Context: an optimization exercise on an open-source flow, tuned for small area. The choices shown serve that exercise and are no tape-out recipe. The RTL was checked by simulation tests, not by an equivalence proof against the original design. The series may have gaps, and a smaller design here may also do less where the tests do not look. Power figures rest on the tool's default switching activity, not on a simulated workload.

### Metal layers overlaid, run 1

Two of the layers only.
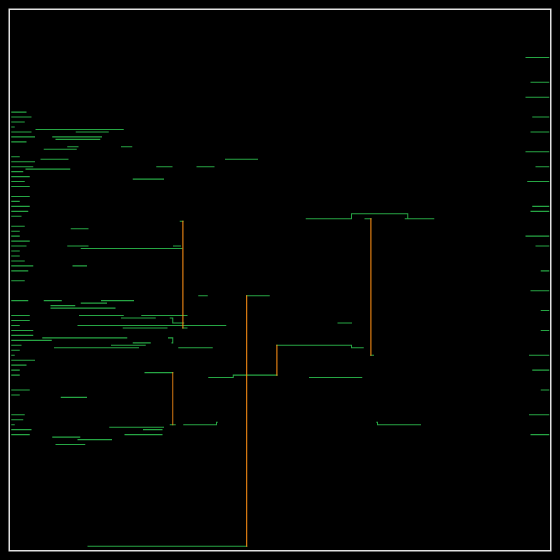
### Register map, names as in the netlist, run 1

Bar = 50 microns.
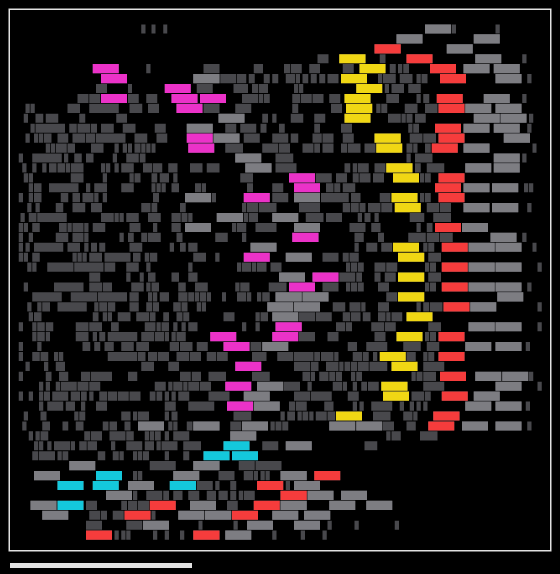
### Clock wires, drivers and flops, run 1

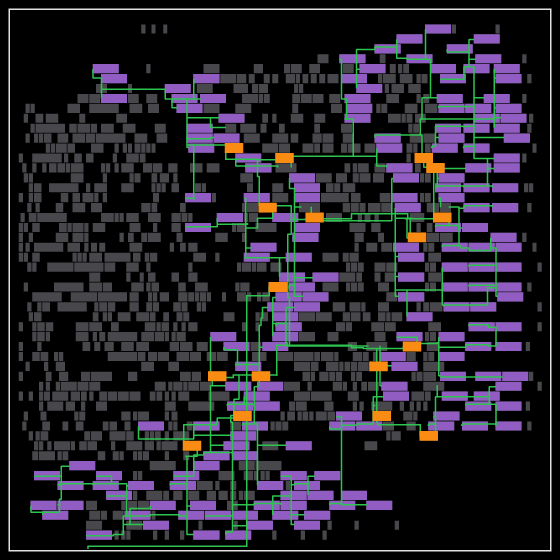
**flow/config.mk**
```make
export PLATFORM = sky130hd
export DESIGN_NAME = FPAdder
export DESIGN_NICKNAME = FPAdder
export VERILOG_FILES = /design/flow/design.v
export SDC_FILE = /design/flow/constraint.sdc
export NUM_CORES = 4
export LEC_CHECK = 0
export CAP_MARGIN = 20
export CORE_MARGIN = 2
export CORE_UTILIZATION = 40
export CTS_BUF_LIST = sky130_fd_sc_hd__clkbuf_8
export CTS_CLUSTER_DIAMETER = 100
export CTS_CLUSTER_SIZE = 40
export SLEW_MARGIN = 20
```
**flow/design.v**
```verilog
module FPAdder(
  input             clk,
  input      [31:0] A_56,
  input      [31:0] B_56,
  output reg [31:0] sum_56
);
  wire        sA = A_56[31];
  wire        sB = B_56[31];
  wire  [7:0] eA = A_56[30:23];
  wire  [7:0] eB = B_56[30:23];
  wire [22:0] mA = A_56[22:0];
  wire [22:0] mB = B_56[22:0];
  wire  [8:0] dsum   = {1'b0, eA} + {1'b0, ~eB};
  wire        larger = dsum[8];
  wire  [7:0] amt    = dsum[7:0] ^ {8{~larger}};
  wire [22:0] ms1    = larger ? {1'b0, mB[22:1]} : mA;
  wire [22:0] sh     = (|amt[7:5]) ? 23'd0 : (ms1 >> amt[4:0]);
  wire [22:0] ml     = larger ? mA : mB;
  wire  [7:0] el     = larger ? eA : eB;
  wire        sL     = larger ? sA : sB;
  wire        op     = sA ^ sB;
  wire        eqe    = eA == eB;
  wire        byp    = (A_56 == 32'd0) | (B_56 == 32'd0);
  wire        sg     = byp ? (sA | sB) : (op ? sL : sA);
  wire        f      = ~byp & op & eqe;
  wire [22:0] mlx    = ml ^ {23{op}};
  reg  [22:0] r1_ml, r1_sh;
  reg   [7:0] r1_e;
  reg         r1_sg, r1_f, r1_op, r1_byp;
  always @(posedge clk) begin
    r1_ml  <= mlx;
    r1_sh  <= sh;
    r1_e   <= el;
    r1_sg  <= sg;
    r1_f   <= f;
    r1_op  <= op;
    r1_byp <= byp;
  end
  wire [22:0] p  = r1_ml ^ r1_sh;
  wire [22:0] g  = r1_ml & r1_sh;
  wire [22:0] G, P;              
  genvar i;
  generate
    for (i = 0; i < 23; i = i + 1) begin : pfx
      if (i == 0) begin : b0
        assign G[0] = g[0];
        assign P[0] = p[0];
      end else begin : bi
        assign G[i] = g[i] | (p[i] & G[i-1]);
        assign P[i] = p[i] & P[i-1];
      end
    end
  endgenerate
  wire        c   = G[22];
  wire        cin = r1_op & c;
  wire [22:0] cy  = {G[21:0] | (P[21:0] & {22{cin}}), cin};
  wire [22:0] z   = p ^ cy;
  wire        inv = r1_op & ~c;
  wire [23:0] t   = {~r1_op & c, z ^ {23{inv}}};
  wire        gt   = ~c & ~P[22];
  wire        lt   = c;
  wire        sign = r1_f ? (r1_sg ? gt : lt) : r1_sg;
  reg  [23:0] r2_t;
  reg   [7:0] r2_e;
  reg         r2_sign, r2_byp;
  always @(posedge clk) begin
    r2_t    <= t;
    r2_e    <= r1_e;
    r2_sign <= sign;
    r2_byp  <= r1_byp;
  end
  wire        keep = r2_byp | (~r2_t[23] & r2_t[22]);
  wire        dec  = ~keep & ~r2_t[23];
  wire        inc  = ~keep & r2_t[23];
  wire  [7:0] eo   = r2_e + {{7{dec}}, inc | dec};
  reg  [22:0] mo;
  always @(*) begin
    if (keep)
      mo = r2_t[22:0];
    else if (r2_t[23])
      mo = r2_t[23:1];
    else
      mo = {r2_t[21:0], 1'b0};
  end
  wire [31:0] res = {r2_sign, eo, mo};
  reg [31:0] r3, r4;
  always @(posedge clk) begin
    r3     <= res;
    r4     <= r3;
    sum_56 <= r4;
  end
endmodule
```
**flow/flow/run.sh**
```bash
#!/bin/bash
# Layout flow: the standard ORFS flow (standard.sh) with two changes:
#  - synthesis maps the logic with the ABC script flow/abc.script; the rest of
#    synthesis (register mapping, flattening, renaming) is the standard
#    synthesis script, unchanged;
#  - the port buffers are plain buf_1 cells.
# Each tool's output goes to the ORFS logs under orfs/logs/; make's own output
# to flow_make.log here.
set -euo pipefail
here=$(pwd)
# ORFS's synth.tcl with only the ABC script replaced
sed 's|^source \$::env(SCRIPTS_DIR)/synth_preamble.tcl$|&\nset abc_args [lreplace $abc_args 1 1 '"$here"'/flow/abc.script]|' \
  "$FLOW_HOME/scripts/synth.tcl" > "$here/synth_area.tcl"
grep -q "flow/abc.script" "$here/synth_area.tcl"
# The standard flow's synthesis script, sourcing the copy above
sed 's|source \$::env(SCRIPTS_DIR)/synth.tcl|source '"$here"'/synth_area.tcl|' \
  synth_recipe.tcl > "$here/synth_recipe_area.tcl"
grep -q "synth_area.tcl" "$here/synth_recipe_area.tcl"
bash standard.sh "SYNTH_SCRIPT=$here/synth_recipe_area.tcl" \
  "BUFFER_PORTS_ARGS=-buffer_cell sky130_fd_sc_hd__buf_1" finish > flow_make.log 2>&1
```
**flow/constraint.sdc**
```tcl
create_clock -name core_clock -period 4.0 [get_ports {clk}]
set_input_delay 0.8000 -clock core_clock [delete_from_list [all_inputs] [get_ports {clk}]]
set_output_delay 0.8000 -clock core_clock [all_outputs]
set_load 0.01 [all_outputs]
```
**flow/flow/abc.script**
```
&get -n
&st
&dch
&nf -R 50
&st
&syn2
&if -g -K 6
&synch2
&nf -R 50
&st
&syn2
&if -g -K 6
&synch2
&nf -R 50
&st
&syn2
&if -g -K 6
&synch2
&nf -R 50
&st
&syn2
&if -g -K 6
&synch2
&nf -R 50
&st
&syn2
&if -g -K 6
&synch2
&nf -R 50
&put
buffer -c
topo
stime -c
upsize -c
dnsize -c
```
**flow/standard.sh**
```bash
#!/bin/bash
# synth_recipe.tcl (not shown) runs the flow's synth.tcl, then flattens the netlist and writes it again
# the make line also repeats each setting of config.mk as NAME=value (left out here)
make -C /OpenROAD-flow-scripts/flow DESIGN_CONFIG=/design/flow/config.mk WORK_HOME=/design/flow/orfs CLKGATE_MAP_FILE= SYNTH_SCRIPT=/design/flow/synth_recipe.tcl "${@:-finish}"
```
==> flow_metrics.py, run 1 <==
metrics = {
    "floorplanning": {
        "coreArea_sq_um": 20300,
        "ioPinCount": 97,
        "die_w_microns": 148,
        "rows": 52,
        "die_h_microns": 148,
        "die_area_sq_um": 21900,
        "start_util": 0.409,
    },
    "cells_and_area": {
        "syn2layout_area_growth_pct": 14.7,
        "antennaDiodeCount": 0,
        "fillers": 2007,
        "finalNetCount": 1045,
        "drive_above_1_share": 0.0945,
        "multi_input_area_sq_um": 4250,
        "utilization": 0.469,
    },
    "clocking": {
        "postCtsSetupRepairBufs": 0,
        "ctsHoldBuffers": 0,
        "cts_made_buffers": 17,
        "clock_sinks": 188,
        "path_clk_slew_ns": 0.11,
        "cts_tree": "done",
        "cts_buffer_depth": 2,
        "htreeDepth": 4,
        "cts_resized": 0,
        "cts-root-buf": "clkbuf_8",
    },
    "synthesis": {
        "synth_top_area_cell": "dfxtp_1",
        "synth_xor_area_frac": 0.0792,
        "ys.flop_type": "dfxtp_1",
        "synth.top_cell.area_share": 0.454,
        "synth_warnings": 1,
        "synthSimpleGateAreaFrac": 0.114,
        "ys_ff_latch": 188,
        "ys_seq_area_frac": 0.454,
        "synthArstFlopShare": 0,
        "synth_fa_ha_area_frac": 0.0637,
        "syn_inst": 834,
        "synth-edff-count": 0,
        "post-synth-top-count-cell": "dfxtp_1",
        "ys_types": 61,
        "synth_area_per_cell_sq_um": 9.95,
        "muxShareOfSynthArea": 0.114,
        "synth_area_sq_um": 8290,
        "synth_top_family_by_area": "compound AO/OA/AOI/OAI gates",
        "ys_top_cells_by_area": "dfxtp_1 45%, mux2i_1 7.6%, xnor2_1 5.9%, ha_1 5.9%, nor2_1 3.8%",
        "synth_common_cells": "188 x dfxtp_1, 85 x nor2_1, 63 x mux2i_1",
        "synth.net_count": 940,
        "synth-compound-area-share": 0.140,
    },
    "routing": {
        "first_pass_iters": 5,
        "drt_iter0_markers": 333,
        "drcViolationCount": 0,
        "via_per_inst": 4.95,
        "ant_nets": 0,
    },
    "sta": {
        "fmax_ghz": 0.281,
        "slew_viol_final": 0,
        "hold_ws_ns": 0.326,
        "tns_ns": 0,
        "period_share": 0.891,
        "setup-violations-final": 0,
        "fin_ws_ns": 0.437,
        "rsz0062_at_grt": "no",
        "worst_pin_slew_ns": 0.799,
        "slew_headroom": 0.462,
        "finalHoldViolations": 0,
        "finalCriticalPeriod_ns": 3.56,
    },
    "power_and_ir_drop": {
        "p_per_area_nw_per_um2": 614,
        "ir_drop_mv": 0.239,
        "leakage_nw": 3.94,
    },
    "place": {
        "place_ws_ns": 0.0449,
        "dp_hpwl_microns": 14100,
        "place_congestion": 0.866,
        "port-buffer-count": 96,
    },
    "global_routing": {
        "grt_max_degree": 45,
        "antenna_found_initial": 0,
        "grt_pass1_wl_microns": 29300,
        "overflow": 0,
        "grt_pass1_vias": 5616,
    },
    "setup_path": {
        "worstSetupPathType": "input port to register",
        "crit_fanout": 7,
        "end_kind": "register",
        "worst-endpoint-arrival_ns": 3.90,
        "cp-start-kind": "input port",
        "cp.required_ns": 4.34,
    },
    "outcome": {
        "status": "finished clean",
    },
    "worst_hold_path": {
        "hold_class": "register to register",
    },
    "job": {
        "maxCapViolCount": 0,
    },
}
About 'Metal layers overlaid':
legend:
  green:
    layer: met3
    wire_length: 906 microns
  orange:
    layer: met4
    wire_length: 158 microns
total wire length: 18000 microns
Total Routing Usage GR: 0.168
per-cell routed wire length: 14.7 microns
routed vias: 6046

About 'Register map, names as in the netlist':
legend:
  yellow:
    name_in_the_netlist: r2_t
    placed_flops: 24
  red:
    name_in_the_netlist: r3
    placed_flops: 32
  magenta:
    name_in_the_netlist: r1_ml
    placed_flops: 23
  cyan:
    name_in_the_netlist: r2_e
    placed_flops: 8
not coloured: 101
Seq/total area: 0.396
Reg area: 3760 sq um
P_seq: 2.79 mW

About 'Clock wires, drivers and flops':
legend:
  purple:
    item: flip-flops
    count: 188
  orange:
    item: cells driving clock nets
    count: 17
  green:
    item: clock wires
    length: 1930 microns
routed clock nets: 18
Clk pwr share: 0.213
clock network power: 1.24 mW
Worst-Skew Late Latency: 0.45 ns
Setup Skew: 0.0208 ns

-- run 1: cell type report --
type                            count  area share
Clock buffer                       17      0.0246
Tap cell                          270      0.0355
Inverter                           33      0.0130
Clock inverter                     15      0.0203
Sequential cell                   188       0.396
Timing Repair Buffer              122      0.0637
Multi-Input combinational cell    577       0.447
-- run 1: worst paths after layout --
kind | startpoint | to | slack [ns] | cells past startpoint
worst max-delay path | B_56[27] | r1_sh[2]$_SDFF_PP0_ | 0.44 | 12
worst min-delay path | r3[11]$_DFF_P_ | r4[11]$_DFF_P_ | 0.33 | 0
worst max register to register | r1_ml[1]$_DFF_P_ | r2_t[21]$_DFF_P_ | 0.62 | 13
worst min register to register | r3[11]$_DFF_P_ | r4[11]$_DFF_P_ | 0.33 | 0
-- run 1: placed cells by master, fill, tap and decap left out, types with 7 or more instances in the layout --
cell / instances
dfxtp_1: 188
a211oi_1: 8
a31oi_1: 7
clkinv_8: 7
buf_1: 96
o21ai_0: 38
nand3_1: 13
nand2b_1: 7
mux4_2: 14
ha_1: 39
buf_4: 22
and3_1: 10
clkbuf_8: 17
a21oi_1: 59
nor2_1: 85
mux2i_1: 63
xnor2_1: 56
nor4_1: 19
o21bai_1: 8
inv_1: 33
a21o_1: 12
nand2_1: 45
xor2_1: 19
-- run 1: sequential cells by signal, indices dropped and copies added (netlist names), 8 cells and up --
| signal | count |
|---|---|
| r4 | 32 |
| r1_sh | 23 |
| sum_56 | 32 |
| r2_t | 24 |
| r1_ml | 23 |
| r2_e | 8 |
| r1_e | 8 |
| r3 | 32 |
-- run 1: worst max-delay path: stages --
cell and delay [ns]:
buf_1 0.10, inv_1 0.06, ha_1 0.32, a21o_1 0.20, or4_1 0.48, o21ai_4 0.25
mux4_2 0.55, a221oi_1 0.43, nor2_1 0.07, a21oi_1 0.27, nand2_1 0.10, a32o_1 0.26
-- run 1: layer usage --
layer	up-vias	GRT usage	routed length [microns]
met5	-	0	0
met2	188	0.263	7970
met3	10	0.0290	906
li1	3149	-	-
met1	2699	0.239	8990
met4	0	0.0467	157
-- run 1: where the power goes --
group	total, mW	internal [mW]	switching (mW)	leakage, nW
Combinational	1.81	0.774	1.03	2.15
Sequential	2.79	2.58	0.216	1.58
Clock	1.24	0.487	0.755	0.211
Total	5.84	3.84	2.00	3.94
-- run 1: cell families (layout without fill, tap and decap cells) --
kind of cell / count (synthesis) / in the layout
muxes: 77 / 77
buffers and inverters: 69 / 187
adders and majority gates: 41 / 41
AOI/OAI and AO/OA: 180 / 180
DFF: 188 / 188
and+or+nand+nor: 204 / 204
xor gates and xnor gates: 75 / 75
-- run 1: through the flow --
stage	total power, mW	instance area, sq um	instances
final	5.84	9510	1222
after detailed placement	4.64	9080	1190
after global routing	6.26	9510	1222
after floorplan	4.08	8290	834
after CTS	5.91	9510	1222
after global placement	4.62	9080	1190
### Top view of the die, run 1

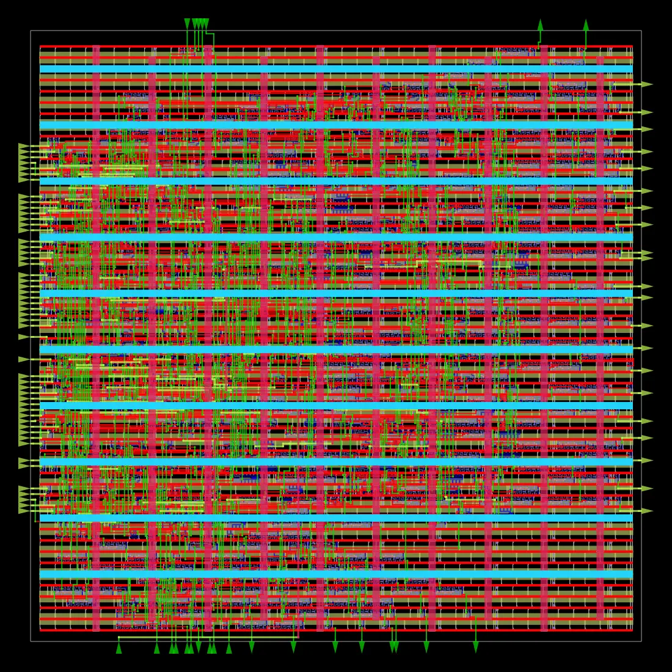

==> run 2: changes to the inputs <==
==> flow/flow/abc.script (replaced) <==
&get -n
&st
&dch
&nf -R 100
&st
&syn2
&if -g -K 6
&synch2
&nf -R 100
&st
&syn2
&if -g -K 6
&synch2
&nf -R 100
&st
&syn2
&if -g -K 6
&synch2
&nf -R 100
&st
&syn2
&if -g -K 6
&synch2
&nf -R 100
&st
&syn2
&if -g -K 6
&synch2
&nf -R 100
&put
buffer -c
topo
stime -c
upsize -c
dnsize -c
### Top view of the die, run 2

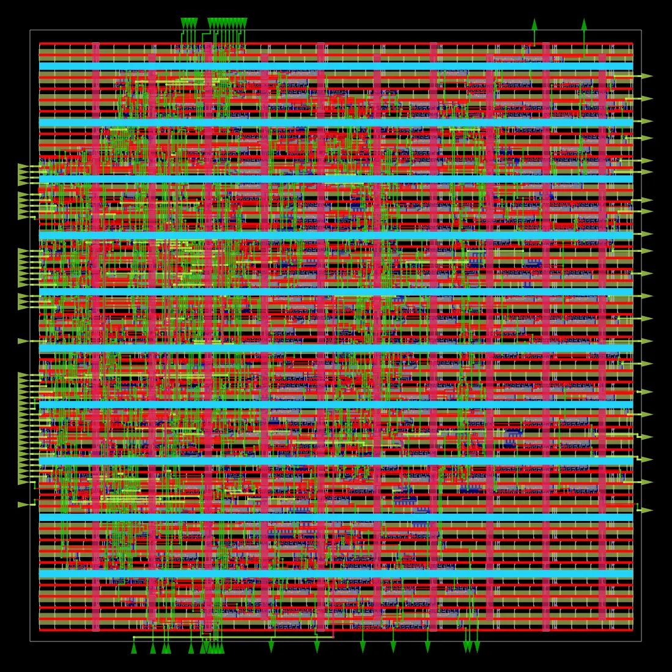
Die Span Y: 147 microns
Die Wd: 147 microns
# rows: 52

### Clock wires, drivers and flops, run 2

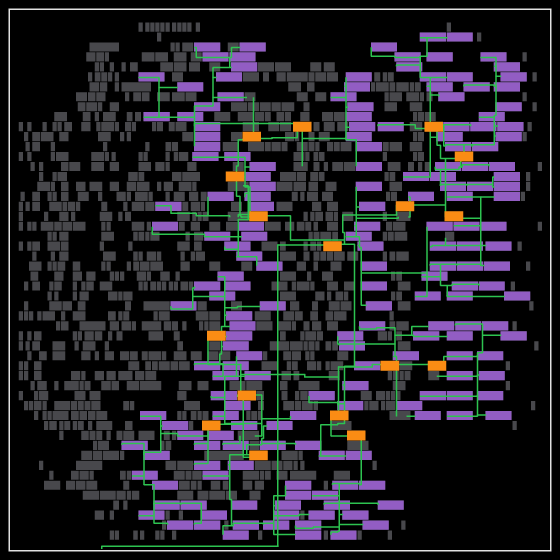
legend:
  green:
    item: clock wires
    length: 1940 microns
  orange:
    item: cells driving clock nets
    count: 17
  purple:
    item: flip-flops
    count: 188
routed clock nets: 18
clock network power: 1.27 mW
Setup Skew: 0.0134 ns
Clk pwr share: 0.221

==> run 2 against run 1 <==
  * Core utilization up 0.24 points
  * Flip-flop and latch count unchanged
  * Hold slack improved by 0.0080 ns
  * Largest cell class unchanged
  * Cell count grew 3.6%
  * Still clean
  * Setup slack lost 0.084 ns
  * Fmax shrank 2.3%
  * Global-route usage is 0.47 points lower
==> flow_metrics.py, run 2 <==
metrics = {
    "cells_and_area": {
        "final_common_cell": "dfxtp_1",
        "antennaDiodeCount": 0,
        "utilization": 0.471,
        "drive_above_1_share": 0.0934,
        "final_area_sq_um": 9530,
        "final_cell_mix": "188 x dfxtp_1, 121 x nor2_1, 96 x buf_1",
        "top_regs": "r3 x32, r4 x32, sum_56 x32",
        "finalNetCount": 1089,
        "syn2layout_area_growth_pct": 15.8,
    },
    "setup_path": {
        "crit_fanout": 21,
        "worstSetupPathType": "input port to register",
        "cp.required_ns": 4.35,
        "end_kind": "register",
        "worst-endpoint-arrival_ns": 4.00,
        "rrSetupSlack_ns": 0.64,
        "cp-start-kind": "input port",
    },
    "place": {
        "place_congestion": 0.941,
        "placedInstanceArea_sq_um": 9100,
        "port-buffer-count": 96,
        "dp_hpwl_microns": 14000,
        "place_ws_ns": -0.0768,
    },
    "sta": {
        "rsz0062_at_grt": "no",
        "tns_ns": 0,
        "setup-violations-final": 0,
        "finalHoldViolations": 0,
        "fin_ws_ns": 0.353,
        "worst_pin_slew_ns": 0.888,
        "slew_headroom": 0.404,
        "period_share": 0.912,
        "hold_ws_ns": 0.334,
        "finalCriticalPeriod_ns": 3.65,
        "fmax_ghz": 0.274,
        "slew_viol_final": 0,
    },
    "clocking": {
        "ctsHoldBuffers": 0,
        "cts_made_buffers": 17,
        "postCtsSetupRepairBufs": 0,
        "cts-root-buf": "clkbuf_8",
        "cts_tree": "done",
        "clk_latency_ns": 0.45,
        "clock_sinks": 188,
        "cts_resized": 0,
        "path_clk_slew_ns": 0.09,
        "cts_buffer_depth": 2,
        "htreeDepth": 4,
    },
    "job": {
        "maxCapViolCount": 0,
    },
    "global_routing": {
        "overflow": 0,
        "grt_max_degree": 45,
        "grt_pass1_wl_microns": 28200,
        "antenna_found_initial": 0,
        "track_usage": 0.163,
        "grt_pass1_vias": 5617,
    },
    "synthesis": {
        "synth.top_cell.area_share": 0.457,
        "synth_warnings": 1,
        "synth_top_area_cell": "dfxtp_1",
        "synth-edff-count": 0,
        "ys_ff_latch": 188,
        "ys_top_cells_by_area": "dfxtp_1 46%, mux2i_1 7.8%, ha_1 5.9%, xnor2_1 5.9%, nor2_1 5.6%",
        "ys_types": 63,
        "synthArstFlopShare": 0,
        "ys.flop_type": "dfxtp_1",
        "syn_inst": 862,
        "synth.net_count": 968,
        "synth_area_sq_um": 8230,
        "synth_area_per_cell_sq_um": 9.55,
        "synth_common_cells": "188 x dfxtp_1, 122 x nor2_1, 64 x mux2i_1",
        "ys_seq_area_frac": 0.457,
        "post-synth-top-count-cell": "dfxtp_1",
    },
    "power_and_ir_drop": {
        "switching_share": 0.333,
        "internal-power_mw": 3.83,
        "comb_power_share": 0.296,
        "leakage_nw": 4.00,
        "p_per_area_nw_per_um2": 604,
        "p_switching_mw": 1.92,
        "seqPwrFrac": 0.483,
    },
    "floorplanning": {
        "start_util": 0.407,
        "die_area_sq_um": 21700,
        "ioPinCount": 97,
    },
    "routing": {
        "first_pass_iters": 6,
        "dr_wl_met3_microns": 823,
        "via_per_inst": 4.84,
        "wl_met2_microns": 7700,
        "routedLengthMet1_microns": 8490,
        "ant_nets": 0,
        "drcViolationCount": 0,
        "drt_iter0_markers": 272,
        "top_layer": "met4",
    },
    "outcome": {
        "status": "finished clean",
    },
    "worst_hold_path": {
        "hold_class": "register to register",
    },
}
### Floorplan with the power grid, run 2

Pins as bars on the die edge.
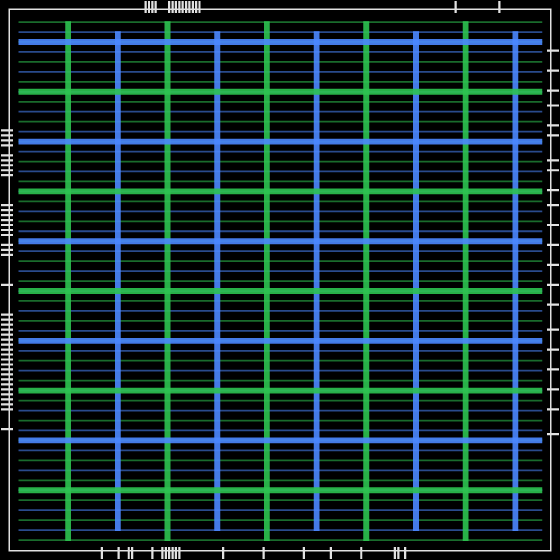
legend:
  blue:
    net: VDD
  green:
    net: VSS
rows: 52
met5 straps: 10
signal pins: 97
Std-Cell Core Area: 20200 sq um
VDD IR max: 0.191 mV

### Metal layers overlaid, run 2

Two of the layers only.
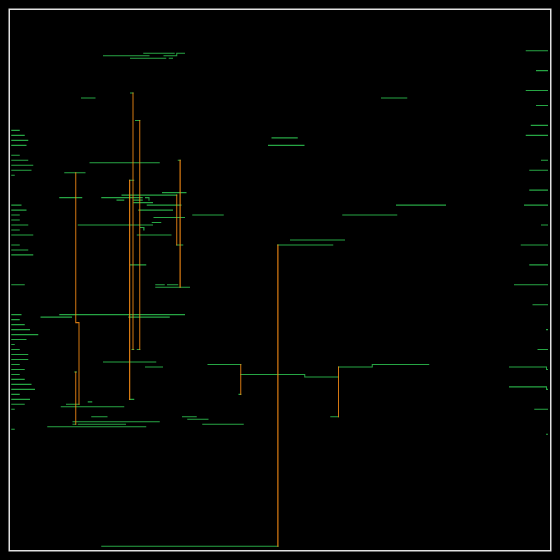
legend:
  green:
    layer: met3
    wire_length: 824 microns
  orange:
    layer: met4
    wire_length: 423 microns
total wire length: 17400 microns
per-cell routed wire length: 13.8 microns
routed vias: 6133

## run 2: changes by cell type after synthesis, moves of 6 or more
cell,change
clkbuf_1,-7
a21oi_1,-6
o31ai_1,+13
mux4_2,-12
or3_1,+16
nor2_1,+37
## run 2: final cells by class
class / instances / area, sq um
fillers: 1980 / 10700
multi-input cells: 611 / 4200
flip-flops and latches: 188 / 3760
repair buffers: 135 / 678
well taps: 270 / 338
clock buffers: 17 / 234
clock inverters: 15 / 200
inverters: 30 / 113
## run 2: stage by stage
stage	power (mW)	instances
3_3_place_gp	4.51	1234
6_report	5.75	1266
3_5_place_dp	4.53	1234
5_1_grt	6.15	1266
4_1_cts	5.82	1266
2_1_floorplan	3.99	862
## run 2: logic make-up after synthesis
kind of cell,count (synthesis),synth area share
and+or+nand+nor,256,0.145
xor gates and xnor gates,75,0.0807
DFF,188,0.457
buffers and inverters,63,0.0334
adders and majority gates,41,0.0641
AOI/OAI and AO/OA,171,0.134
muxes,68,0.0860
## run 2: power by group through the flow
stage	Sequential (mW)	Clock (mW)	Combinational, mW
6_report	2.78	1.27	1.70
5_1_grt	2.85	1.39	1.90
4_1_cts	2.79	1.32	1.71
3_5_place_dp	2.83	0	1.70
3_3_place_gp	2.82	0	1.69
2_1_floorplan	2.85	0	1.14
## run 2: metal layers
| layer | GRT usage | vias to the layer above |
|---|---|---|
| li1 | - | 3254 |
| met1 | 0.221 | 2677 |
| met2 | 0.253 | 180 |
| met3 | 0.0340 | 22 |
| met4 | 0.0697 | 0 |
| met5 | 0 | - |
## run 2: final timing paths
kind | cells past startpoint | to | from
worst max-delay path | 20 | r1_sh[7]$_SDFF_PP0_ | A_56[23]
worst min-delay path | 0 | sum_56[31]$_DFF_P_ | r4[31]$_DFF_P_
worst max register to register | 14 | r2_t[2]$_DFF_P_ | r1_ml[12]$_DFF_P_
worst min register to register | 0 | sum_56[31]$_DFF_P_ | r4[31]$_DFF_P_
## run 2: worst max-delay path, cell delays in order
cell	delay, ns
buf_1	0.14
ha_1	0.20
inv_1	0.06
fa_1	0.37
nor2b_1	0.18
nor2_1	0.05
o21ai_0	0.12
and2_1	0.16
nor3_1	0.05
nor2_1	0.13
or2_1	0.27
buf_12	0.19
nor2_1	0.04
or3_1	0.31
o31ai_1	0.10
o21ai_0	0.28
o21ai_0	0.26
buf_4	0.15
nand2_1	0.04
o21ai_0	0.09
### Register map, names as in the netlist, run 2

Bar = 50 microns.
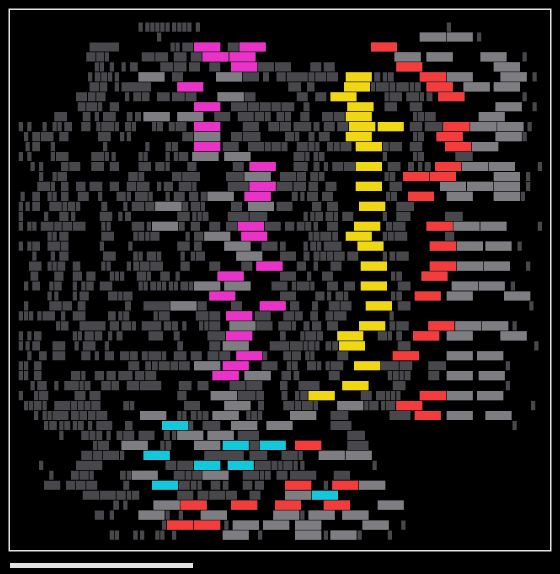

==> run 3: changes to the inputs <==
==> flow/flow/abc.script (replaced) <==
strash
&get -n
&st
&dch
&nf -R 1000
&put
topo
buffer -c
topo
upsize -c
dnsize -c
### Register map, names as in the netlist, run 3

Bar = 50 microns.
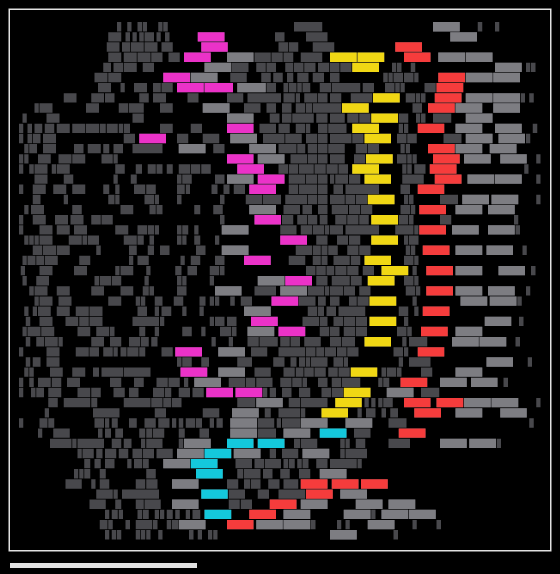
legend:
  red:
    name_in_the_netlist: r3
    placed_flops: 32
    where: a vertical strip on the right
  yellow:
    name_in_the_netlist: r2_t
    placed_flops: 24
  magenta:
    name_in_the_netlist: r1_ml
    placed_flops: 23
  cyan:
    name_in_the_netlist: r2_e
    placed_flops: 8
    where: bottom centre
not coloured: 101
Seq/total area: 0.374
Util after Layout: 0.519
Reg area: 3770 sq um

### Top view of the die, run 3

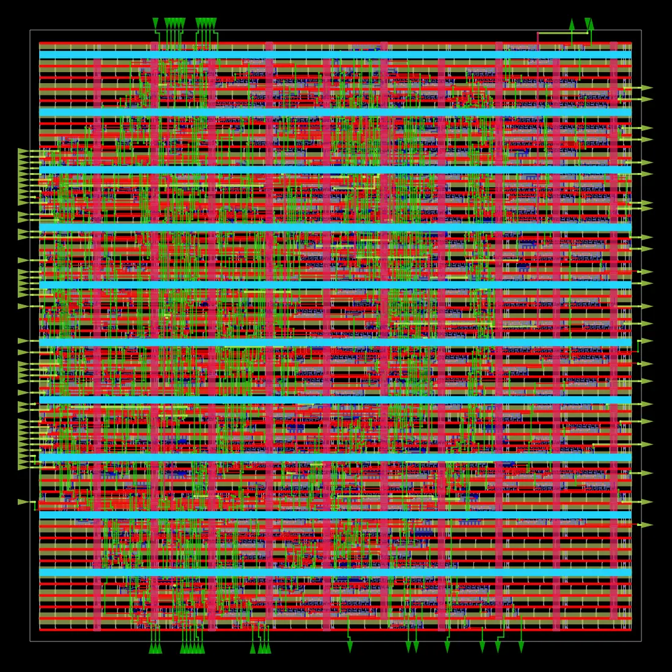
Die Wd: 145 microns
die area: 20900 sq um

==> run 3 against run 2 <==
  * Register-to-register slack worse by 1.6 ns
  * Cell count shrank 1.6%
  * Global-route usage is 0.79 points higher
  * Largest power group unchanged
  * Synthesized cell count shrank 10%
  * Clock skew increased by 0.0041 ns
  * Non-clock buffer count grew 71
  * Power increased by 11%
  * Cell area is 5.6% higher
  * Wire length grew 3.0%
  * The layout now fails its checks (negative setup slack)
  * Flip-flop and latch count stayed put
==> flow_metrics.py, run 3 <==
metrics = {
    "setup_path": {
        "crit_fanout": 20,
        "cp.required_ns": 4.35,
        "max_stage_delay_ns": 0.34,
        "crit_slowest_cell": "dfxtp_2",
        "end_kind": "register",
        "crit_path_frequent_cell": "a21oi_2",
        "worst-endpoint-arrival_ns": 5.29,
        "cp-start-kind": "register",
        "reg2regPathDepth": 35,
        "worstSetupPathType": "register to register",
    },
    "synthesis": {
        "synth_top_area_cell": "dfxtp_1",
        "synth_area_per_cell_sq_um": 10.2,
        "synth_warnings": 1,
        "synthArstFlopShare": 0,
        "post-synth-top-count-cell": "dfxtp_1",
        "ys_top_cells_by_area": "dfxtp_1 48%, mux2i_1 11%, xnor2_1 8.2%, ha_1 6.2%, nand2_1 4.0%",
        "ys_ff_latch": 188,
        "syn_inst": 774,
        "ys_seq_area_frac": 0.476,
        "synth.top_cell.area_share": 0.476,
        "synth.net_count": 880,
        "synth_area_sq_um": 7900,
        "synth_common_cells": "188 x dfxtp_1, 85 x nand2_1, 83 x mux2i_1",
        "synth-edff-count": 0,
        "ys_types": 45,
        "ys.flop_type": "dfxtp_1",
    },
    "cells_and_area": {
        "final_area_sq_um": 10100,
        "syn2layout_area_growth_pct": 27.4,
        "top_regs": "r3 x32, r4 x32, sum_56 x32",
        "fillers": 1820,
        "antennaDiodeCount": 0,
        "multi_input_area_sq_um": 4120,
        "final_common_cell": "dfxtp_1",
        "finalNetCount": 1074,
        "final_cell_mix": "186 x dfxtp_1, 97 x buf_4, 96 x buf_1",
        "drive_above_1_share": 0.189,
    },
    "global_routing": {
        "grt_pass1_wl_microns": 27600,
        "grt_max_degree": 40,
        "grt_pass1_vias": 5546,
        "antenna_found_initial": 0,
        "overflow": 0,
    },
    "floorplanning": {
        "rows": 51,
        "ioPinCount": 97,
        "start_util": 0.407,
    },
    "clocking": {
        "clk_latency_ns": 0.46,
        "cts-root-buf": "clkbuf_8",
        "cts_buffer_depth": 2,
        "ctsHoldBuffers": 0,
        "path_clk_slew_ns": 0.11,
        "cts_made_buffers": 17,
        "cts_tree": "done",
        "clock_sinks": 188,
        "htreeDepth": 4,
    },
    "routing": {
        "first_pass_iters": 4,
        "drt_iter0_markers": 253,
        "via_per_inst": 4.70,
        "drcViolationCount": 0,
        "ant_nets": 0,
    },
    "sta": {
        "slew_viol_final": 0,
        "worst_pin_slew_ns": 1.10,
        "slew_headroom": 0.264,
        "rsz0062_at_grt": "yes",
        "fmax_ghz": 0.203,
        "finalHoldViolations": 0,
        "fin_worst_skew_ns": 0.0174,
        "finalCriticalPeriod_ns": 4.94,
        "setup-violations-final": 24,
        "fin_ws_ns": -0.938,
        "period_share": 1.23,
    },
    "place": {
        "placedInstanceArea_sq_um": 9080,
        "dp_hpwl_microns": 13200,
        "place_congestion": 0.884,
        "place_ws_ns": -0.719,
        "port-buffer-count": 96,
    },
    "outcome": {
        "status": "finished with violations",
        "violations": "negative setup slack",
    },
    "worst_hold_path": {
        "worstHoldPathCells": 0,
        "hold_class": "register to register",
    },
    "power_and_ir_drop": {
        "leakage_nw": 4.55,
        "total_power_mw": 6.40,
        "p_per_area_nw_per_um2": 635,
    },
    "job": {
        "maxCapViolCount": 0,
    },
}
### Floorplan with the power grid, run 3

Pins as bars on the die edge.
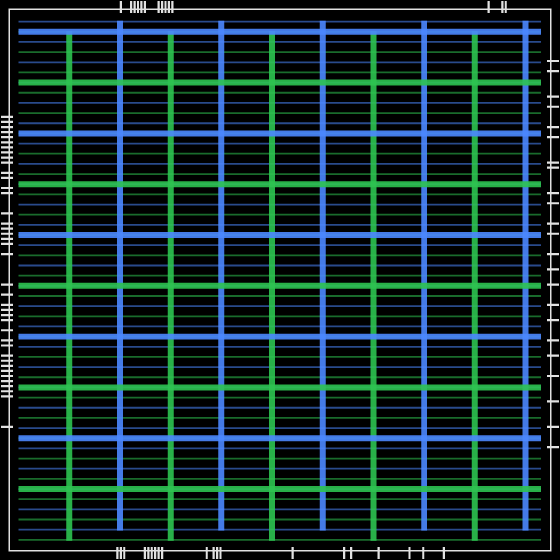
VDD IR max: 0.253 mV
Std-Cell Core Area: 19400 sq um
Die Span Y: 145 microns

### Metal layers overlaid, run 3

Two of the layers only.
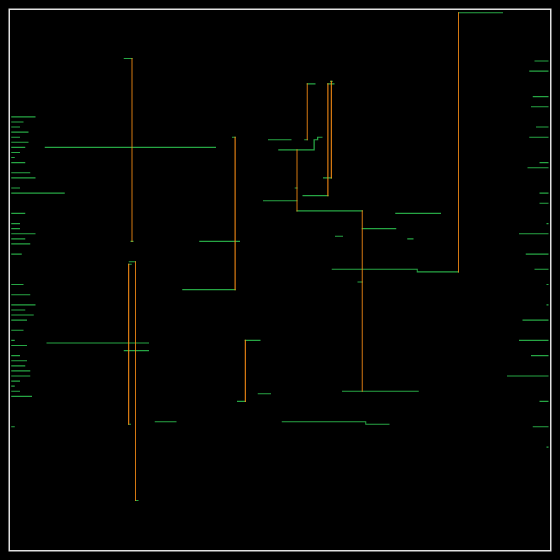
legend:
  green:
    layer: met3
    wire_length: 544 microns
  orange:
    layer: met4
    wire_length: 418 microns
Total Routing Usage GR: 0.171
routed vias: 5857
total wire length: 18000 microns
per-cell routed wire length: 14.4 microns

## run 3: changes by cell type after synthesis, moves of 12 or more
cell / previous run / this run
o21ai_0: 37 / 15
a22oi_1: 4 / 26
nand2_1: 48 / 85
mux2i_1: 64 / 83
xnor2_1: 55 / 74
nor2_1: 122 / 34
a21oi_1: 54 / 42
or3_1: 17 / 1
o31ai_1: 15 / 0
## run 3: power by group
| group | switching, mW | total (mW) | internal [mW] |
|---|---|---|---|
| clock | 0.764 | 1.25 | 0.488 |
| combinational | 1.23 | 2.33 | 1.09 |
| sequential | 0.220 | 2.82 | 2.60 |
## run 3: routing by layer
| metal | global-route usage | wire length [microns] | part of all wire |
|---|---|---|---|
| met5 | 0 | 0 | 0 |
| met1 | 0.225 | 8570 | 0.48 |
| met3 | 0.0298 | 543 | 0.030 |
| met2 | 0.279 | 8420 | 0.47 |
| met4 | 0.0669 | 417 | 0.023 |
## run 3: critical path, delay by kind of cell (launching register included)
kind,cells,cell delay (ns)
AO/OA/AOI/OAI,18,2.79
XOR/XNOR,2,0.28
adder cells (fa/ha/maj),1,0.23
buffers and inverters,3,0.27
flip-flops,1,0.34
AND/OR/NAND/NOR,11,0.90
## run 3: cell families after synthesis
kind of cell,count (synthesis),synth area share
simple gates,172,0.0994
xor+xnor,93,0.103
mux,85,0.109
flops,188,0.476
fa+ha+maj,41,0.0668
compound gates,138,0.117
buf+inv,57,0.0285
## run 3: layout make-up
class | instances | share of cell area
Timing Repair Buffer | 206 | 0.131
Clock buffer | 17 | 0.0232
Inverter | 26 | 0.00969
Sequential cell | 188 | 0.374
Tap cell | 265 | 0.0329
Clock inverter | 15 | 0.0194
Multi-Input combinational cell | 529 | 0.409
## run 3: repair_timing
| item | in CTS | in global routing |
|---|---|---|
| gates cloned | 0 | 2 |
| buffers inserted | 41 | 11 |
| hold endpoints to repair | 0 | 0 |
| gates resized for setup | 13 | 15 |
| pin swaps | 11 | 9 |
| setup endpoints to repair | 24 | 24 |
## run 3: path summary, 6_finish.rpt
check | start | end | slack (ns)
min | r2_sign$_DFF_P_ | r3[31]$_DFF_P_ | 0.33
max reg2reg | r1_sh[1]$_SDFF_PP0_ | r2_t[10]$_DFF_P_ | -0.94
max | r1_sh[1]$_SDFF_PP0_ | r2_t[10]$_DFF_P_ | -0.94
min reg2reg | r2_sign$_DFF_P_ | r3[31]$_DFF_P_ | 0.33
## run 3: per-stage QoR
| step | hold slack (ns) | setup TNS (ns) | instances |
|---|---|---|---|
| 2_1_floorplan | 0.310 | -11.29 | 774 |
| 3_3_place_gp | 0.310 | -13.21 | 1163 |
| 3_5_place_dp | 0.312 | -15.76 | 1163 |
| 4_1_cts | 0.336 | -15.44 | 1236 |
| 5_1_grt | 0.336 | -30.39 | 1246 |
| 6_report | 0.332 | -20.63 | 1246 |
### Clock wires, drivers and flops, run 3

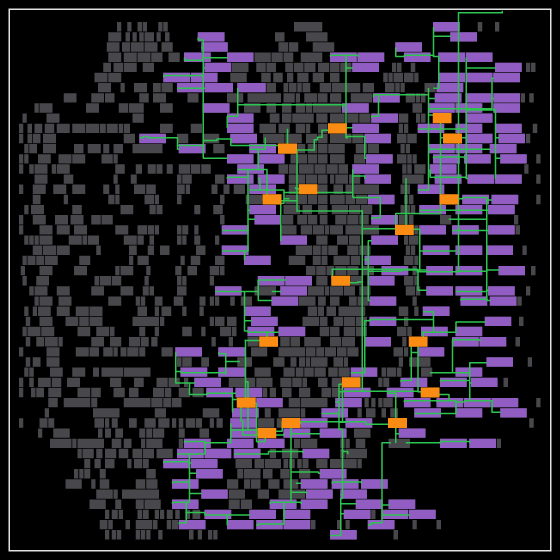

==> run 4: changes to the inputs <==
==> flow/flow/abc.script (replaced) <==
strash
&get -n
&st
&dch
&nf -R 1000
&put
### Clock wires, drivers and flops, run 4

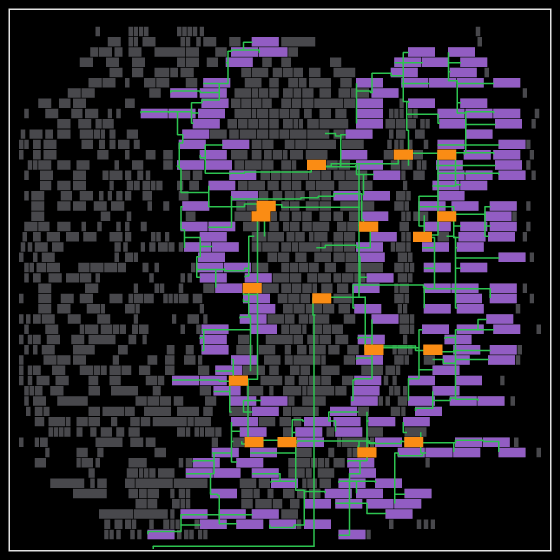
Clk pwr share: 0.193
Setup Skew: 0.0143 ns

### Register map, names as in the netlist, run 4

Bar = 50 microns.
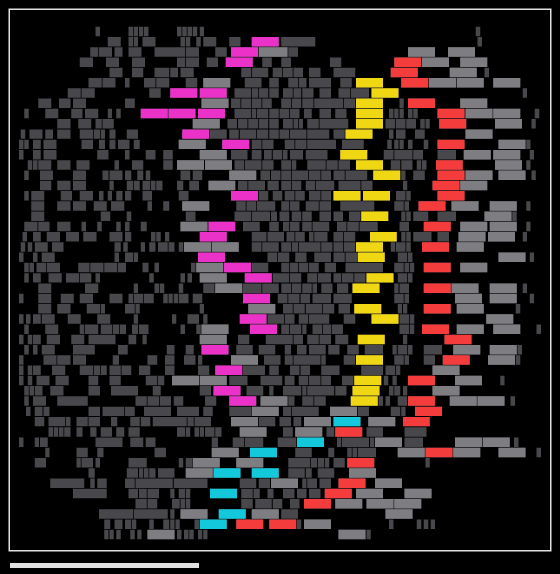
legend:
  red:
    name_in_the_netlist: r3
    placed_flops: 32
    where: a vertical strip on the right
  magenta:
    name_in_the_netlist: r1_ml
    placed_flops: 23
  cyan:
    name_in_the_netlist: r2_e
    placed_flops: 8
    where: bottom centre
  yellow:
    name_in_the_netlist: r2_t
    placed_flops: 24
Seq/total area: 0.367
Util after Layout: 0.545
Reg area: 3760 sq um
P_seq: 2.82 mW

==> run 4 against run 3 <==
  * Still fails the layout checks on negative setup slack
  * Setup slack got worse by 0.19 ns
  * Core utilization rose by 2.6 points
  * Global-route usage increased by 0.24 points
  * Synthesized area fell by 2.2%
  * Combinational power about the same
  * Via count is 0.26% higher
==> flow_metrics.py, run 4 <==
metrics = {
    "synthesis": {
        "synth-edff-count": 0,
        "synth_common_cells": "188 x dfxtp_1, 85 x nand2_1, 83 x mux2i_1",
        "ys_top_cells_by_area": "dfxtp_1 49%, mux2i_1 11%, xnor2_1 8.4%, ha_1 6.3%, nand2_1 4.1%",
        "post-synth-top-count-cell": "dfxtp_1",
        "ys_ff_latch": 188,
        "ys.flop_type": "dfxtp_1",
        "synth_area_sq_um": 7730,
        "synth_warnings": 1,
        "synthArstFlopShare": 0,
        "synth.net_count": 849,
        "synth.top_cell.area_share": 0.487,
        "syn_inst": 743,
    },
    "sta": {
        "finalHoldViolations": 0,
        "worst_pin_slew_ns": 0.781,
        "rsz0062_at_grt": "yes",
        "period_share": 1.28,
        "fmax_ghz": 0.195,
        "tns_ns": -23.71,
        "fin_ws_ns": -1.12,
        "hold_ws_ns": 0.330,
        "slew_headroom": 0.475,
        "setup-violations-final": 24,
        "slew_viol_final": 0,
        "finalCriticalPeriod_ns": 5.12,
    },
    "worst_hold_path": {
        "hold_class": "register to register",
        "min_from": "r4[6]$_DFF_P_",
    },
    "cells_and_area": {
        "fillers": 1728,
        "finalNetCount": 1081,
        "final_cell_mix": "187 x dfxtp_1, 104 x buf_4, 96 x buf_1",
        "drive_above_1_share": 0.213,
        "top_regs": "r3 x32, r4 x32, sum_56 x32",
        "final_area_sq_um": 10300,
        "antennaDiodeCount": 0,
        "syn2layout_area_growth_pct": 32.8,
    },
    "setup_path": {
        "cp_num_buf_inv": 19,
        "worstSetupPathType": "register to register",
        "cp-start-kind": "register",
        "worst-endpoint-arrival_ns": 5.50,
        "r2r_start": "r1_sh[1]$_SDFF_PP0_",
        "crit_path_frequent_cell": "buf_4",
        "cpLargestDelayFamily": "buffers and inverters",
        "crit_fanout": 2,
        "startpoint": "r1_sh[1]$_SDFF_PP0_",
        "crit_slowest_cell": "dfxtp_2",
        "cp.required_ns": 4.38,
    },
    "job": {
        "maxCapViolCount": 0,
    },
    "clocking": {
        "clock_sinks": 188,
        "ctsHoldBuffers": 0,
        "cts_buffer_depth": 2,
        "cts_tree": "done",
        "cts_made_buffers": 17,
        "htreeDepth": 4,
    },
    "place": {
        "port-buffer-count": 96,
        "place_congestion": 0.929,
        "placedInstanceArea_sq_um": 9150,
    },
    "power_and_ir_drop": {
        "leakage_nw": 4.54,
        "p_per_area_nw_per_um2": 623,
        "ir_drop_mv": 0.235,
    },
    "floorplanning": {
        "die_area_sq_um": 20500,
        "die_w_microns": 143,
        "rows": 50,
        "start_util": 0.411,
    },
    "outcome": {
        "violations": "negative setup slack",
        "status": "finished with violations",
    },
    "global_routing": {
        "grt_max_degree": 49,
        "antenna_found_initial": 0,
        "overflow": 0,
        "grt_pass1_vias": 5568,
        "grt_pass1_wl_microns": 27700,
    },
    "routing": {
        "drcViolationCount": 0,
        "ant_nets": 0,
    },
}
### Metal layers overlaid, run 4

Two of the layers only.
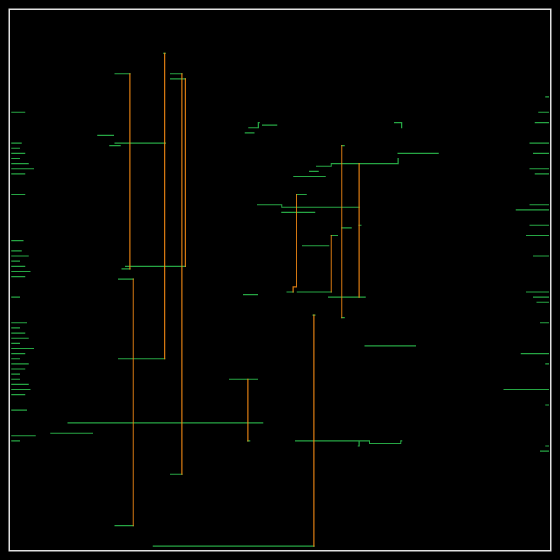
legend:
  orange:
    layer: met4
    wire_length: 554 microns
  green:
    layer: met3
    wire_length: 574 microns
routed vias: 5872
total wire length: 17800 microns
Total Routing Usage GR: 0.173

### Top view of the die, run 4

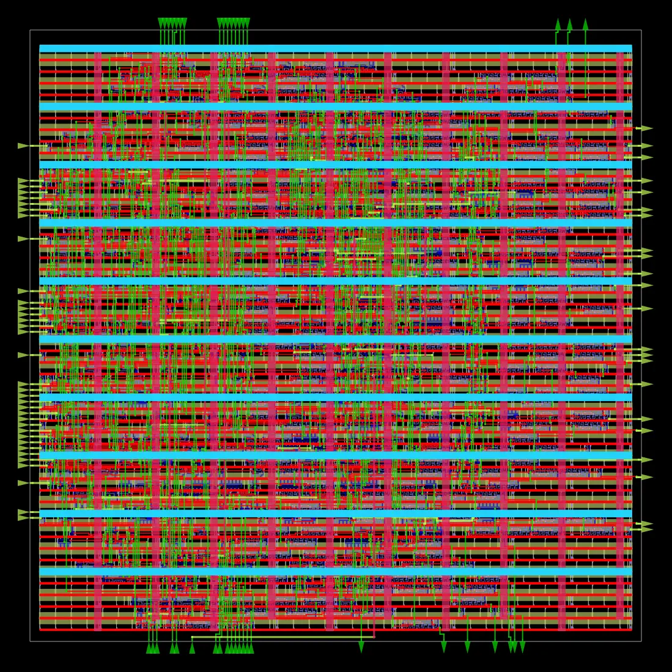
io pins: 97
Die Span Y: 143 microns

run 4: area by class of cell:
type	instances	area (sq um)	area share
timing repair buffer	210	1350	0.131
clock buffer	17	234	0.0228
tap	260	325	0.0317
inverter	26	125	0.0122
sequential	188	3760	0.367
multi-input combinational	532	4280	0.417
clock inverter	15	188	0.0183
run 4: path summary, 6_finish.rpt:
| check | to | slack (ns) | depth (start not counted) |
|---|---|---|---|
| max | r2_t[12]$_DFF_P_ | -1.12 | 36 |
| min | sum_56[6]$_DFF_P_ | 0.33 | 0 |
| max reg2reg | r2_t[12]$_DFF_P_ | -1.12 | 36 |
| min reg2reg | sum_56[6]$_DFF_P_ | 0.33 | 0 |
run 4: worst register-to-register path, delay by kind of cell, from the launching register on:
family          cells  cell delay, ns
flops               1            0.35
buf+inv            19            2.22
xor+xnor            2            0.28
compound gates     10            1.58
simple gates        4            0.36
fa+ha+maj           1            0.23
run 4: layer usage:
layer / global-route usage / wire length [microns]
met5: 0 / 0
met4: 0.0719 / 553
met3: 0.0302 / 574
met2: 0.286 / 8350
met1: 0.224 / 8280
run 4: report_power, final:
group          leakage [nW]  internal, mW  switching (mW)
Sequential             1.58          2.60           0.219
Combinational          2.76          1.11            1.24
Clock                 0.206         0.488           0.747
Total                  4.54          4.20            2.20
run 4: what timing repair did:
action,in CTS,in global routing
pin swaps,10,21
setup buffers,50,9
cloned,3,2
endpoints found under the setup margin,24,24
gates resized for setup,7,25
run 4: cells by family (layout without fill, tap and decap cells):
group                      after synthesis  count (layout)  share of synthesized area
DFF                                    188             188                      0.487
adders and majority gates               41              41                     0.0683
buffers and inverters                   26             268                     0.0126
muxes                                   85              85                      0.112
and+or+nand+nor                        172             175                      0.101
AOI/OAI and AO/OA                      138             138                      0.114
xor gates and xnor gates                93              93                      0.105
run 4: through the flow:
step / power, mW / cells
after global placement: 4.95 / 1152
after global routing: 6.85 / 1248
after floorplan: 4.29 / 743
after CTS: 6.34 / 1238
final: 6.40 / 1248
after detailed placement: 4.97 / 1153
### Floorplan with the power grid, run 4

Pins as bars on the die edge.
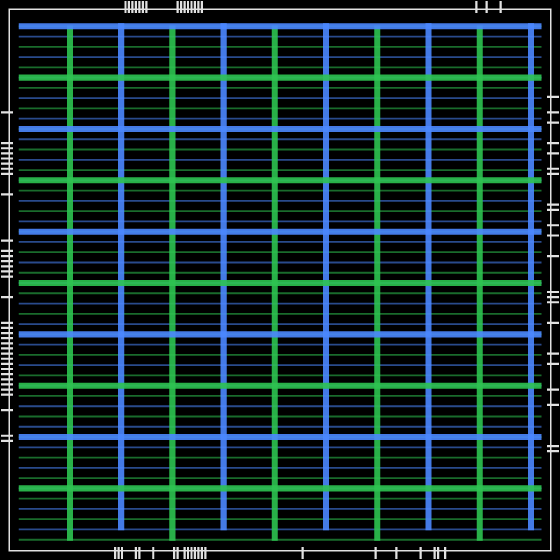

==> run 5: changes to the inputs <==
--- a/flow/flow/run.sh
+++ b/flow/flow/run.sh
@@ -18,3 +18,4 @@
 grep -q "synth_area.tcl" "$here/synth_recipe_area.tcl"
 bash standard.sh "SYNTH_SCRIPT=$here/synth_recipe_area.tcl" \
-  "BUFFER_PORTS_ARGS=-buffer_cell sky130_fd_sc_hd__buf_1" finish > flow_make.log 2>&1
+  "BUFFER_PORTS_ARGS=-buffer_cell sky130_fd_sc_hd__buf_1" \
+  "CTS_ARGS=-sink_clustering_enable -repair_clock_nets -dont_use_dummy_load -sink_clustering_size 50 -sink_clustering_max_diameter 200 -buf_list sky130_fd_sc_hd__clkbuf_8" finish > flow_make.log 2>&1
==> flow/flow/abc.script (replaced) <==
&get -n
&st
&dch
&nf -R 50
&st
&syn2
&if -g -K 6
&synch2
&nf -R 50
&st
&syn2
&if -g -K 6
&synch2
&nf -R 50
&st
&syn2
&if -g -K 6
&synch2
&nf -R 50
&st
&syn2
&if -g -K 6
&synch2
&nf -R 50
&st
&syn2
&if -g -K 6
&synch2
&nf -R 50
&put
buffer -c
topo
stime -c
upsize -c
dnsize -c
### Floorplan with the power grid, run 5

Pins as bars on the die edge.
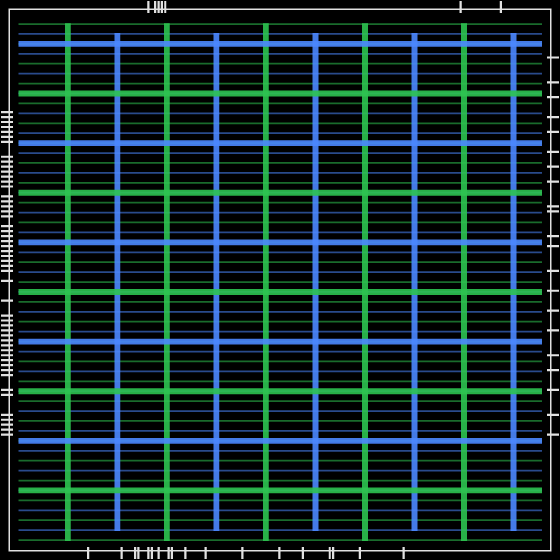
legend:
  blue:
    net: VDD
  green:
    net: VSS
met1 rails: 53
met5 straps: 10
signal pins: 97
rows: 52
VDD IR max: 0.239 mV
Die Span Y: 148 microns

### Top view of the die, run 5

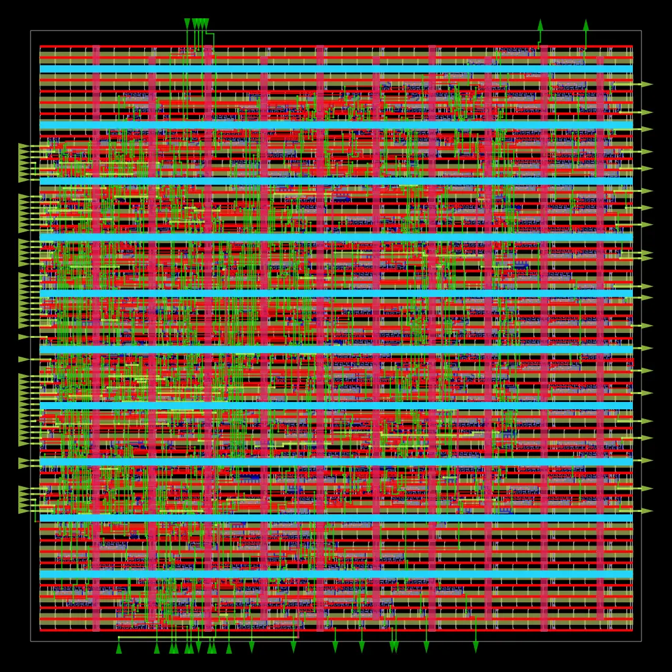
Util after Layout: 0.459
die area: 21900 sq um
Finished Cell Area: 9320 sq um
total wire length: 17900 microns
Die Wd: 148 microns

==> run 5 against run 4 <==
  * Now clean on timing, DRC and antenna
  * Sequential power is essentially flat
  * Register-to-register slack gained 1.7 ns
  * Hold slack lost 0.030 ns
  * Clock power shrank 26%
  * Fmax grew 43%
  * Die area grew 7.1%
  * Synthesized area grew 7.3%
  * First-iteration DRC count grew 50%
==> flow_metrics.py, run 5 <==
metrics = {
    "cells_and_area": {
        "syn2layout_area_growth_pct": 12.4,
        "final_common_cell": "dfxtp_1",
        "fillers": 2013,
        "top_regs": "r3 x32, r4 x32, sum_56 x32",
        "antennaDiodeCount": 0,
        "drive_above_1_share": 0.0800,
        "finalNetCount": 1045,
        "multi_input_area_sq_um": 4250,
        "final_cell_mix": "188 x dfxtp_1, 96 x buf_1, 85 x nor2_1",
        "fin_cells": 1207,
        "seqCellArea_sq_um": 3760,
    },
    "setup_path": {
        "crit_fanout": 7,
        "crit_slowest_cell": "mux4_2",
        "worstSetupPathType": "input port to register",
        "path_cells": "buf_1 -> inv_1 -> ha_1 -> a21o_1 -> or4_1 -> o21ai_4 -> mux4_2 -> a221oi_1 -> nor2_1 -> a21oi_1 -> nand2_1 -> a32o_1",
        "cp-start-kind": "input port",
        "reg2regPathDepth": 13,
        "cp.required_ns": 4.31,
        "end_kind": "register",
        "max_stage_delay_ns": 0.55,
        "worst-endpoint-arrival_ns": 3.89,
    },
    "global_routing": {
        "grt_pass1_wl_microns": 29200,
        "antenna_found_initial": 0,
        "grt_max_degree": 45,
        "grt_pass1_vias": 5590,
        "overflow": 0,
    },
    "synthesis": {
        "synth-edff-count": 0,
        "synth_warnings": 1,
        "synthArstFlopShare": 0,
        "synth_common_cells": "188 x dfxtp_1, 85 x nor2_1, 63 x mux2i_1",
        "synth_area_sq_um": 8290,
        "synth.net_count": 940,
        "ys_top_cells_by_area": "dfxtp_1 45%, mux2i_1 7.6%, xnor2_1 5.9%, ha_1 5.9%, nor2_1 3.8%",
        "ys_ff_latch": 188,
        "ys_types": 61,
        "synth_area_per_cell_sq_um": 9.95,
        "post-synth-top-count-cell": "dfxtp_1",
        "syn_inst": 834,
        "synth.top_cell.area_share": 0.454,
        "synth_top_area_cell": "dfxtp_1",
        "ys_seq_area_frac": 0.454,
        "ys.flop_type": "dfxtp_1",
    },
    "power_and_ir_drop": {
        "comb_power_share": 0.328,
        "p_per_area_nw_per_um2": 591,
        "switching_share": 0.323,
        "p_switching_mw": 1.78,
        "leakage_nw": 3.85,
        "seqPwrFrac": 0.507,
        "internal-power_mw": 3.73,
        "total_power_mw": 5.51,
    },
    "clocking": {
        "cts-root-buf": "clkbuf_8",
        "postCtsSetupRepairBufs": 0,
        "cts_made_buffers": 17,
        "cts_resized": 0,
        "clock_sinks": 188,
        "cts_buffer_depth": 2,
        "cts_tree": "done",
        "ctsHoldBuffers": 0,
        "htreeDepth": 4,
        "path_clk_slew_ns": 0.11,
    },
    "place": {
        "dpl.cell_count": 1190,
        "dp_hpwl_microns": 14100,
        "place_ws_ns": 0.0449,
        "placedInstanceArea_sq_um": 9080,
        "place_congestion": 0.866,
        "port-buffer-count": 96,
    },
    "sta": {
        "period_share": 0.894,
        "tns_ns": 0,
        "worst_pin_slew_ns": 0.774,
        "setup-violations-final": 0,
        "fin_ws_ns": 0.422,
        "slew_headroom": 0.478,
        "fmax_ghz": 0.280,
        "finalHoldViolations": 0,
        "finalCriticalPeriod_ns": 3.58,
        "hold_ws_ns": 0.299,
        "slew_viol_final": 0,
        "rsz0062_at_grt": "no",
    },
    "floorplanning": {
        "ioPinCount": 97,
        "start_util": 0.409,
        "coreArea_sq_um": 20300,
        "rows": 52,
    },
    "worst_hold_path": {
        "worstHoldPathCells": 0,
        "hold_class": "register to register",
    },
    "job": {
        "maxCapViolCount": 0,
    },
    "outcome": {
        "status": "finished clean",
    },
    "routing": {
        "ant_nets": 0,
        "via_per_inst": 4.96,
        "drcViolationCount": 0,
        "drt_iter0_markers": 328,
        "first_pass_iters": 5,
    },
}
### Clock wires, drivers and flops, run 5

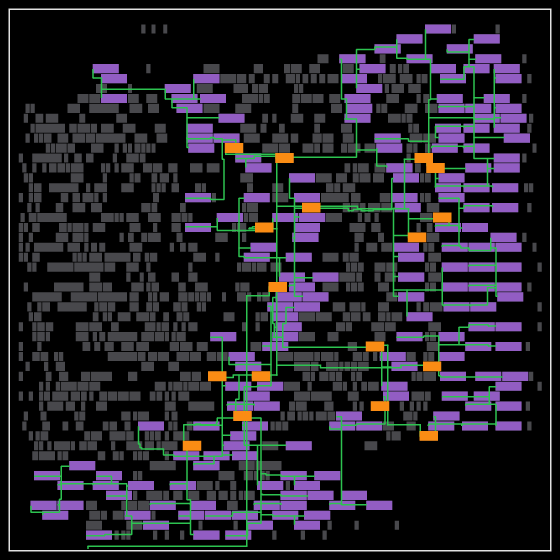
legend:
  green:
    item: clock wires
    length: 1950 microns
  purple:
    item: flip-flops
    count: 188
  orange:
    item: cells driving clock nets
    count: 17
routed clock nets: 18
Worst-Skew Late Latency: 0.46 ns
Clk pwr share: 0.166
clock network power: 0.912 mW
Setup Skew: 0.0490 ns

### Metal layers overlaid, run 5

Two of the layers only.
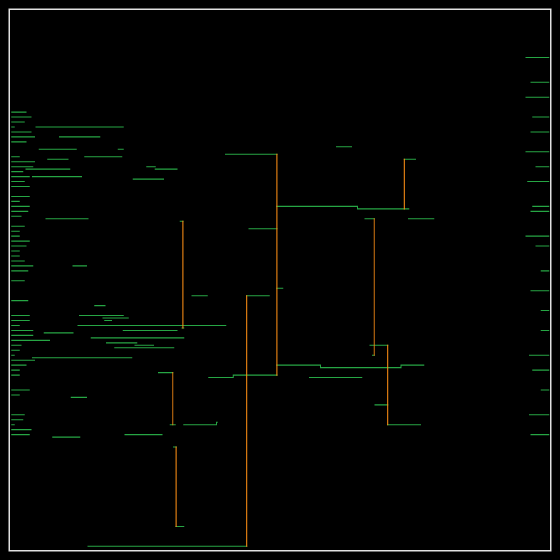
legend:
  green:
    layer: met3
    wire_length: 841 microns
  orange:
    layer: met4
    wire_length: 267 microns
per-cell routed wire length: 14.9 microns
routed vias: 5986
Total Routing Usage GR: 0.167

run 5: cell count changes after synthesis, sizes merged, moves of 15 or more:
cell	previous run	this run
a21oi	46	61
xnor2	74	56
nand2	85	45
clkinv	26	0
nor2	34	85
a22oi	26	5
mux2i	83	63
o21ai	20	41
inv	0	33
clkbuf	0	22
run 5: critical path: cells and delay by family:
| family | cells | cell delay (ns) |
|---|---|---|
| AOI/OAI and AO/OA | 5 | 1.42 |
| and+or+nand+nor | 3 | 0.64 |
| muxes | 1 | 0.55 |
| adders and majority gates | 1 | 0.32 |
| buffers and inverters | 2 | 0.16 |
run 5: cells by family after synthesis:
group,after synthesis,share of synthesized area
mux,77,0.114
simple gates,204,0.114
flops,188,0.454
buf+inv,69,0.0348
xor+xnor,75,0.0792
fa+ha+maj,41,0.0637
compound gates,180,0.140
run 5: per-layer routing:
metal | wire (microns) | vias to the layer above | GRT usage | part of all wire
li1 | - | 3129 | - | -
met1 | 9080 | 2662 | 0.238 | 0.51
met2 | 7760 | 173 | 0.260 | 0.43
met3 | 840 | 22 | 0.0299 | 0.047
met4 | 267 | 0 | 0.0486 | 0.015
met5 | 0 | - | 0 | 0
run 5: worst paths after layout:
path                                       start                   to  slack (ns)
worst max register to register  r1_ml[1]$_DFF_P_     r2_t[21]$_DFF_P_        0.60
worst min register to register    r3[11]$_DFF_P_       r4[11]$_DFF_P_        0.30
worst max-delay path                    B_56[27]  r1_sh[2]$_SDFF_PP0_        0.42
worst min-delay path              r3[11]$_DFF_P_       r4[11]$_DFF_P_        0.30
run 5: final cells by class:
class                           count  area share
Clock buffer                       17      0.0251
Inverter                           33      0.0133
Multi-Input combinational cell    577       0.456
Sequential cell                   188       0.404
Tap cell                          270      0.0363
Timing Repair Buffer              122      0.0650
run 5: power by group through the flow:
stage / clock, mW / sequential [mW] / combinational [mW]
finish: 0.912 / 2.79 / 1.81
global route: 1.05 / 2.86 / 2.02
CTS: 0.962 / 2.80 / 1.81
detailed placement: 0 / 2.85 / 1.80
global placement: 0 / 2.83 / 1.79
floorplan: 0 / 2.87 / 1.21
==> run 6: changes to the inputs <==
--- a/flow/flow/run.sh
+++ b/flow/flow/run.sh
@@ -19,3 +19,3 @@
 bash standard.sh "SYNTH_SCRIPT=$here/synth_recipe_area.tcl" \
   "BUFFER_PORTS_ARGS=-buffer_cell sky130_fd_sc_hd__buf_1" \
-  "CTS_ARGS=-sink_clustering_enable -repair_clock_nets -dont_use_dummy_load -sink_clustering_size 50 -sink_clustering_max_diameter 200 -buf_list sky130_fd_sc_hd__clkbuf_8" finish > flow_make.log 2>&1
+  "CTS_ARGS=-sink_clustering_enable -repair_clock_nets -dont_use_dummy_load -sink_clustering_size 30 -sink_clustering_max_diameter 100 -buf_list sky130_fd_sc_hd__clkbuf_8" finish > flow_make.log 2>&1
### Register map, names as in the netlist, run 6

Bar = 50 microns.
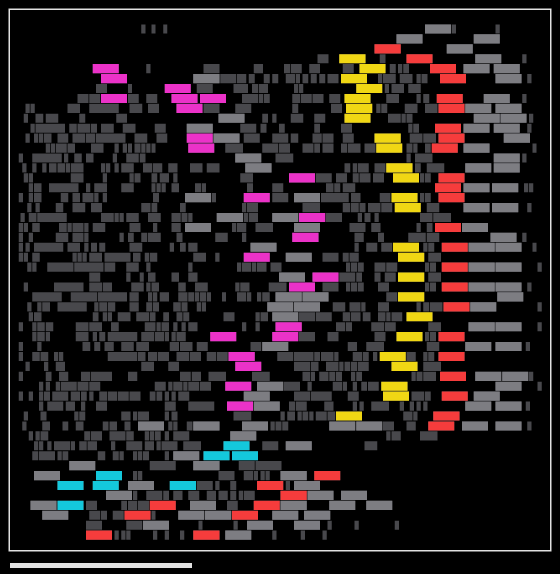
legend:
  red:
    name_in_the_netlist: r3
    placed_flops: 32
  magenta:
    name_in_the_netlist: r1_ml
    placed_flops: 23
  yellow:
    name_in_the_netlist: r2_t
    placed_flops: 24
  cyan:
    name_in_the_netlist: r2_e
    placed_flops: 8
P_seq: 2.79 mW
Reg area: 3760 sq um
Seq/total area: 0.404

==> run 6 against run 5 <==
  * Cell area stayed put
  * Via count unchanged
  * Register-to-register slack about the same
  * Critical endpoint unchanged
==> flow_metrics.py, run 6 <==
metrics = {
    "floorplanning": {
        "coreArea_sq_um": 20300,
        "die_w_microns": 148,
        "die_h_microns": 148,
        "rows": 52,
        "ioPinCount": 97,
    },
    "synthesis": {
        "synthArstFlopShare": 0,
        "post-synth-top-count-cell": "dfxtp_1",
        "synth_top_area_cell": "dfxtp_1",
        "ys_seq_area_frac": 0.454,
        "ys_top_cells_by_area": "dfxtp_1 45%, mux2i_1 7.6%, xnor2_1 5.9%, ha_1 5.9%, nor2_1 3.8%",
        "ys_ff_latch": 188,
        "synth-edff-count": 0,
        "synth_area_sq_um": 8290,
        "syn_inst": 834,
        "synth_warnings": 1,
        "synth_common_cells": "188 x dfxtp_1, 85 x nor2_1, 63 x mux2i_1",
    },
    "cells_and_area": {
        "top_regs": "r3 x32, r4 x32, sum_56 x32",
        "finalNetCount": 1045,
        "drive_above_1_share": 0.0800,
        "final_cell_mix": "188 x dfxtp_1, 96 x buf_1, 85 x nor2_1",
        "fin_cells": 1207,
        "fillers": 2013,
        "syn2layout_area_growth_pct": 12.4,
    },
    "place": {
        "dpl.cell_count": 1190,
        "port-buffer-count": 96,
        "place_congestion": 0.866,
    },
    "job": {
        "maxCapViolCount": 0,
    },
    "routing": {
        "drcViolationCount": 0,
        "ant_nets": 0,
        "first_pass_iters": 5,
        "routed_wl_microns": 17900,
        "wire_per_inst_microns": 14.9,
        "vias": 5986,
    },
    "sta": {
        "tns_ns": 0,
        "setup-violations-final": 0,
        "slew_headroom": 0.478,
        "finalCriticalPeriod_ns": 3.58,
        "period_share": 0.894,
        "finalHoldViolations": 0,
    },
    "setup_path": {
        "cp-start-kind": "input port",
        "worstSetupPathType": "input port to register",
        "crit_fanout": 7,
        "r2r_end": "r2_t[21]$_DFF_P_",
        "r2r_start": "r1_ml[1]$_DFF_P_",
        "worst-endpoint-arrival_ns": 3.89,
        "rrSetupSlack_ns": 0.60,
    },
    "global_routing": {
        "antenna_found_initial": 0,
        "grt_pass1_wl_microns": 29200,
        "grt_max_degree": 45,
        "grt_use_met2": 0.260,
        "grt_pass1_vias": 5590,
        "track_usage": 0.167,
        "use_met1": 0.238,
        "use_met3": 0.0299,
    },
    "clocking": {
        "cts_buffer_depth": 2,
        "ctsHoldBuffers": 0,
        "cts-root-buf": "clkbuf_8",
        "path_clk_slew_ns": 0.11,
        "cts_tree": "done",
        "postCtsSetupRepairBufs": 0,
    },
    "outcome": {
        "status": "finished clean",
    },
    "power_and_ir_drop": {
        "p_per_area_nw_per_um2": 591,
        "ir_drop_mv": 0.239,
        "leakage_nw": 3.85,
    },
    "worst_hold_path": {
        "hold_class": "register to register",
    },
}
==> run 6: cell counts after synthesis <==
No cell type changed its count.
==> run 6: layer usage <==
layer | vias up | routed length, microns
li1 | 3129 | -
met1 | 2662 | 9080
met2 | 173 | 7760
met3 | 22 | 840
met4 | 0 | 267
met5 | - | 0
==> run 6: cell type report <==
type / count / share of cell area
multi-input combinational: 577 / 0.456
sequential: 188 / 0.404
tap: 270 / 0.0363
clock buffer: 17 / 0.0251
inverter: 33 / 0.0133
timing repair buffer: 122 / 0.0650
==> run 6: logic make-up (layout without fill, tap and decap cells) <==
family                     count (synthesis)  in the layout  synth area share
and+or+nand+nor                          204            204             0.114
adders and majority gates                 41             41            0.0637
muxes                                     77             77             0.114
DFF                                      188            188             0.454
AOI/OAI and AO/OA                        180            180             0.140
xor gates and xnor gates                  75             75            0.0792
buffers and inverters                     69            172            0.0348
==> run 6: where the power goes <==
group	internal (mW)	switching, mW	leakage, nW	total (mW)
clock	0.376	0.536	0.122	0.912
sequential	2.58	0.214	1.58	2.79
combinational	0.774	1.03	2.15	1.81
total	3.73	1.78	3.85	5.51
==> run 6: worst max path at each step <==
stage	start	endpoint	slack, ns	depth (start not counted)
finish	B_56[27]	r1_sh[2]$_SDFF_PP0_	0.42	12
global placement	A_56[27]	r1_sh[2]$_SDFF_PP0_	0.13	11
CTS	B_56[27]	r1_sh[2]$_SDFF_PP0_	0.51	12
detailed placement	B_56[27]	r1_sh[2]$_SDFF_PP0_	0.04	12
floorplan	B_56[27]	r1_sh[2]$_SDFF_PP0_	0.36	11
global route	A_56[23]	r1_sh[2]$_SDFF_PP0_	0.24	15
==> run 6: worst max-delay path: stages <==
cell      delay [ns]
buf_1           0.10
inv_1           0.06
ha_1            0.32
a21o_1          0.20
or4_1           0.48
o21ai_4         0.26
mux4_2          0.55
a221oi_1        0.42
nor2_1          0.07
a21oi_1         0.28
nand2_1         0.09
a32o_1          0.26
==> run 7: changes to the inputs <==
--- a/flow/config.mk
+++ b/flow/config.mk
@@ -12,3 +12,4 @@
 export CTS_CLUSTER_DIAMETER = 100
 export CTS_CLUSTER_SIZE = 40
+export GPL_TIMING_DRIVEN = 0
 export SLEW_MARGIN = 20
### Register map, names as in the netlist, run 7

Bar = 50 microns.
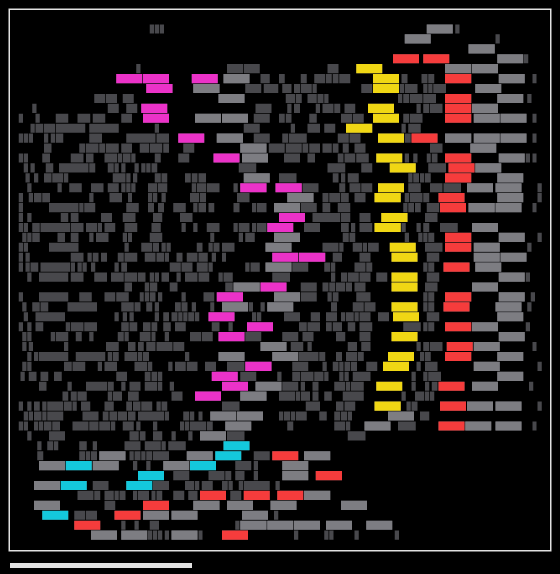
legend:
  magenta:
    name_in_the_netlist: r1_ml
    placed_flops: 23
  red:
    name_in_the_netlist: r3
    placed_flops: 32
  cyan:
    name_in_the_netlist: r2_e
    placed_flops: 8
    where: lower left
  yellow:
    name_in_the_netlist: r2_t
    placed_flops: 24
Seq/total area: 0.407
Util after Layout: 0.455

### Metal layers overlaid, run 7

Two of the layers only.
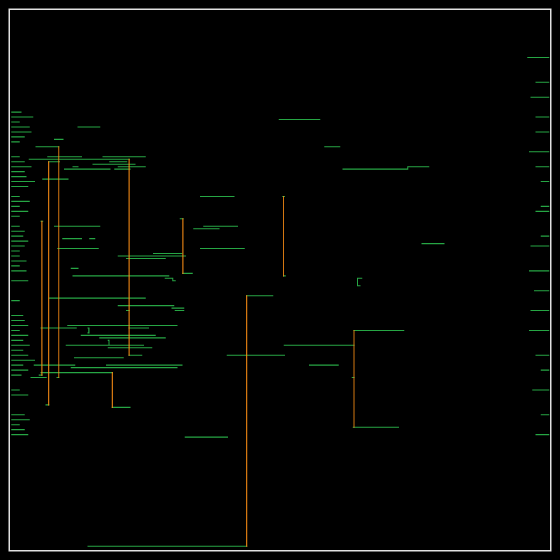
legend:
  orange:
    layer: met4
    wire_length: 367 microns
  green:
    layer: met3
    wire_length: 967 microns
per-cell routed wire length: 14.9 microns
Total Routing Usage GR: 0.168
routed vias: 6034
total wire length: 18100 microns

==> run 7 against run 6 <==
  * Largest cell class unchanged
  * Critical path type unchanged
  * Flip-flop and latch count unchanged
  * First-iteration DRC count fell by 11%
  * Count of clock-buffer cells in the layout did not move
  * Non-clock buffer count is 9 higher
  * Die area unchanged
  * Register-to-register slack better by 0.17 ns
  * Cell count rose by 0.75%
  * Clock skew up 0.0027 ns
  * Via count is 0.80% higher
  * Cell area shrank 0.87%
  * Still clean
  * Synthesized cell count is the same
==> flow_metrics.py, run 7 <==
metrics = {
    "outcome": {
        "status": "finished clean",
    },
    "setup_path": {
        "worstSetupPathType": "input port to register",
        "cp_num_buf_inv": 2,
        "cp.required_ns": 4.31,
        "r2r_end": "r2_t[1]$_DFF_P_",
        "crit_fanout": 9,
        "cpLargestDelayFamily": "compound AO/OA/AOI/OAI gates",
        "worst-endpoint-arrival_ns": 4.19,
        "max_stage_delay_ns": 0.60,
        "cp-start-kind": "input port",
        "crit_slowest_cell": "mux4_2",
        "path_cells": "buf_1 -> inv_1 -> ha_1 -> a21o_1 -> or4_1 -> o21ai_4 -> mux4_2 -> a221oi_1 -> nor2_1 -> a21oi_1 -> nand2_1 -> a32o_1",
        "end_kind": "register",
        "reg2regPathDepth": 13,
        "rrSetupSlack_ns": 0.77,
        "r2r_start": "r1_ml[4]$_DFF_P_",
    },
    "clocking": {
        "clk_latency_ns": 0.45,
        "cts_buffer_depth": 2,
        "path_clk_slew_ns": 0.11,
        "cts_made_buffers": 17,
        "cts-root-buf": "clkbuf_8",
        "cts_tree": "done",
        "clock_sinks": 188,
        "postCtsSetupRepairBufs": 0,
        "htreeDepth": 4,
    },
    "worst_hold_path": {
        "min_from": "r3[3]$_DFF_P_",
        "holdPathEnd": "r4[3]$_DFF_P_",
        "worstHoldPathCells": 0,
        "hold_class": "register to register",
    },
    "floorplanning": {
        "coreArea_sq_um": 20300,
        "die_h_microns": 148,
        "ioPinCount": 97,
        "die_w_microns": 148,
        "start_util": 0.409,
        "rows": 52,
        "die_area_sq_um": 21900,
    },
    "sta": {
        "tns_ns": 0,
        "setup-violations-final": 0,
        "slew_viol_final": 0,
        "fin_worst_skew_ns": 0.0517,
        "slew_headroom": 0.356,
        "finalHoldViolations": 0,
        "finalCriticalPeriod_ns": 3.89,
        "fin_ws_ns": 0.113,
        "fmax_ghz": 0.257,
        "worst_pin_slew_ns": 0.959,
        "rsz0062_at_grt": "yes",
        "hold_ws_ns": 0.295,
        "period_share": 0.972,
    },
    "synthesis": {
        "synth_top_area_cell": "dfxtp_1",
        "synth_common_cells": "188 x dfxtp_1, 85 x nor2_1, 63 x mux2i_1",
        "synth_area_per_cell_sq_um": 9.95,
        "ys_types": 61,
        "synth.top_cell.area_share": 0.454,
        "post-synth-top-count-cell": "dfxtp_1",
        "synth_area_sq_um": 8290,
        "ys.flop_type": "dfxtp_1",
        "ys_seq_area_frac": 0.454,
        "synth.net_count": 940,
        "ys_ff_latch": 188,
        "synthArstFlopShare": 0,
        "ys_top_cells_by_area": "dfxtp_1 45%, mux2i_1 7.6%, xnor2_1 5.9%, ha_1 5.9%, nor2_1 3.8%",
        "syn_inst": 834,
        "synth_warnings": 1,
        "synth-edff-count": 0,
    },
    "place": {
        "placedInstanceArea_sq_um": 8990,
        "place_congestion": 0.905,
        "place_ws_ns": -0.448,
        "dp_hpwl_microns": 14600,
        "dpl.cell_count": 1200,
        "port-buffer-count": 96,
    },
    "cells_and_area": {
        "fillers": 2028,
        "final_common_cell": "dfxtp_1",
        "finalNetCount": 1054,
        "antennaDiodeCount": 0,
        "final_cell_mix": "188 x dfxtp_1, 100 x buf_1, 85 x nor2_1",
        "top_regs": "r3 x32, r4 x32, sum_56 x32",
        "syn2layout_area_growth_pct": 11.4,
        "drive_above_1_share": 0.0634,
    },
    "routing": {
        "drt_iter0_markers": 293,
        "drcViolationCount": 0,
        "first_pass_iters": 5,
        "ant_nets": 0,
        "via_per_inst": 4.96,
    },
    "global_routing": {
        "overflow": 0,
        "antenna_found_initial": 0,
        "grt_pass1_vias": 5547,
        "grt_pass1_wl_microns": 29200,
        "grt_max_degree": 22,
    },
    "job": {
        "maxCapViolCount": 0,
    },
    "power_and_ir_drop": {
        "leakage_nw": 3.79,
        "comb_power_share": 0.324,
        "internal-power_mw": 3.68,
        "p_per_area_nw_per_um2": 590,
        "ir_drop_mv": 0.212,
        "switching_share": 0.325,
        "seqPwrFrac": 0.512,
        "total_power_mw": 5.45,
        "p_switching_mw": 1.77,
    },
}
### Clock wires, drivers and flops, run 7

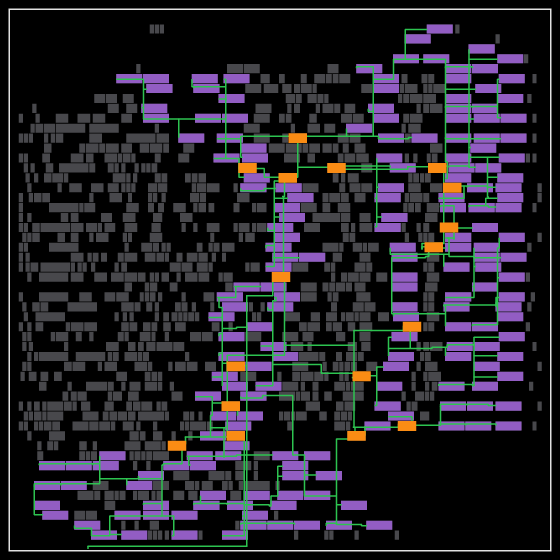
legend:
  orange:
    item: cells driving clock nets
    count: 17
  purple:
    item: flip-flops
    count: 188
  green:
    item: clock wires
    length: 1820 microns
flops lie: widely spread
clock network power: 0.896 mW
Clk pwr share: 0.164

### Top view of the die, run 7

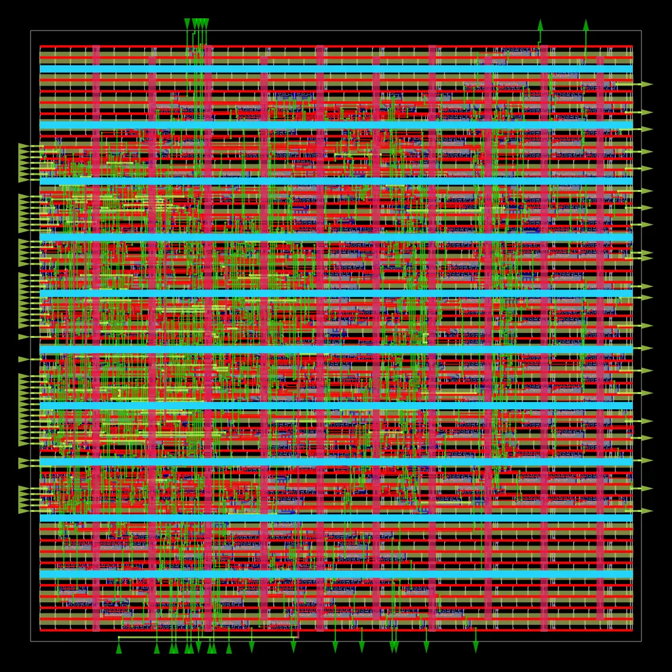
Layout Cells excl Fill: 1216
Finished Cell Area: 9240 sq um

-- run 7: cell counts after synthesis --
No cell type changed its count.
-- run 7: layout make-up --
| type | instances | area [sq um] | share of cell area |
|---|---|---|---|
| Clock buffer | 17 | 234 | 0.0253 |
| Tap cell | 270 | 338 | 0.0366 |
| Multi-Input combinational cell | 577 | 4250 | 0.461 |
| Buffer | 35 | 164 | 0.0177 |
| Sequential cell | 188 | 3760 | 0.407 |
| Inverter | 33 | 124 | 0.0134 |
| Timing Repair Buffer | 96 | 360 | 0.0390 |
-- run 7: worst max path at each step --
stage / startpoint / endpoint / slack, ns / cells after the start
2_1_floorplan: B_56[27] / r1_sh[2]$_SDFF_PP0_ / 0.36 / 11
3_3_place_gp: A_56[23] / r1_sh[2]$_SDFF_PP0_ / -0.42 / 16
3_5_place_dp: B_56[23] / r1_sh[2]$_SDFF_PP0_ / -0.45 / 17
4_1_cts: B_56[23] / r1_sh[2]$_SDFF_PP0_ / 0.02 / 17
5_1_grt: B_56[27] / r1_sh[2]$_SDFF_PP0_ / -0.03 / 12
6_report: B_56[27] / r1_sh[2]$_SDFF_PP0_ / 0.11 / 12
-- run 7: what timing repair did --
action	4_1_cts	5_1_grt
endpoints found under the setup margin	0	26
hold buffers	0	0
resized for setup	0	6
-- run 7: cells by family (layout without fill, tap and decap cells) --
kind of cell    after synthesis  after routing  synth area share
compound gates              180            180             0.140
xor+xnor                     75             75            0.0792
fa+ha+maj                    41             41            0.0637
buf+inv                      69            181            0.0348
flops                       188            188             0.454
mux                          77             77             0.114
simple gates                204            204             0.114
-- run 7: power by group through the flow --
stage	Clock [mW]	Combinational [mW]	Sequential [mW]
after detailed placement	0	1.75	2.84
after floorplan	0	1.21	2.87
after global routing	1.03	1.97	2.84
final	0.896	1.76	2.79
after CTS	0.952	1.76	2.80
after global placement	0	1.74	2.83
-- run 7: layer usage --
| layer | vias to the layer above | track usage | routed length [microns] |
|---|---|---|---|
| met1 | 2663 | 0.236 | 8840 |
| met4 | 0 | 0.0614 | 367 |
| met2 | 201 | 0.262 | 7890 |
| met5 | - | 0 | 0 |
| met3 | 22 | 0.0278 | 966 |
| li1 | 3148 | - | - |
==> run 8: changes to the inputs <==
==> flow/flow/abc.script (replaced) <==
&get -n
&st
&dch
&nf -R 100
&st
&syn2
&if -g -K 6
&synch2
&nf -R 100
&st
&syn2
&if -g -K 6
&synch2
&nf -R 100
&st
&syn2
&if -g -K 6
&synch2
&nf -R 100
&st
&syn2
&if -g -K 6
&synch2
&nf -R 100
&st
&syn2
&if -g -K 6
&synch2
&nf -R 100
&put
buffer -c
topo
stime -c
upsize -c
dnsize -c
### Register map, names as in the netlist, run 8

Bar = 50 microns.
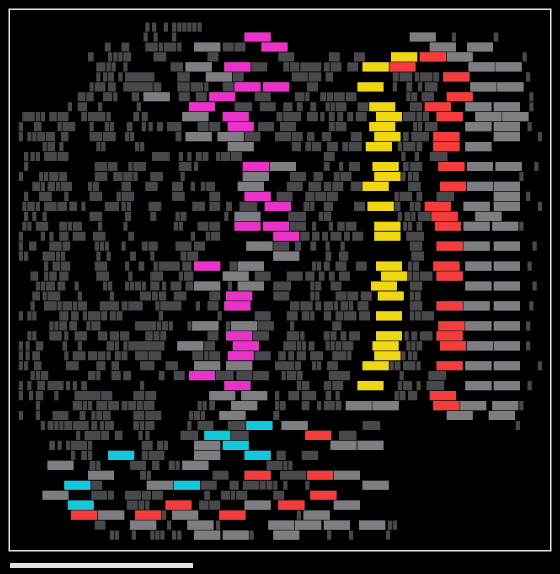
legend:
  cyan:
    name_in_the_netlist: r2_e
    placed_flops: 8
  yellow:
    name_in_the_netlist: r2_t
    placed_flops: 24
  magenta:
    name_in_the_netlist: r1_ml
    placed_flops: 23
  red:
    name_in_the_netlist: r3
    placed_flops: 32
not coloured: 101
Util after Layout: 0.457
P_seq: 2.77 mW
Seq/total area: 0.407

### Clock wires, drivers and flops, run 8

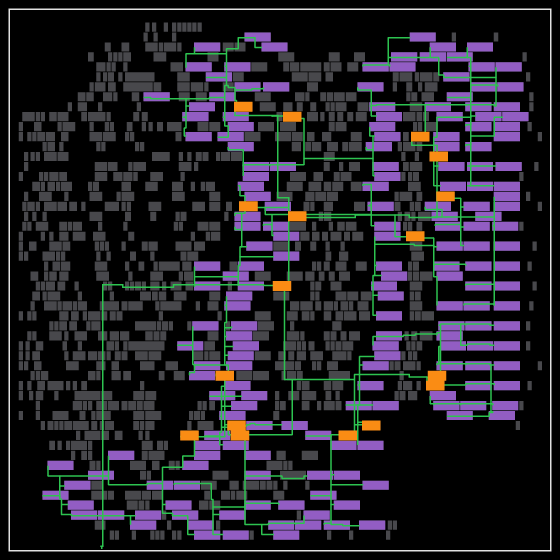
Setup Skew: 0.0513 ns
Worst-Skew Late Latency: 0.45 ns
clock network power: 0.894 mW

### Top view of the die, run 8

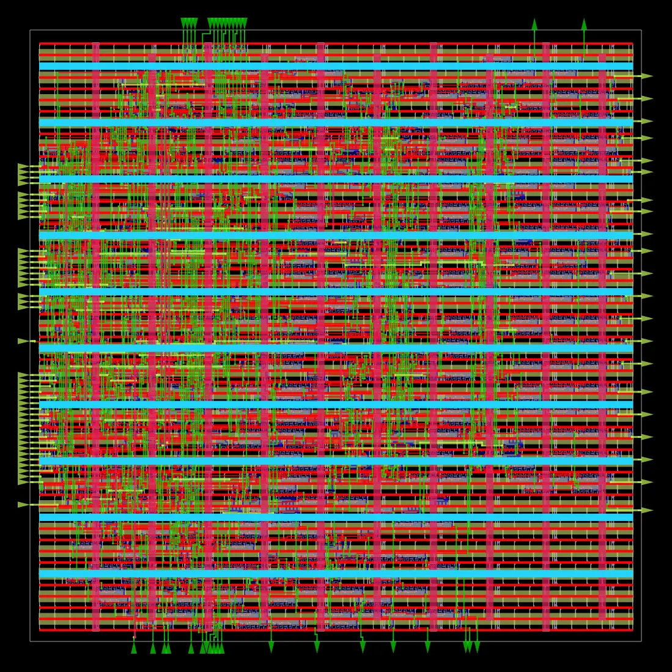
total wire length: 18300 microns
Finished Cell Area: 9240 sq um
Die Wd: 147 microns

### Metal layers overlaid, run 8

Two of the layers only.
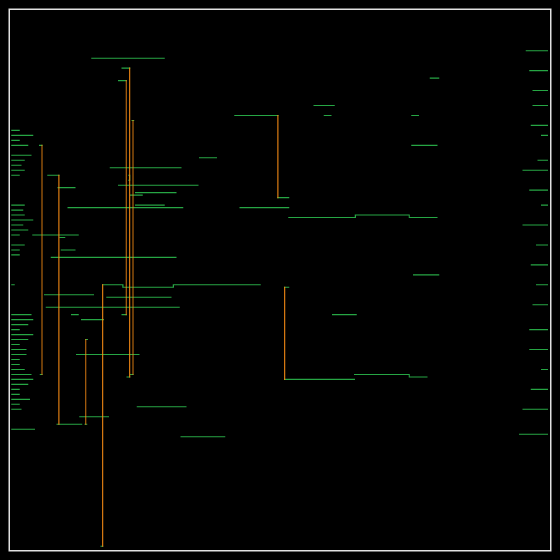
legend:
  orange:
    layer: met4
    wire_length: 490 microns
  green:
    layer: met3
    wire_length: 742 microns
Total Routing Usage GR: 0.172
per-cell routed wire length: 14.7 microns

==> run 8 against run 7 <==
  * Synthesized area shrank 0.75%
  * Cell count increased by 2.5%
  * Die area is 0.74% lower
  * Clock power about the same
  * Sequential power barely moved
  * Count of clock-buffer cells in the layout unchanged
  * Wire length increased by 1.5%
  * Combinational power shrank 3%
  * Cell area is essentially flat
  * Setup slack gained 0.14 ns
  * Power decreased by 1.6%
  * Register-to-register slack lost 0.10 ns
==> flow_metrics.py, run 8 <==
metrics = {
    "sta": {
        "period_share": 0.938,
        "finalHoldViolations": 0,
        "finalCriticalPeriod_ns": 3.75,
        "worst_pin_slew_ns": 0.861,
        "slew_headroom": 0.420,
        "fmax_ghz": 0.267,
        "hold_ws_ns": 0.310,
        "tns_ns": 0,
        "slew_viol_final": 0,
        "rsz0062_at_grt": "yes",
        "setup-violations-final": 0,
    },
    "power_and_ir_drop": {
        "p_per_area_nw_per_um2": 580,
        "ir_drop_mv": 0.226,
        "leakage_nw": 3.83,
    },
    "place": {
        "dp_hpwl_microns": 14900,
        "place_congestion": 0.910,
        "port-buffer-count": 96,
    },
    "synthesis": {
        "synth_top_family_by_area": "simple AND/OR/NAND/NOR gates",
        "ys_types": 63,
        "ys_top_cells_by_area": "dfxtp_1 46%, mux2i_1 7.8%, ha_1 5.9%, xnor2_1 5.9%, nor2_1 5.6%",
        "synth.top_cell.area_share": 0.457,
        "synth_top_area_cell": "dfxtp_1",
        "synth-edff-count": 0,
        "synth_warnings": 1,
        "synthArstFlopShare": 0,
        "ys_ff_latch": 188,
        "post-synth-top-count-cell": "dfxtp_1",
        "synth_area_sq_um": 8230,
        "ys.flop_type": "dfxtp_1",
        "ys_seq_area_frac": 0.457,
        "muxShareOfSynthArea": 0.0860,
        "synth_xor_area_frac": 0.0807,
        "synth.net_count": 968,
        "synth_common_cells": "188 x dfxtp_1, 122 x nor2_1, 64 x mux2i_1",
        "synth_fa_ha_area_frac": 0.0641,
        "synthSimpleGateAreaFrac": 0.145,
        "synth_area_per_cell_sq_um": 9.55,
        "syn_inst": 862,
        "synth-compound-area-share": 0.134,
    },
    "global_routing": {
        "overflow": 0,
        "grt_max_degree": 22,
        "use_met1": 0.229,
        "grt_pass1_wl_microns": 29800,
        "grt_pass1_vias": 5850,
        "antenna_found_initial": 0,
        "grt_use_met2": 0.281,
        "grt_busiest_layer": "met2",
        "use_met3": 0.0262,
    },
    "floorplanning": {
        "rows": 52,
        "die_area_sq_um": 21700,
        "ioPinCount": 97,
        "coreArea_sq_um": 20200,
        "start_util": 0.407,
    },
    "cells_and_area": {
        "top_regs": "r3 x32, r4 x32, sum_56 x32",
        "drive_above_1_share": 0.0615,
        "final_common_cell": "dfxtp_1",
        "finalNetCount": 1084,
        "fillers": 2031,
        "syn2layout_area_growth_pct": 12.3,
        "final_cell_mix": "188 x dfxtp_1, 122 x nor2_1, 99 x buf_1",
        "antennaDiodeCount": 0,
    },
    "outcome": {
        "status": "finished clean",
    },
    "setup_path": {
        "worst-endpoint-arrival_ns": 4.09,
        "crit_fanout": 10,
        "cp_num_buf_inv": 4,
        "cp.required_ns": 4.34,
        "cpLargestDelayFamily": "compound AO/OA/AOI/OAI gates",
        "cp-start-kind": "input port",
        "worstSetupPathType": "input port to register",
        "max_stage_delay_ns": 0.54,
        "path_cells": "buf_1 -> ha_1 -> inv_1 -> fa_1 -> nor2b_2 -> nor2_1 -> o21ai_0 -> and2_1 -> nor3_1 -> nor2_1 -> nor2_1 -> clkbuf_4 -> buf_2 -> nor2_1 -> o31ai_1 -> o21ai_0 -> o21ai_0 -> a32o_1",
        "crit_slowest_cell": "o21ai_0",
        "crit_path_frequent_cell": "nor2_1",
        "end_kind": "register",
    },
    "routing": {
        "drcViolationCount": 0,
        "ant_nets": 0,
        "vias": 6115,
        "first_pass_iters": 6,
        "via_per_inst": 4.91,
        "drt_iter0_markers": 239,
    },
    "clocking": {
        "htreeDepth": 4,
        "path_clk_slew_ns": 0.09,
        "cts-root-buf": "clkbuf_8",
        "clock_sinks": 188,
        "ctsHoldBuffers": 0,
        "cts_tree": "done",
        "cts_buffer_depth": 2,
        "cts_made_buffers": 17,
    },
    "worst_hold_path": {
        "hold_class": "register to register",
    },
    "job": {
        "maxCapViolCount": 0,
    },
}
-- run 8: worst paths after layout --
path	startpoint	end	slack, ns	cells past startpoint
max reg2reg	r1_ml[1]$_DFF_P_	r2_t[21]$_DFF_P_	0.67	16
min	r3[16]$_DFF_P_	r4[16]$_DFF_P_	0.31	0
min reg2reg	r3[16]$_DFF_P_	r4[16]$_DFF_P_	0.31	0
max	A_56[23]	r1_sh[3]$_SDFF_PP0_	0.25	18
-- run 8: per-stage QoR --
| stage | cells | cell area, sq um | power [mW] | setup slack (ns) |
|---|---|---|---|---|
| finish | 1246 | 9240 | 5.36 | 0.249 |
| global route | 1246 | 9240 | 5.78 | -0.0133 |
| CTS | 1245 | 9160 | 5.39 | 0.0373 |
| detailed placement | 1228 | 8930 | 4.48 | -0.449 |
| global placement | 1228 | 8930 | 4.46 | -0.503 |
| floorplan | 862 | 8230 | 3.99 | 0.419 |
-- run 8: logic make-up after synthesis --
logic type,count (synthesis)
AO/OA/AOI/OAI,171
XOR/XNOR,75
adder cells (fa/ha/maj),41
buffers and inverters,63
flip-flops,188
multiplexers,68
AND/OR/NAND/NOR,256
-- run 8: cell type report --
class                      count  area, sq um  area share
inverter                      30          113      0.0122
multi-input combinational    611         4240       0.459
timing repair buffer          97          368      0.0398
tap                          270          338      0.0366
buffer                        33          186      0.0202
clock buffer                  17          234      0.0253
sequential                   188         3760       0.407
-- run 8: layer usage --
layer	up-vias	wire length [microns]
met2	152	8320
met1	2723	8770
met4	0	490
met5	-	0
li1	3222	-
met3	18	741
-- run 8: what timing repair did --
| item | CTS | global route |
|---|---|---|
| buffers inserted | 0 | 1 |
| setup endpoints to repair | 0 | 22 |
| gates resized for setup | 0 | 22 |
-- run 8: report_power, final --
group | switching (mW) | internal (mW) | total [mW]
clock network | 0.519 | 0.376 | 0.894
registers | 0.207 | 2.56 | 2.77
logic | 1.00 | 0.698 | 1.70
total | 1.73 | 3.64 | 5.36
-- run 8: worst reg2reg max path: stages, from the launching register on --
cell and delay, ns:
dfxtp_1 0.32, ha_1 0.35, a21o_1 0.19, a21oi_2 0.19, nor2b_2 0.07, o41ai_2 0.34
o21ai_2 0.13, nor3_2 0.12, nor2_1 0.12, nand3_2 0.10, nand2_1 0.12, nor3_2 0.17
o21ai_1 0.15, a21oi_4 0.27, buf_6 0.20, mux2i_1 0.24, xnor2_1 0.14
==> run 9: changes to the inputs <==
==> flow/flow/abc.script (replaced) <==
&get -n
&st
&dch
&nf -R 50
&st
&syn2
&if -g -K 6
&synch2
&nf -R 50
&st
&syn2
&if -g -K 6
&synch2
&nf -R 50
&st
&syn2
&if -g -K 6
&synch2
&nf -R 50
&st
&syn2
&if -g -K 6
&synch2
&nf -R 50
&st
&syn2
&if -g -K 6
&synch2
&nf -R 50
&put
buffer -c
topo
stime -c
upsize -c
dnsize -c
--- a/flow/config.mk
+++ b/flow/config.mk
@@ -6,5 +6,5 @@
 export NUM_CORES = 4
 export LEC_CHECK = 0
-export CAP_MARGIN = 20
+export CAP_MARGIN = 5
 export CORE_MARGIN = 2
 export CORE_UTILIZATION = 40
@@ -13,3 +13,3 @@
 export CTS_CLUSTER_SIZE = 40
 export GPL_TIMING_DRIVEN = 0
-export SLEW_MARGIN = 20
+export SLEW_MARGIN = 5
==> run 9 against run 8 <==
  * Still clean on timing, DRC and antenna
  * Clock power barely moved
  * Synthesized area increased by 0.76%
  * Critical path type unchanged
  * Power grew 1.6%
==> flow_metrics.py, run 9 <==
metrics = {
    "outcome": {
        "status": "finished clean",
    },
    "floorplanning": {
        "die_area_sq_um": 21900,
        "ioPinCount": 97,
        "start_util": 0.409,
        "coreArea_sq_um": 20300,
        "die_w_microns": 148,
    },
    "sta": {
        "period_share": 0.972,
        "slew_viol_final": 0,
        "setup-violations-final": 0,
        "rsz0062_at_grt": "yes",
        "fmax_ghz": 0.257,
        "worst_pin_slew_ns": 0.959,
        "fin_ws_ns": 0.113,
    },
    "cells_and_area": {
        "syn2layout_area_growth_pct": 11.4,
        "final_area_sq_um": 9240,
        "fin_cells": 1216,
        "multi_input_area_sq_um": 4250,
        "drive_above_1_share": 0.0634,
        "fillers": 2028,
    },
    "setup_path": {
        "max_stage_delay_ns": 0.60,
        "r2r_start": "r1_ml[4]$_DFF_P_",
        "crit_slowest_cell": "mux4_2",
        "path_cells": "buf_1 -> inv_1 -> ha_1 -> a21o_1 -> or4_1 -> o21ai_4 -> mux4_2 -> a221oi_1 -> nor2_1 -> a21oi_1 -> nand2_1 -> a32o_1",
        "cp.required_ns": 4.31,
        "r2r_end": "r2_t[1]$_DFF_P_",
    },
    "place": {
        "place_congestion": 0.905,
        "dp_hpwl_microns": 14600,
        "place_ws_ns": -0.448,
        "dpl.cell_count": 1200,
        "port-buffer-count": 96,
    },
    "synthesis": {
        "ys_seq_area_frac": 0.454,
        "synth.top_cell.area_share": 0.454,
        "syn_inst": 834,
        "synth_common_cells": "188 x dfxtp_1, 85 x nor2_1, 63 x mux2i_1",
        "post-synth-top-count-cell": "dfxtp_1",
        "synth.net_count": 940,
        "synth_top_area_cell": "dfxtp_1",
        "synth-edff-count": 0,
        "synthArstFlopShare": 0,
    },
    "clocking": {
        "cts_buffer_depth": 2,
        "cts_made_buffers": 17,
        "path_clk_slew_ns": 0.11,
        "postCtsSetupRepairBufs": 0,
        "cts-root-buf": "clkbuf_8",
    },
    "routing": {
        "routed_wl_microns": 18100,
        "drcViolationCount": 0,
        "dr_wl_met3_microns": 966,
        "wire_per_inst_microns": 14.9,
        "top_layer": "met4",
        "vias": 6034,
        "via_per_inst": 4.96,
    },
    "power_and_ir_drop": {
        "comb_power_share": 0.324,
        "internal-power_mw": 3.68,
        "ir_drop_mv": 0.212,
        "p_switching_mw": 1.77,
        "leakage_nw": 3.79,
    },
    "job": {
        "maxCapViolCount": 0,
    },
    "global_routing": {
        "antenna_found_initial": 0,
        "overflow": 0,
        "track_usage": 0.168,
    },
    "worst_hold_path": {
        "hold_class": "register to register",
        "holdPathEnd": "r4[3]$_DFF_P_",
        "min_from": "r3[3]$_DFF_P_",
    },
}
run 9: cell type report:
cell class,count,area share
Timing Repair Buffer,96,0.0390
Tap cell,270,0.0366
Inverter,33,0.0134
Clock buffer,17,0.0253
Sequential cell,188,0.407
Buffer,35,0.0177
Multi-Input combinational cell,577,0.461
run 9: how the worst max path moves through the flow:
stage | startpoint | to | slack, ns | cells past startpoint
after floorplan | B_56[27] | r1_sh[2]$_SDFF_PP0_ | 0.36 | 11
after global routing | B_56[27] | r1_sh[2]$_SDFF_PP0_ | -0.03 | 12
after CTS | B_56[23] | r1_sh[2]$_SDFF_PP0_ | 0.02 | 17
after global placement | A_56[23] | r1_sh[2]$_SDFF_PP0_ | -0.42 | 16
final | B_56[27] | r1_sh[2]$_SDFF_PP0_ | 0.11 | 12
after detailed placement | B_56[23] | r1_sh[2]$_SDFF_PP0_ | -0.45 | 17
run 9: layer usage:
layer  vias to the layer above  track usage
met3                        22       0.0278
met4                         0       0.0614
li1                       3148            -
met5                         -            0
met2                       201        0.262
met1                      2663        0.236
run 9: repair_timing:
item | CTS | global route
gates resized for setup | 0 | 6
hold buffers | 0 | 0
setup endpoints to repair | 0 | 26
run 9: cells by family after synthesis:
group	count (synthesis)	share of synthesized area
multiplexers	77	0.114
AND/OR/NAND/NOR	204	0.114
XOR/XNOR	75	0.0792
AO/OA/AOI/OAI	180	0.140
buffers and inverters	69	0.0348
flip-flops	188	0.454
adder cells (fa/ha/maj)	41	0.0637
run 9: power by group through the flow:
| stage | logic, mW | clock network, mW | registers [mW] |
|---|---|---|---|
| floorplan | 1.21 | 0 | 2.87 |
| global placement | 1.74 | 0 | 2.83 |
| detailed placement | 1.75 | 0 | 2.84 |
| CTS | 1.76 | 0.952 | 2.80 |
| global route | 1.97 | 1.03 | 2.84 |
| finish | 1.76 | 0.896 | 2.79 |
run 9: stage by stage:
stage	hold WS, ns	util	TNS (ns)
floorplan	0.310	-	0
global placement	0.311	0.443	-6.30
detailed placement	0.312	0.443	-6.47
CTS	0.293	0.455	0
global route	0.301	0.455	-0.0435
finish	0.295	0.455	0
==> run 10: changes to the inputs <==
==> flow/flow/abc.script (replaced) <==
&get -n
&st
&dch
&nf -R 100
&st
&syn2
&if -g -K 6
&synch2
&nf -R 100
&st
&syn2
&if -g -K 6
&synch2
&nf -R 100
&st
&syn2
&if -g -K 6
&synch2
&nf -R 100
&st
&syn2
&if -g -K 6
&synch2
&nf -R 100
&st
&syn2
&if -g -K 6
&synch2
&nf -R 100
&put
buffer -c
topo
stime -c
upsize -c
dnsize -c
==> flow/config.mk (replaced) <==
export PLATFORM = sky130hd
export DESIGN_NAME = FPAdder
export DESIGN_NICKNAME = FPAdder
export VERILOG_FILES = /design/flow/design.v
export SDC_FILE = /design/flow/constraint.sdc
export NUM_CORES = 4
export LEC_CHECK = 0
export CAP_MARGIN = 20
export CORE_MARGIN = 2
export CORE_UTILIZATION = 40
export GPL_TIMING_DRIVEN = 0
export PLACE_DENSITY = 0.8
export SLEW_MARGIN = 20
### Top view of the die, run 10

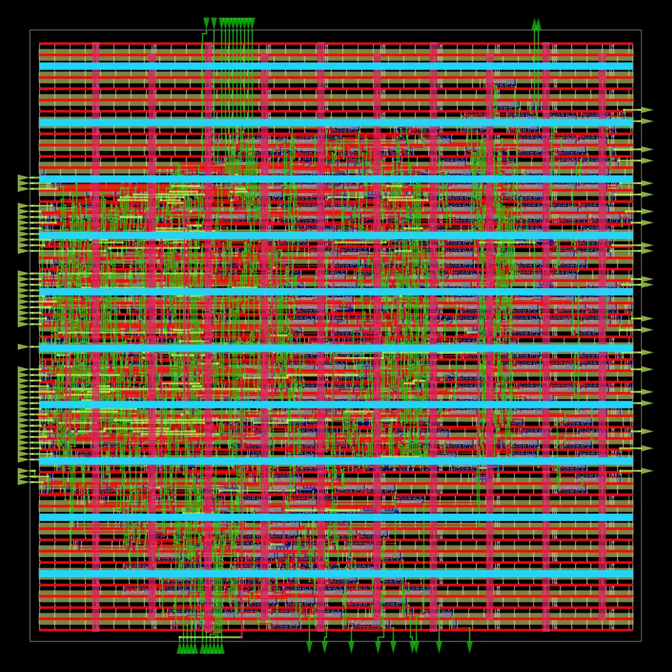
Layout Cells excl Fill: 1245
Util after Layout: 0.455
Die Span Y: 147 microns
total wire length: 18300 microns

### Clock wires, drivers and flops, run 10

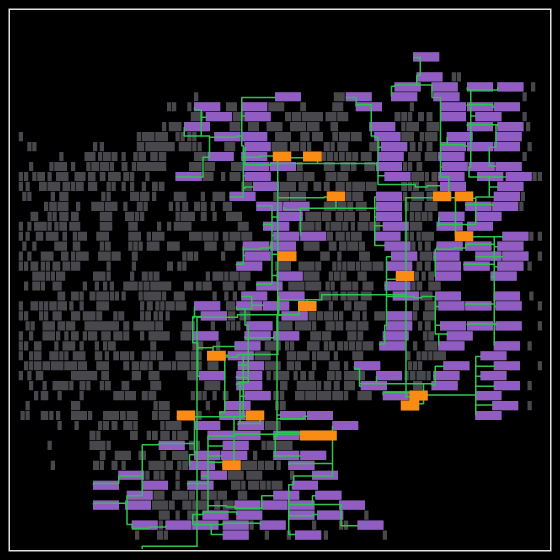
Setup Skew: 0.0469 ns
clock network power: 0.895 mW
Clk pwr share: 0.167

==> run 10 against run 9 <==
  * Critical path depth is 9 higher
  * Via count is 4.6% higher
  * Flip-flop and latch count stayed put
  * Critical path type unchanged
  * Largest cell class unchanged
  * Highest routed layer unchanged
==> flow_metrics.py, run 10 <==
metrics = {
    "synthesis": {
        "syn_inst": 862,
        "muxShareOfSynthArea": 0.0860,
        "synth-compound-area-share": 0.134,
        "synth.net_count": 968,
        "synth_area_sq_um": 8230,
        "synth_warnings": 1,
        "post-synth-top-count-cell": "dfxtp_1",
        "ys_ff_latch": 188,
        "synth.top_cell.area_share": 0.457,
        "synth_common_cells": "188 x dfxtp_1, 122 x nor2_1, 64 x mux2i_1",
        "synthArstFlopShare": 0,
        "synth-edff-count": 0,
        "synth_area_per_cell_sq_um": 9.55,
        "ys_seq_area_frac": 0.457,
        "synth_top_family_by_area": "simple AND/OR/NAND/NOR gates",
        "synth_top_area_cell": "dfxtp_1",
        "synthSimpleGateAreaFrac": 0.145,
        "ys_types": 63,
        "ys.flop_type": "dfxtp_1",
        "synth_fa_ha_area_frac": 0.0641,
        "synth_xor_area_frac": 0.0807,
        "ys_top_cells_by_area": "dfxtp_1 46%, mux2i_1 7.8%, ha_1 5.9%, xnor2_1 5.9%, nor2_1 5.6%",
    },
    "routing": {
        "ant_nets": 0,
        "via_per_inst": 5.07,
        "first_pass_iters": 5,
        "drcViolationCount": 0,
        "drt_iter0_markers": 358,
    },
    "floorplanning": {
        "start_util": 0.407,
        "ioPinCount": 97,
        "coreArea_sq_um": 20200,
        "die_area_sq_um": 21700,
        "rows": 52,
        "die_w_microns": 147,
    },
    "power_and_ir_drop": {
        "leakage_nw": 3.82,
        "p_per_area_nw_per_um2": 582,
        "ir_drop_mv": 0.237,
    },
    "cells_and_area": {
        "antennaDiodeCount": 0,
        "top_regs": "r3 x32, r4 x32, sum_56 x32",
        "multi_input_area_sq_um": 4230,
        "final_common_cell": "dfxtp_1",
        "seqCellArea_sq_um": 3760,
        "fillers": 1965,
        "drive_above_1_share": 0.0585,
        "finalNetCount": 1083,
        "final_cell_mix": "188 x dfxtp_1, 122 x nor2_1, 99 x buf_1",
        "syn2layout_area_growth_pct": 11.9,
    },
    "job": {
        "maxCapViolCount": 0,
    },
    "global_routing": {
        "antenna_found_initial": 0,
        "grt_pass1_wl_microns": 29900,
        "grt_max_degree": 22,
        "overflow": 0,
        "grt_pass1_vias": 5982,
    },
    "clocking": {
        "cts_tree": "done",
        "ctsHoldBuffers": 0,
        "htreeDepth": 4,
        "path_clk_slew_ns": 0.09,
        "cts-root-buf": "clkbuf_8",
        "cts_buffer_depth": 2,
        "postCtsSetupRepairBufs": 0,
        "clock_sinks": 188,
        "cts_made_buffers": 17,
        "clk_latency_ns": 0.45,
    },
    "sta": {
        "hold_ws_ns": 0.292,
        "period_share": 0.943,
        "rsz0062_at_grt": "yes",
        "fmax_ghz": 0.265,
        "slew_viol_final": 0,
        "finalCriticalPeriod_ns": 3.77,
        "setup-violations-final": 0,
        "finalHoldViolations": 0,
        "tns_ns": 0,
        "slew_headroom": 0.377,
        "worst_pin_slew_ns": 0.927,
    },
    "setup_path": {
        "worstSetupPathType": "input port to register",
        "end_kind": "register",
        "crit_slowest_cell": "fa_1",
        "max_stage_delay_ns": 0.42,
        "cp.required_ns": 4.34,
        "path_cells": "buf_1 -> inv_1 -> ha_1 -> inv_1 -> fa_1 -> nor2b_2 -> nor2_1 -> o21ai_0 -> and2_1 -> nor3_1 -> nor2_1 -> nor2_1 -> buf_2 -> nor2_1 -> or3_1 -> o31ai_1 -> a221oi_4 -> nor2_1 -> a41oi_2 -> nand2_1 -> a32o_1",
        "worst-endpoint-arrival_ns": 4.11,
        "crit_path_frequent_cell": "nor2_1",
        "cp-start-kind": "input port",
        "crit_fanout": 10,
        "cp_num_buf_inv": 4,
        "cpLargestDelayFamily": "compound AO/OA/AOI/OAI gates",
    },
    "place": {
        "place_congestion": 0.937,
        "dp_hpwl_microns": 14900,
        "port-buffer-count": 96,
    },
    "outcome": {
        "status": "finished clean",
    },
    "worst_hold_path": {
        "hold_class": "register to register",
    },
}
### Metal layers overlaid, run 10

Two of the layers only.
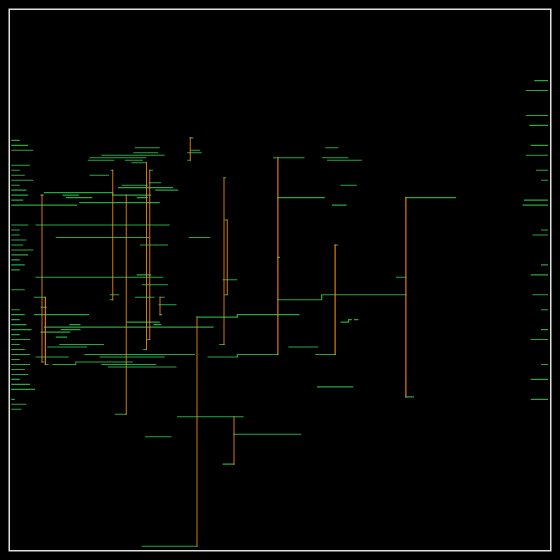
per-cell routed wire length: 14.7 microns
routed vias: 6313
Total Routing Usage GR: 0.172

### Register map, names as in the netlist, run 10

Bar = 50 microns.
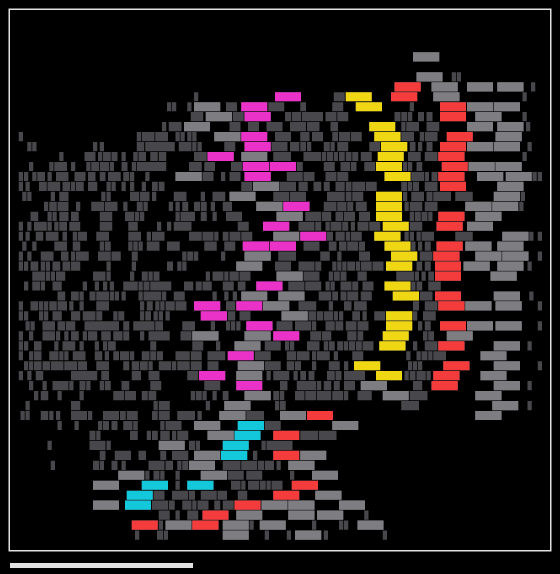
legend:
  red:
    name_in_the_netlist: r3
    placed_flops: 32
  yellow:
    name_in_the_netlist: r2_t
    placed_flops: 24
  cyan:
    name_in_the_netlist: r2_e
    placed_flops: 8
    where: bottom centre
  magenta:
    name_in_the_netlist: r1_ml
    placed_flops: 23
not coloured: 101
P_seq: 2.78 mW
Seq/total area: 0.408

-- run 10: metal layers --
metal | up-vias | global-route usage | part of all wire
met2 | 220 | 0.277 | 0.45
met4 | 0 | 0.0721 | 0.030
met1 | 2838 | 0.230 | 0.47
met3 | 36 | 0.0296 | 0.056
met5 | - | 0 | 0
li1 | 3219 | - | -
-- run 10: path summary, 6_finish.rpt --
kind	start	end	slack, ns	depth (start not counted)
worst max-delay path	B_56[23]	r1_sh[2]$_SDFF_PP0_	0.23	21
worst min register to register	r4[19]$_DFF_P_	sum_56[19]$_DFF_P_	0.29	0
worst max register to register	r1_ml[1]$_DFF_P_	r2_t[21]$_DFF_P_	0.66	16
worst min-delay path	r4[19]$_DFF_P_	sum_56[19]$_DFF_P_	0.29	0
-- run 10: repair_timing --
item                                    in CTS  in global routing
endpoints found under the setup margin       0                 20
endpoints found under the hold margin        0                  0
gates resized for setup                      0                 14
-- run 10: logic make-up (layout without fill, tap and decap cells) --
family	after synthesis	count (layout)
fa+ha+maj	41	41
compound gates	171	171
simple gates	256	256
mux	68	68
flops	188	188
buf+inv	63	176
xor+xnor	75	75
-- run 10: power breakdown --
part	switching, mW	internal, mW	leakage [nW]
registers	0.214	2.56	1.58
logic	1.01	0.688	2.12
clock network	0.519	0.376	0.122
total	1.74	3.63	3.82
-- run 10: per-stage QoR --
step / cell area, sq um / util / total power [mW] / setup slack [ns] / instances
after global routing: 9220 / 0.455 / 5.75 / -0.0176 / 1245
after floorplan: 8230 / - / 3.99 / 0.419 / 862
final: 9220 / 0.455 / 5.37 / 0.230 / 1245
after global placement: 8930 / 0.441 / 4.43 / -0.459 / 1228
after detailed placement: 8930 / 0.441 / 4.48 / -0.478 / 1228
after CTS: 9160 / 0.453 / 5.37 / 0.0103 / 1245
-- run 10: cell type report --
type,instances,share of cell area
repair buffers,96,0.0392
well taps,270,0.0367
inverters,30,0.0122
flip-flops and latches,188,0.408
clock buffers,17,0.0254
multi-input cells,611,0.459
plain buffers,33,0.0190
-- run 10: worst register-to-register path, stage by stage (launching register included) --
cell and delay [ns]:
dfxtp_1 0.32, ha_1 0.35, a21o_1 0.19, a21oi_2 0.19, nor2b_2 0.07, o41ai_2 0.35
o21ai_2 0.12, nor3_2 0.12, nor2_1 0.12, nand3_2 0.11, nand2_1 0.12, nor3_2 0.17
o21ai_1 0.16, a21oi_4 0.27, buf_6 0.21, mux2i_1 0.24, xnor2_1 0.13
### Floorplan with the power grid, run 10

Pins as bars on the die edge.
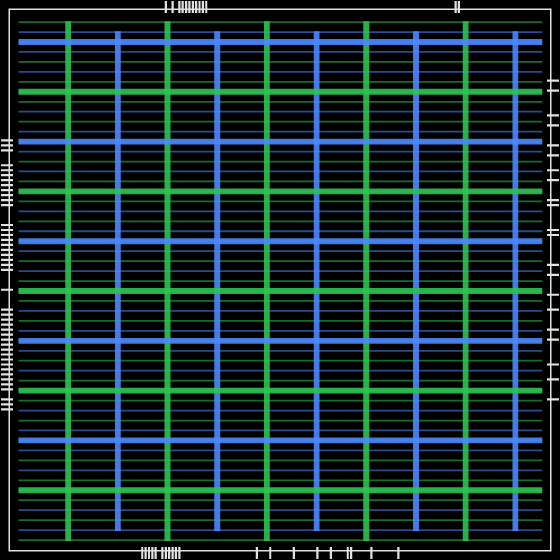

==> run 11: changes to the inputs <==
--- a/flow/config.mk
+++ b/flow/config.mk
@@ -8,6 +8,6 @@
 export CAP_MARGIN = 20
 export CORE_MARGIN = 2
-export CORE_UTILIZATION = 40
+export CORE_UTILIZATION = 50
 export GPL_TIMING_DRIVEN = 0
-export PLACE_DENSITY = 0.8
+export PLACE_DENSITY = 0.75
 export SLEW_MARGIN = 20
### Floorplan with the power grid, run 11

Pins as bars on the die edge.
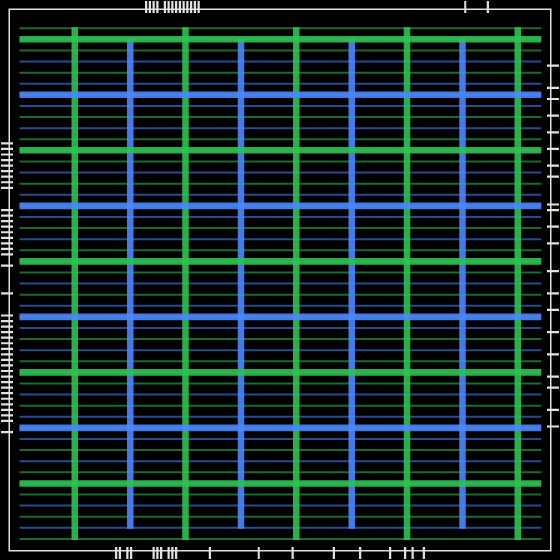
Die Wd: 132 microns
Die Span Y: 132 microns
Std-Cell Core Area: 16000 sq um

### Metal layers overlaid, run 11

Two of the layers only.
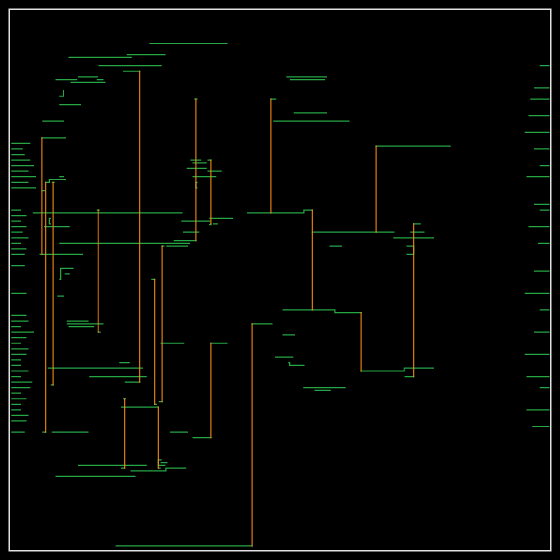
legend:
  green:
    layer: met3
    wire_length: 854 microns
  orange:
    layer: met4
    wire_length: 599 microns
Total Routing Usage GR: 0.203
routed vias: 6242
per-cell routed wire length: 14.9 microns
total wire length: 17700 microns

### Top view of the die, run 11

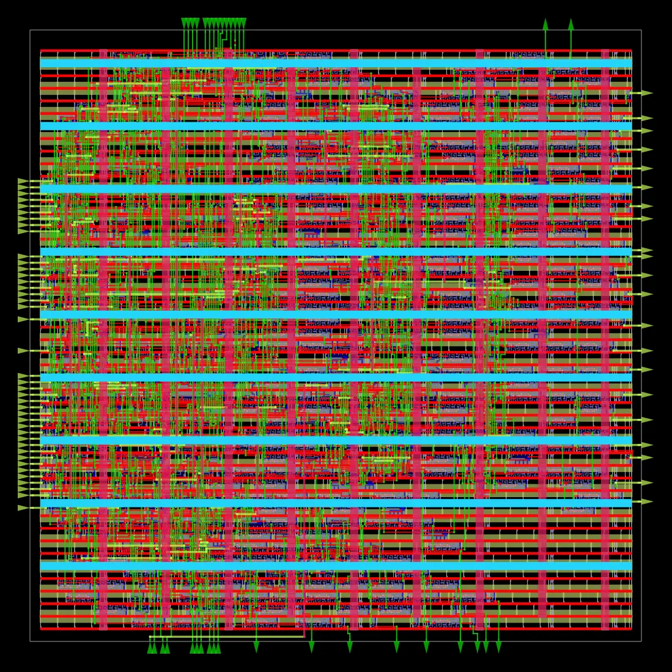
# rows: 46
Layout Cells excl Fill: 1192
Util after Layout: 0.572
die area: 17500 sq um
Finished Cell Area: 9150 sq um

### Clock wires, drivers and flops, run 11

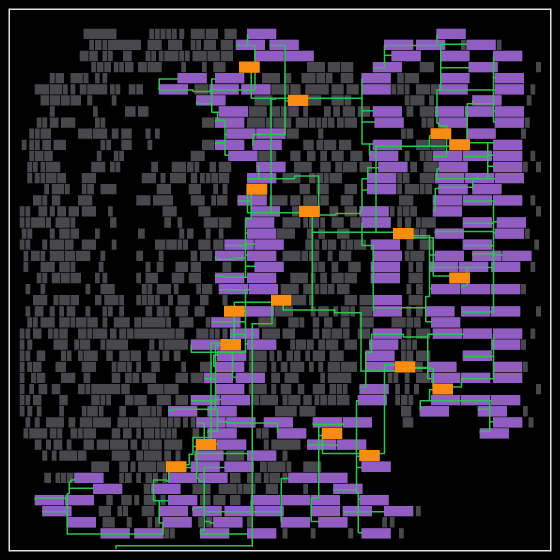
Worst-Skew Late Latency: 0.46 ns
clock network power: 0.886 mW
Clk pwr share: 0.165
Setup Skew: 0.0356 ns

==> run 11 against run 10 <==
  * First-iteration DRC count increased by 21%
  * Die area fell by 19%
  * Core utilization grew 12 points
  * Critical endpoint is now r1_ml[18]$_DFF_P_
  * Register-to-register slack hardly changed
  * Combinational power about the same
  * Flip-flop and latch count unchanged
  * Still clean on timing, DRC and antenna
  * Clock power shrank 1%
  * Largest power group unchanged
  * Sequential power is essentially flat
  * Fmax is 2.1% lower
==> flow_metrics.py, run 11 <==
metrics = {
    "outcome": {
        "status": "finished clean",
    },
    "setup_path": {
        "startpoint": "A_56[23]",
        "crit_slowest_cell": "buf_1",
        "crit_fanout": 10,
        "end_kind": "register",
        "r2r_start": "r1_ml[12]$_DFF_P_",
        "cpLargestDelayFamily": "buffers and inverters",
        "max_stage_delay_ns": 0.51,
        "path_cells": "buf_1 -> ha_1 -> inv_1 -> fa_1 -> nor2b_1 -> nor2_1 -> o21ai_0 -> and2_1 -> nor3_1 -> nor2_1 -> or2_1 -> clkbuf_4 -> buf_2 -> buf_1 -> mux2i_1 -> xnor2_1",
        "cp_num_buf_inv": 5,
        "cp-start-kind": "input port",
        "worst-endpoint-arrival_ns": 4.14,
        "worstSetupPathType": "input port to register",
        "cp.required_ns": 4.29,
    },
    "global_routing": {
        "overflow": 0,
        "antenna_found_initial": 0,
        "grt_pass1_wl_microns": 28500,
        "grt_pass1_vias": 5838,
        "grt_max_degree": 20,
    },
    "cells_and_area": {
        "final_common_cell": "dfxtp_1",
        "seqCellArea_sq_um": 3760,
        "fillers": 1500,
        "final_cell_mix": "188 x dfxtp_1, 122 x nor2_1, 100 x buf_1",
        "syn2layout_area_growth_pct": 11.1,
        "antennaDiodeCount": 0,
        "top_regs": "r3 x32, r4 x32, sum_56 x32",
        "drive_above_1_share": 0.0564,
        "finalNetCount": 1084,
        "multi_input_area_sq_um": 4220,
    },
    "synthesis": {
        "synth_xor_area_frac": 0.0807,
        "synth.top_cell.area_share": 0.457,
        "synth-edff-count": 0,
        "synth_warnings": 1,
        "ys_types": 63,
        "ys_top_cells_by_area": "dfxtp_1 46%, mux2i_1 7.8%, ha_1 5.9%, xnor2_1 5.9%, nor2_1 5.6%",
        "synth_area_per_cell_sq_um": 9.55,
        "ys_seq_area_frac": 0.457,
        "synth.net_count": 968,
        "synth_top_area_cell": "dfxtp_1",
        "synth_top_family_by_area": "simple AND/OR/NAND/NOR gates",
        "syn_inst": 862,
        "synthSimpleGateAreaFrac": 0.145,
        "post-synth-top-count-cell": "dfxtp_1",
        "synthArstFlopShare": 0,
        "synth_common_cells": "188 x dfxtp_1, 122 x nor2_1, 64 x mux2i_1",
        "synth_area_sq_um": 8230,
        "ys.flop_type": "dfxtp_1",
        "muxShareOfSynthArea": 0.0860,
        "synth_fa_ha_area_frac": 0.0641,
        "synth-compound-area-share": 0.134,
        "ys_ff_latch": 188,
    },
    "sta": {
        "hold_ws_ns": 0.312,
        "period_share": 0.963,
        "finalCriticalPeriod_ns": 3.85,
        "slew_viol_final": 0,
        "slew_headroom": 0.425,
        "worst_pin_slew_ns": 0.857,
        "setup-violations-final": 0,
        "rsz0062_at_grt": "no",
        "finalHoldViolations": 0,
        "fmax_ghz": 0.260,
    },
    "clocking": {
        "clock_sinks": 188,
        "htreeDepth": 4,
        "cts_tree": "done",
        "ctsHoldBuffers": 0,
        "cts-root-buf": "clkbuf_8",
        "path_clk_slew_ns": 0.09,
        "cts_buffer_depth": 2,
        "cts_made_buffers": 17,
    },
    "routing": {
        "via_per_inst": 5.24,
        "drcViolationCount": 0,
        "first_pass_iters": 5,
        "ant_nets": 0,
        "drt_iter0_markers": 433,
    },
    "worst_hold_path": {
        "min_from": "r3[15]$_DFF_P_",
        "hold_class": "register to register",
    },
    "power_and_ir_drop": {
        "p_per_area_nw_per_um2": 586,
        "p_switching_mw": 1.73,
        "internal-power_mw": 3.63,
        "switching_share": 0.322,
        "seqPwrFrac": 0.518,
        "leakage_nw": 3.81,
        "comb_power_share": 0.317,
        "ir_drop_mv": 0.259,
    },
    "place": {
        "place_congestion": 0.910,
        "port-buffer-count": 96,
        "dp_hpwl_microns": 14300,
    },
    "floorplanning": {
        "start_util": 0.514,
        "ioPinCount": 97,
    },
    "job": {
        "maxCapViolCount": 0,
    },
}
run 11: layout make-up:
class	count	share of cell area
plain buffers	33	0.0193
multi-input cells	611	0.462
flip-flops and latches	188	0.411
repair buffers	97	0.0402
clock buffers	17	0.0256
well taps	216	0.0295
inverters	30	0.0123
run 11: worst paths after layout:
path,endpoint,slack (ns),depth (start not counted)
worst max-delay path,r1_ml[18]$_DFF_P_,0.15,16
worst min-delay path,r4[15]$_DFF_P_,0.31,0
worst max register to register,r2_t[21]$_DFF_P_,0.65,14
worst min register to register,r4[15]$_DFF_P_,0.31,0
run 11: cells by family (layout without fill, tap and decap cells):
group / Yosys count / count (layout)
xor+xnor: 75 / 75
flops: 188 / 188
simple gates: 256 / 256
buf+inv: 63 / 177
fa+ha+maj: 41 / 41
mux: 68 / 68
compound gates: 171 / 171
run 11: routing by layer:
metal	global-route usage	wire length (microns)	vias up
met3	0.0361	853	38
li1	-	-	3221
met2	0.340	8260	224
met5	0	0	-
met4	0.106	599	0
met1	0.251	8030	2759
run 11: power by group through the flow:
| stage | combinational, mW | sequential (mW) | clock [mW] |
|---|---|---|---|
| 6_report | 1.70 | 2.77 | 0.886 |
| 5_1_grt | 1.88 | 2.84 | 0.998 |
| 4_1_cts | 1.67 | 2.78 | 0.923 |
| 3_5_place_dp | 1.66 | 2.82 | 0 |
| 3_3_place_gp | 1.64 | 2.80 | 0 |
| 2_1_floorplan | 1.14 | 2.85 | 0 |
run 11: stage by stage:
stage | instance area, sq um | setup WS (ns) | instances | total power, mW | setup TNS [ns]
after CTS | 9100 | 0.152 | 1191 | 5.37 | 0
after floorplan | 8230 | 0.419 | 862 | 3.99 | 0
after global placement | 8860 | -0.471 | 1174 | 4.44 | -4.98
after detailed placement | 8860 | -0.455 | 1174 | 4.48 | -5.00
final | 9150 | 0.149 | 1192 | 5.36 | 0
after global routing | 9150 | 0.00367 | 1192 | 5.72 | 0
run 11: timing repair:
| item | 4_1_cts | 5_1_grt |
|---|---|---|
| setup endpoints to repair | 1 | 16 |
| gates resized for setup | 1 | 11 |
| hold endpoints to repair | 0 | 0 |
| buffers inserted | 0 | 1 |
run 11: worst reg2reg max path: stages (launching register included):
cell and delay [ns]:
dfxtp_1 0.30, ha_1 0.36, a21o_1 0.18, a21oi_1 0.19, nor2_1 0.07, a211oi_1 0.29, inv_1 0.08, a221oi_1 0.40
nand2_1 0.21, nor3_2 0.19, o21ai_1 0.17, a21oi_4 0.28, buf_6 0.20, mux2i_1 0.23, xnor2_1 0.14

[separate check: timing with driven ports]
No port has a modelled driver above. Below, the same layouts with a new extraction and two added sets of constraints. Step 1 sets driving cells, clkbuf_16 on the clock port and buf_2 on the other inputs (assumed; they add their load-dependent delay and slew). Step 2 adds t to the input delays and takes it off the output delays; t is the mean of the earliest and latest rising clock arrival at the registers after step 1. Input paths then give back, and output paths get back, about the clock's delay inside the block. a / b / c = ideal ports / drivers / drivers and shift; a / b = the first two.
run	shift t [ns]	slack for setup (ns)	worst slew at a driven data input, ns
run 1	0.476	0.437 / 0.447 / -0.029	0.04
run 2	0.485	0.353 / 0.370 / -0.116	0.03
run 3	0.483	-0.938 / -0.938 / -0.938	0.03
run 4	0.477	-1.123 / -1.123 / -1.123	0.03
run 5	0.471	0.422 / 0.433 / -0.038	0.04
run 6	0.471	0.422 / 0.433 / -0.038	0.04
run 7	0.455	0.113 / 0.126 / -0.329	0.04
run 8	0.468	0.249 / 0.267 / -0.201	0.03
run 9	0.455	0.113 / 0.126 / -0.329	0.04
run 10	0.465	0.230 / 0.246 / -0.219	0.06
run 11	0.472	0.149 / 0.156 / -0.316	0.04
Met with ideal ports but missed after step 2: setup timing in 9 of these runs. For run 2, which loses most, drivers alone change the setup slack by +0.017 ns; drivers and shift together by -0.469 ns.
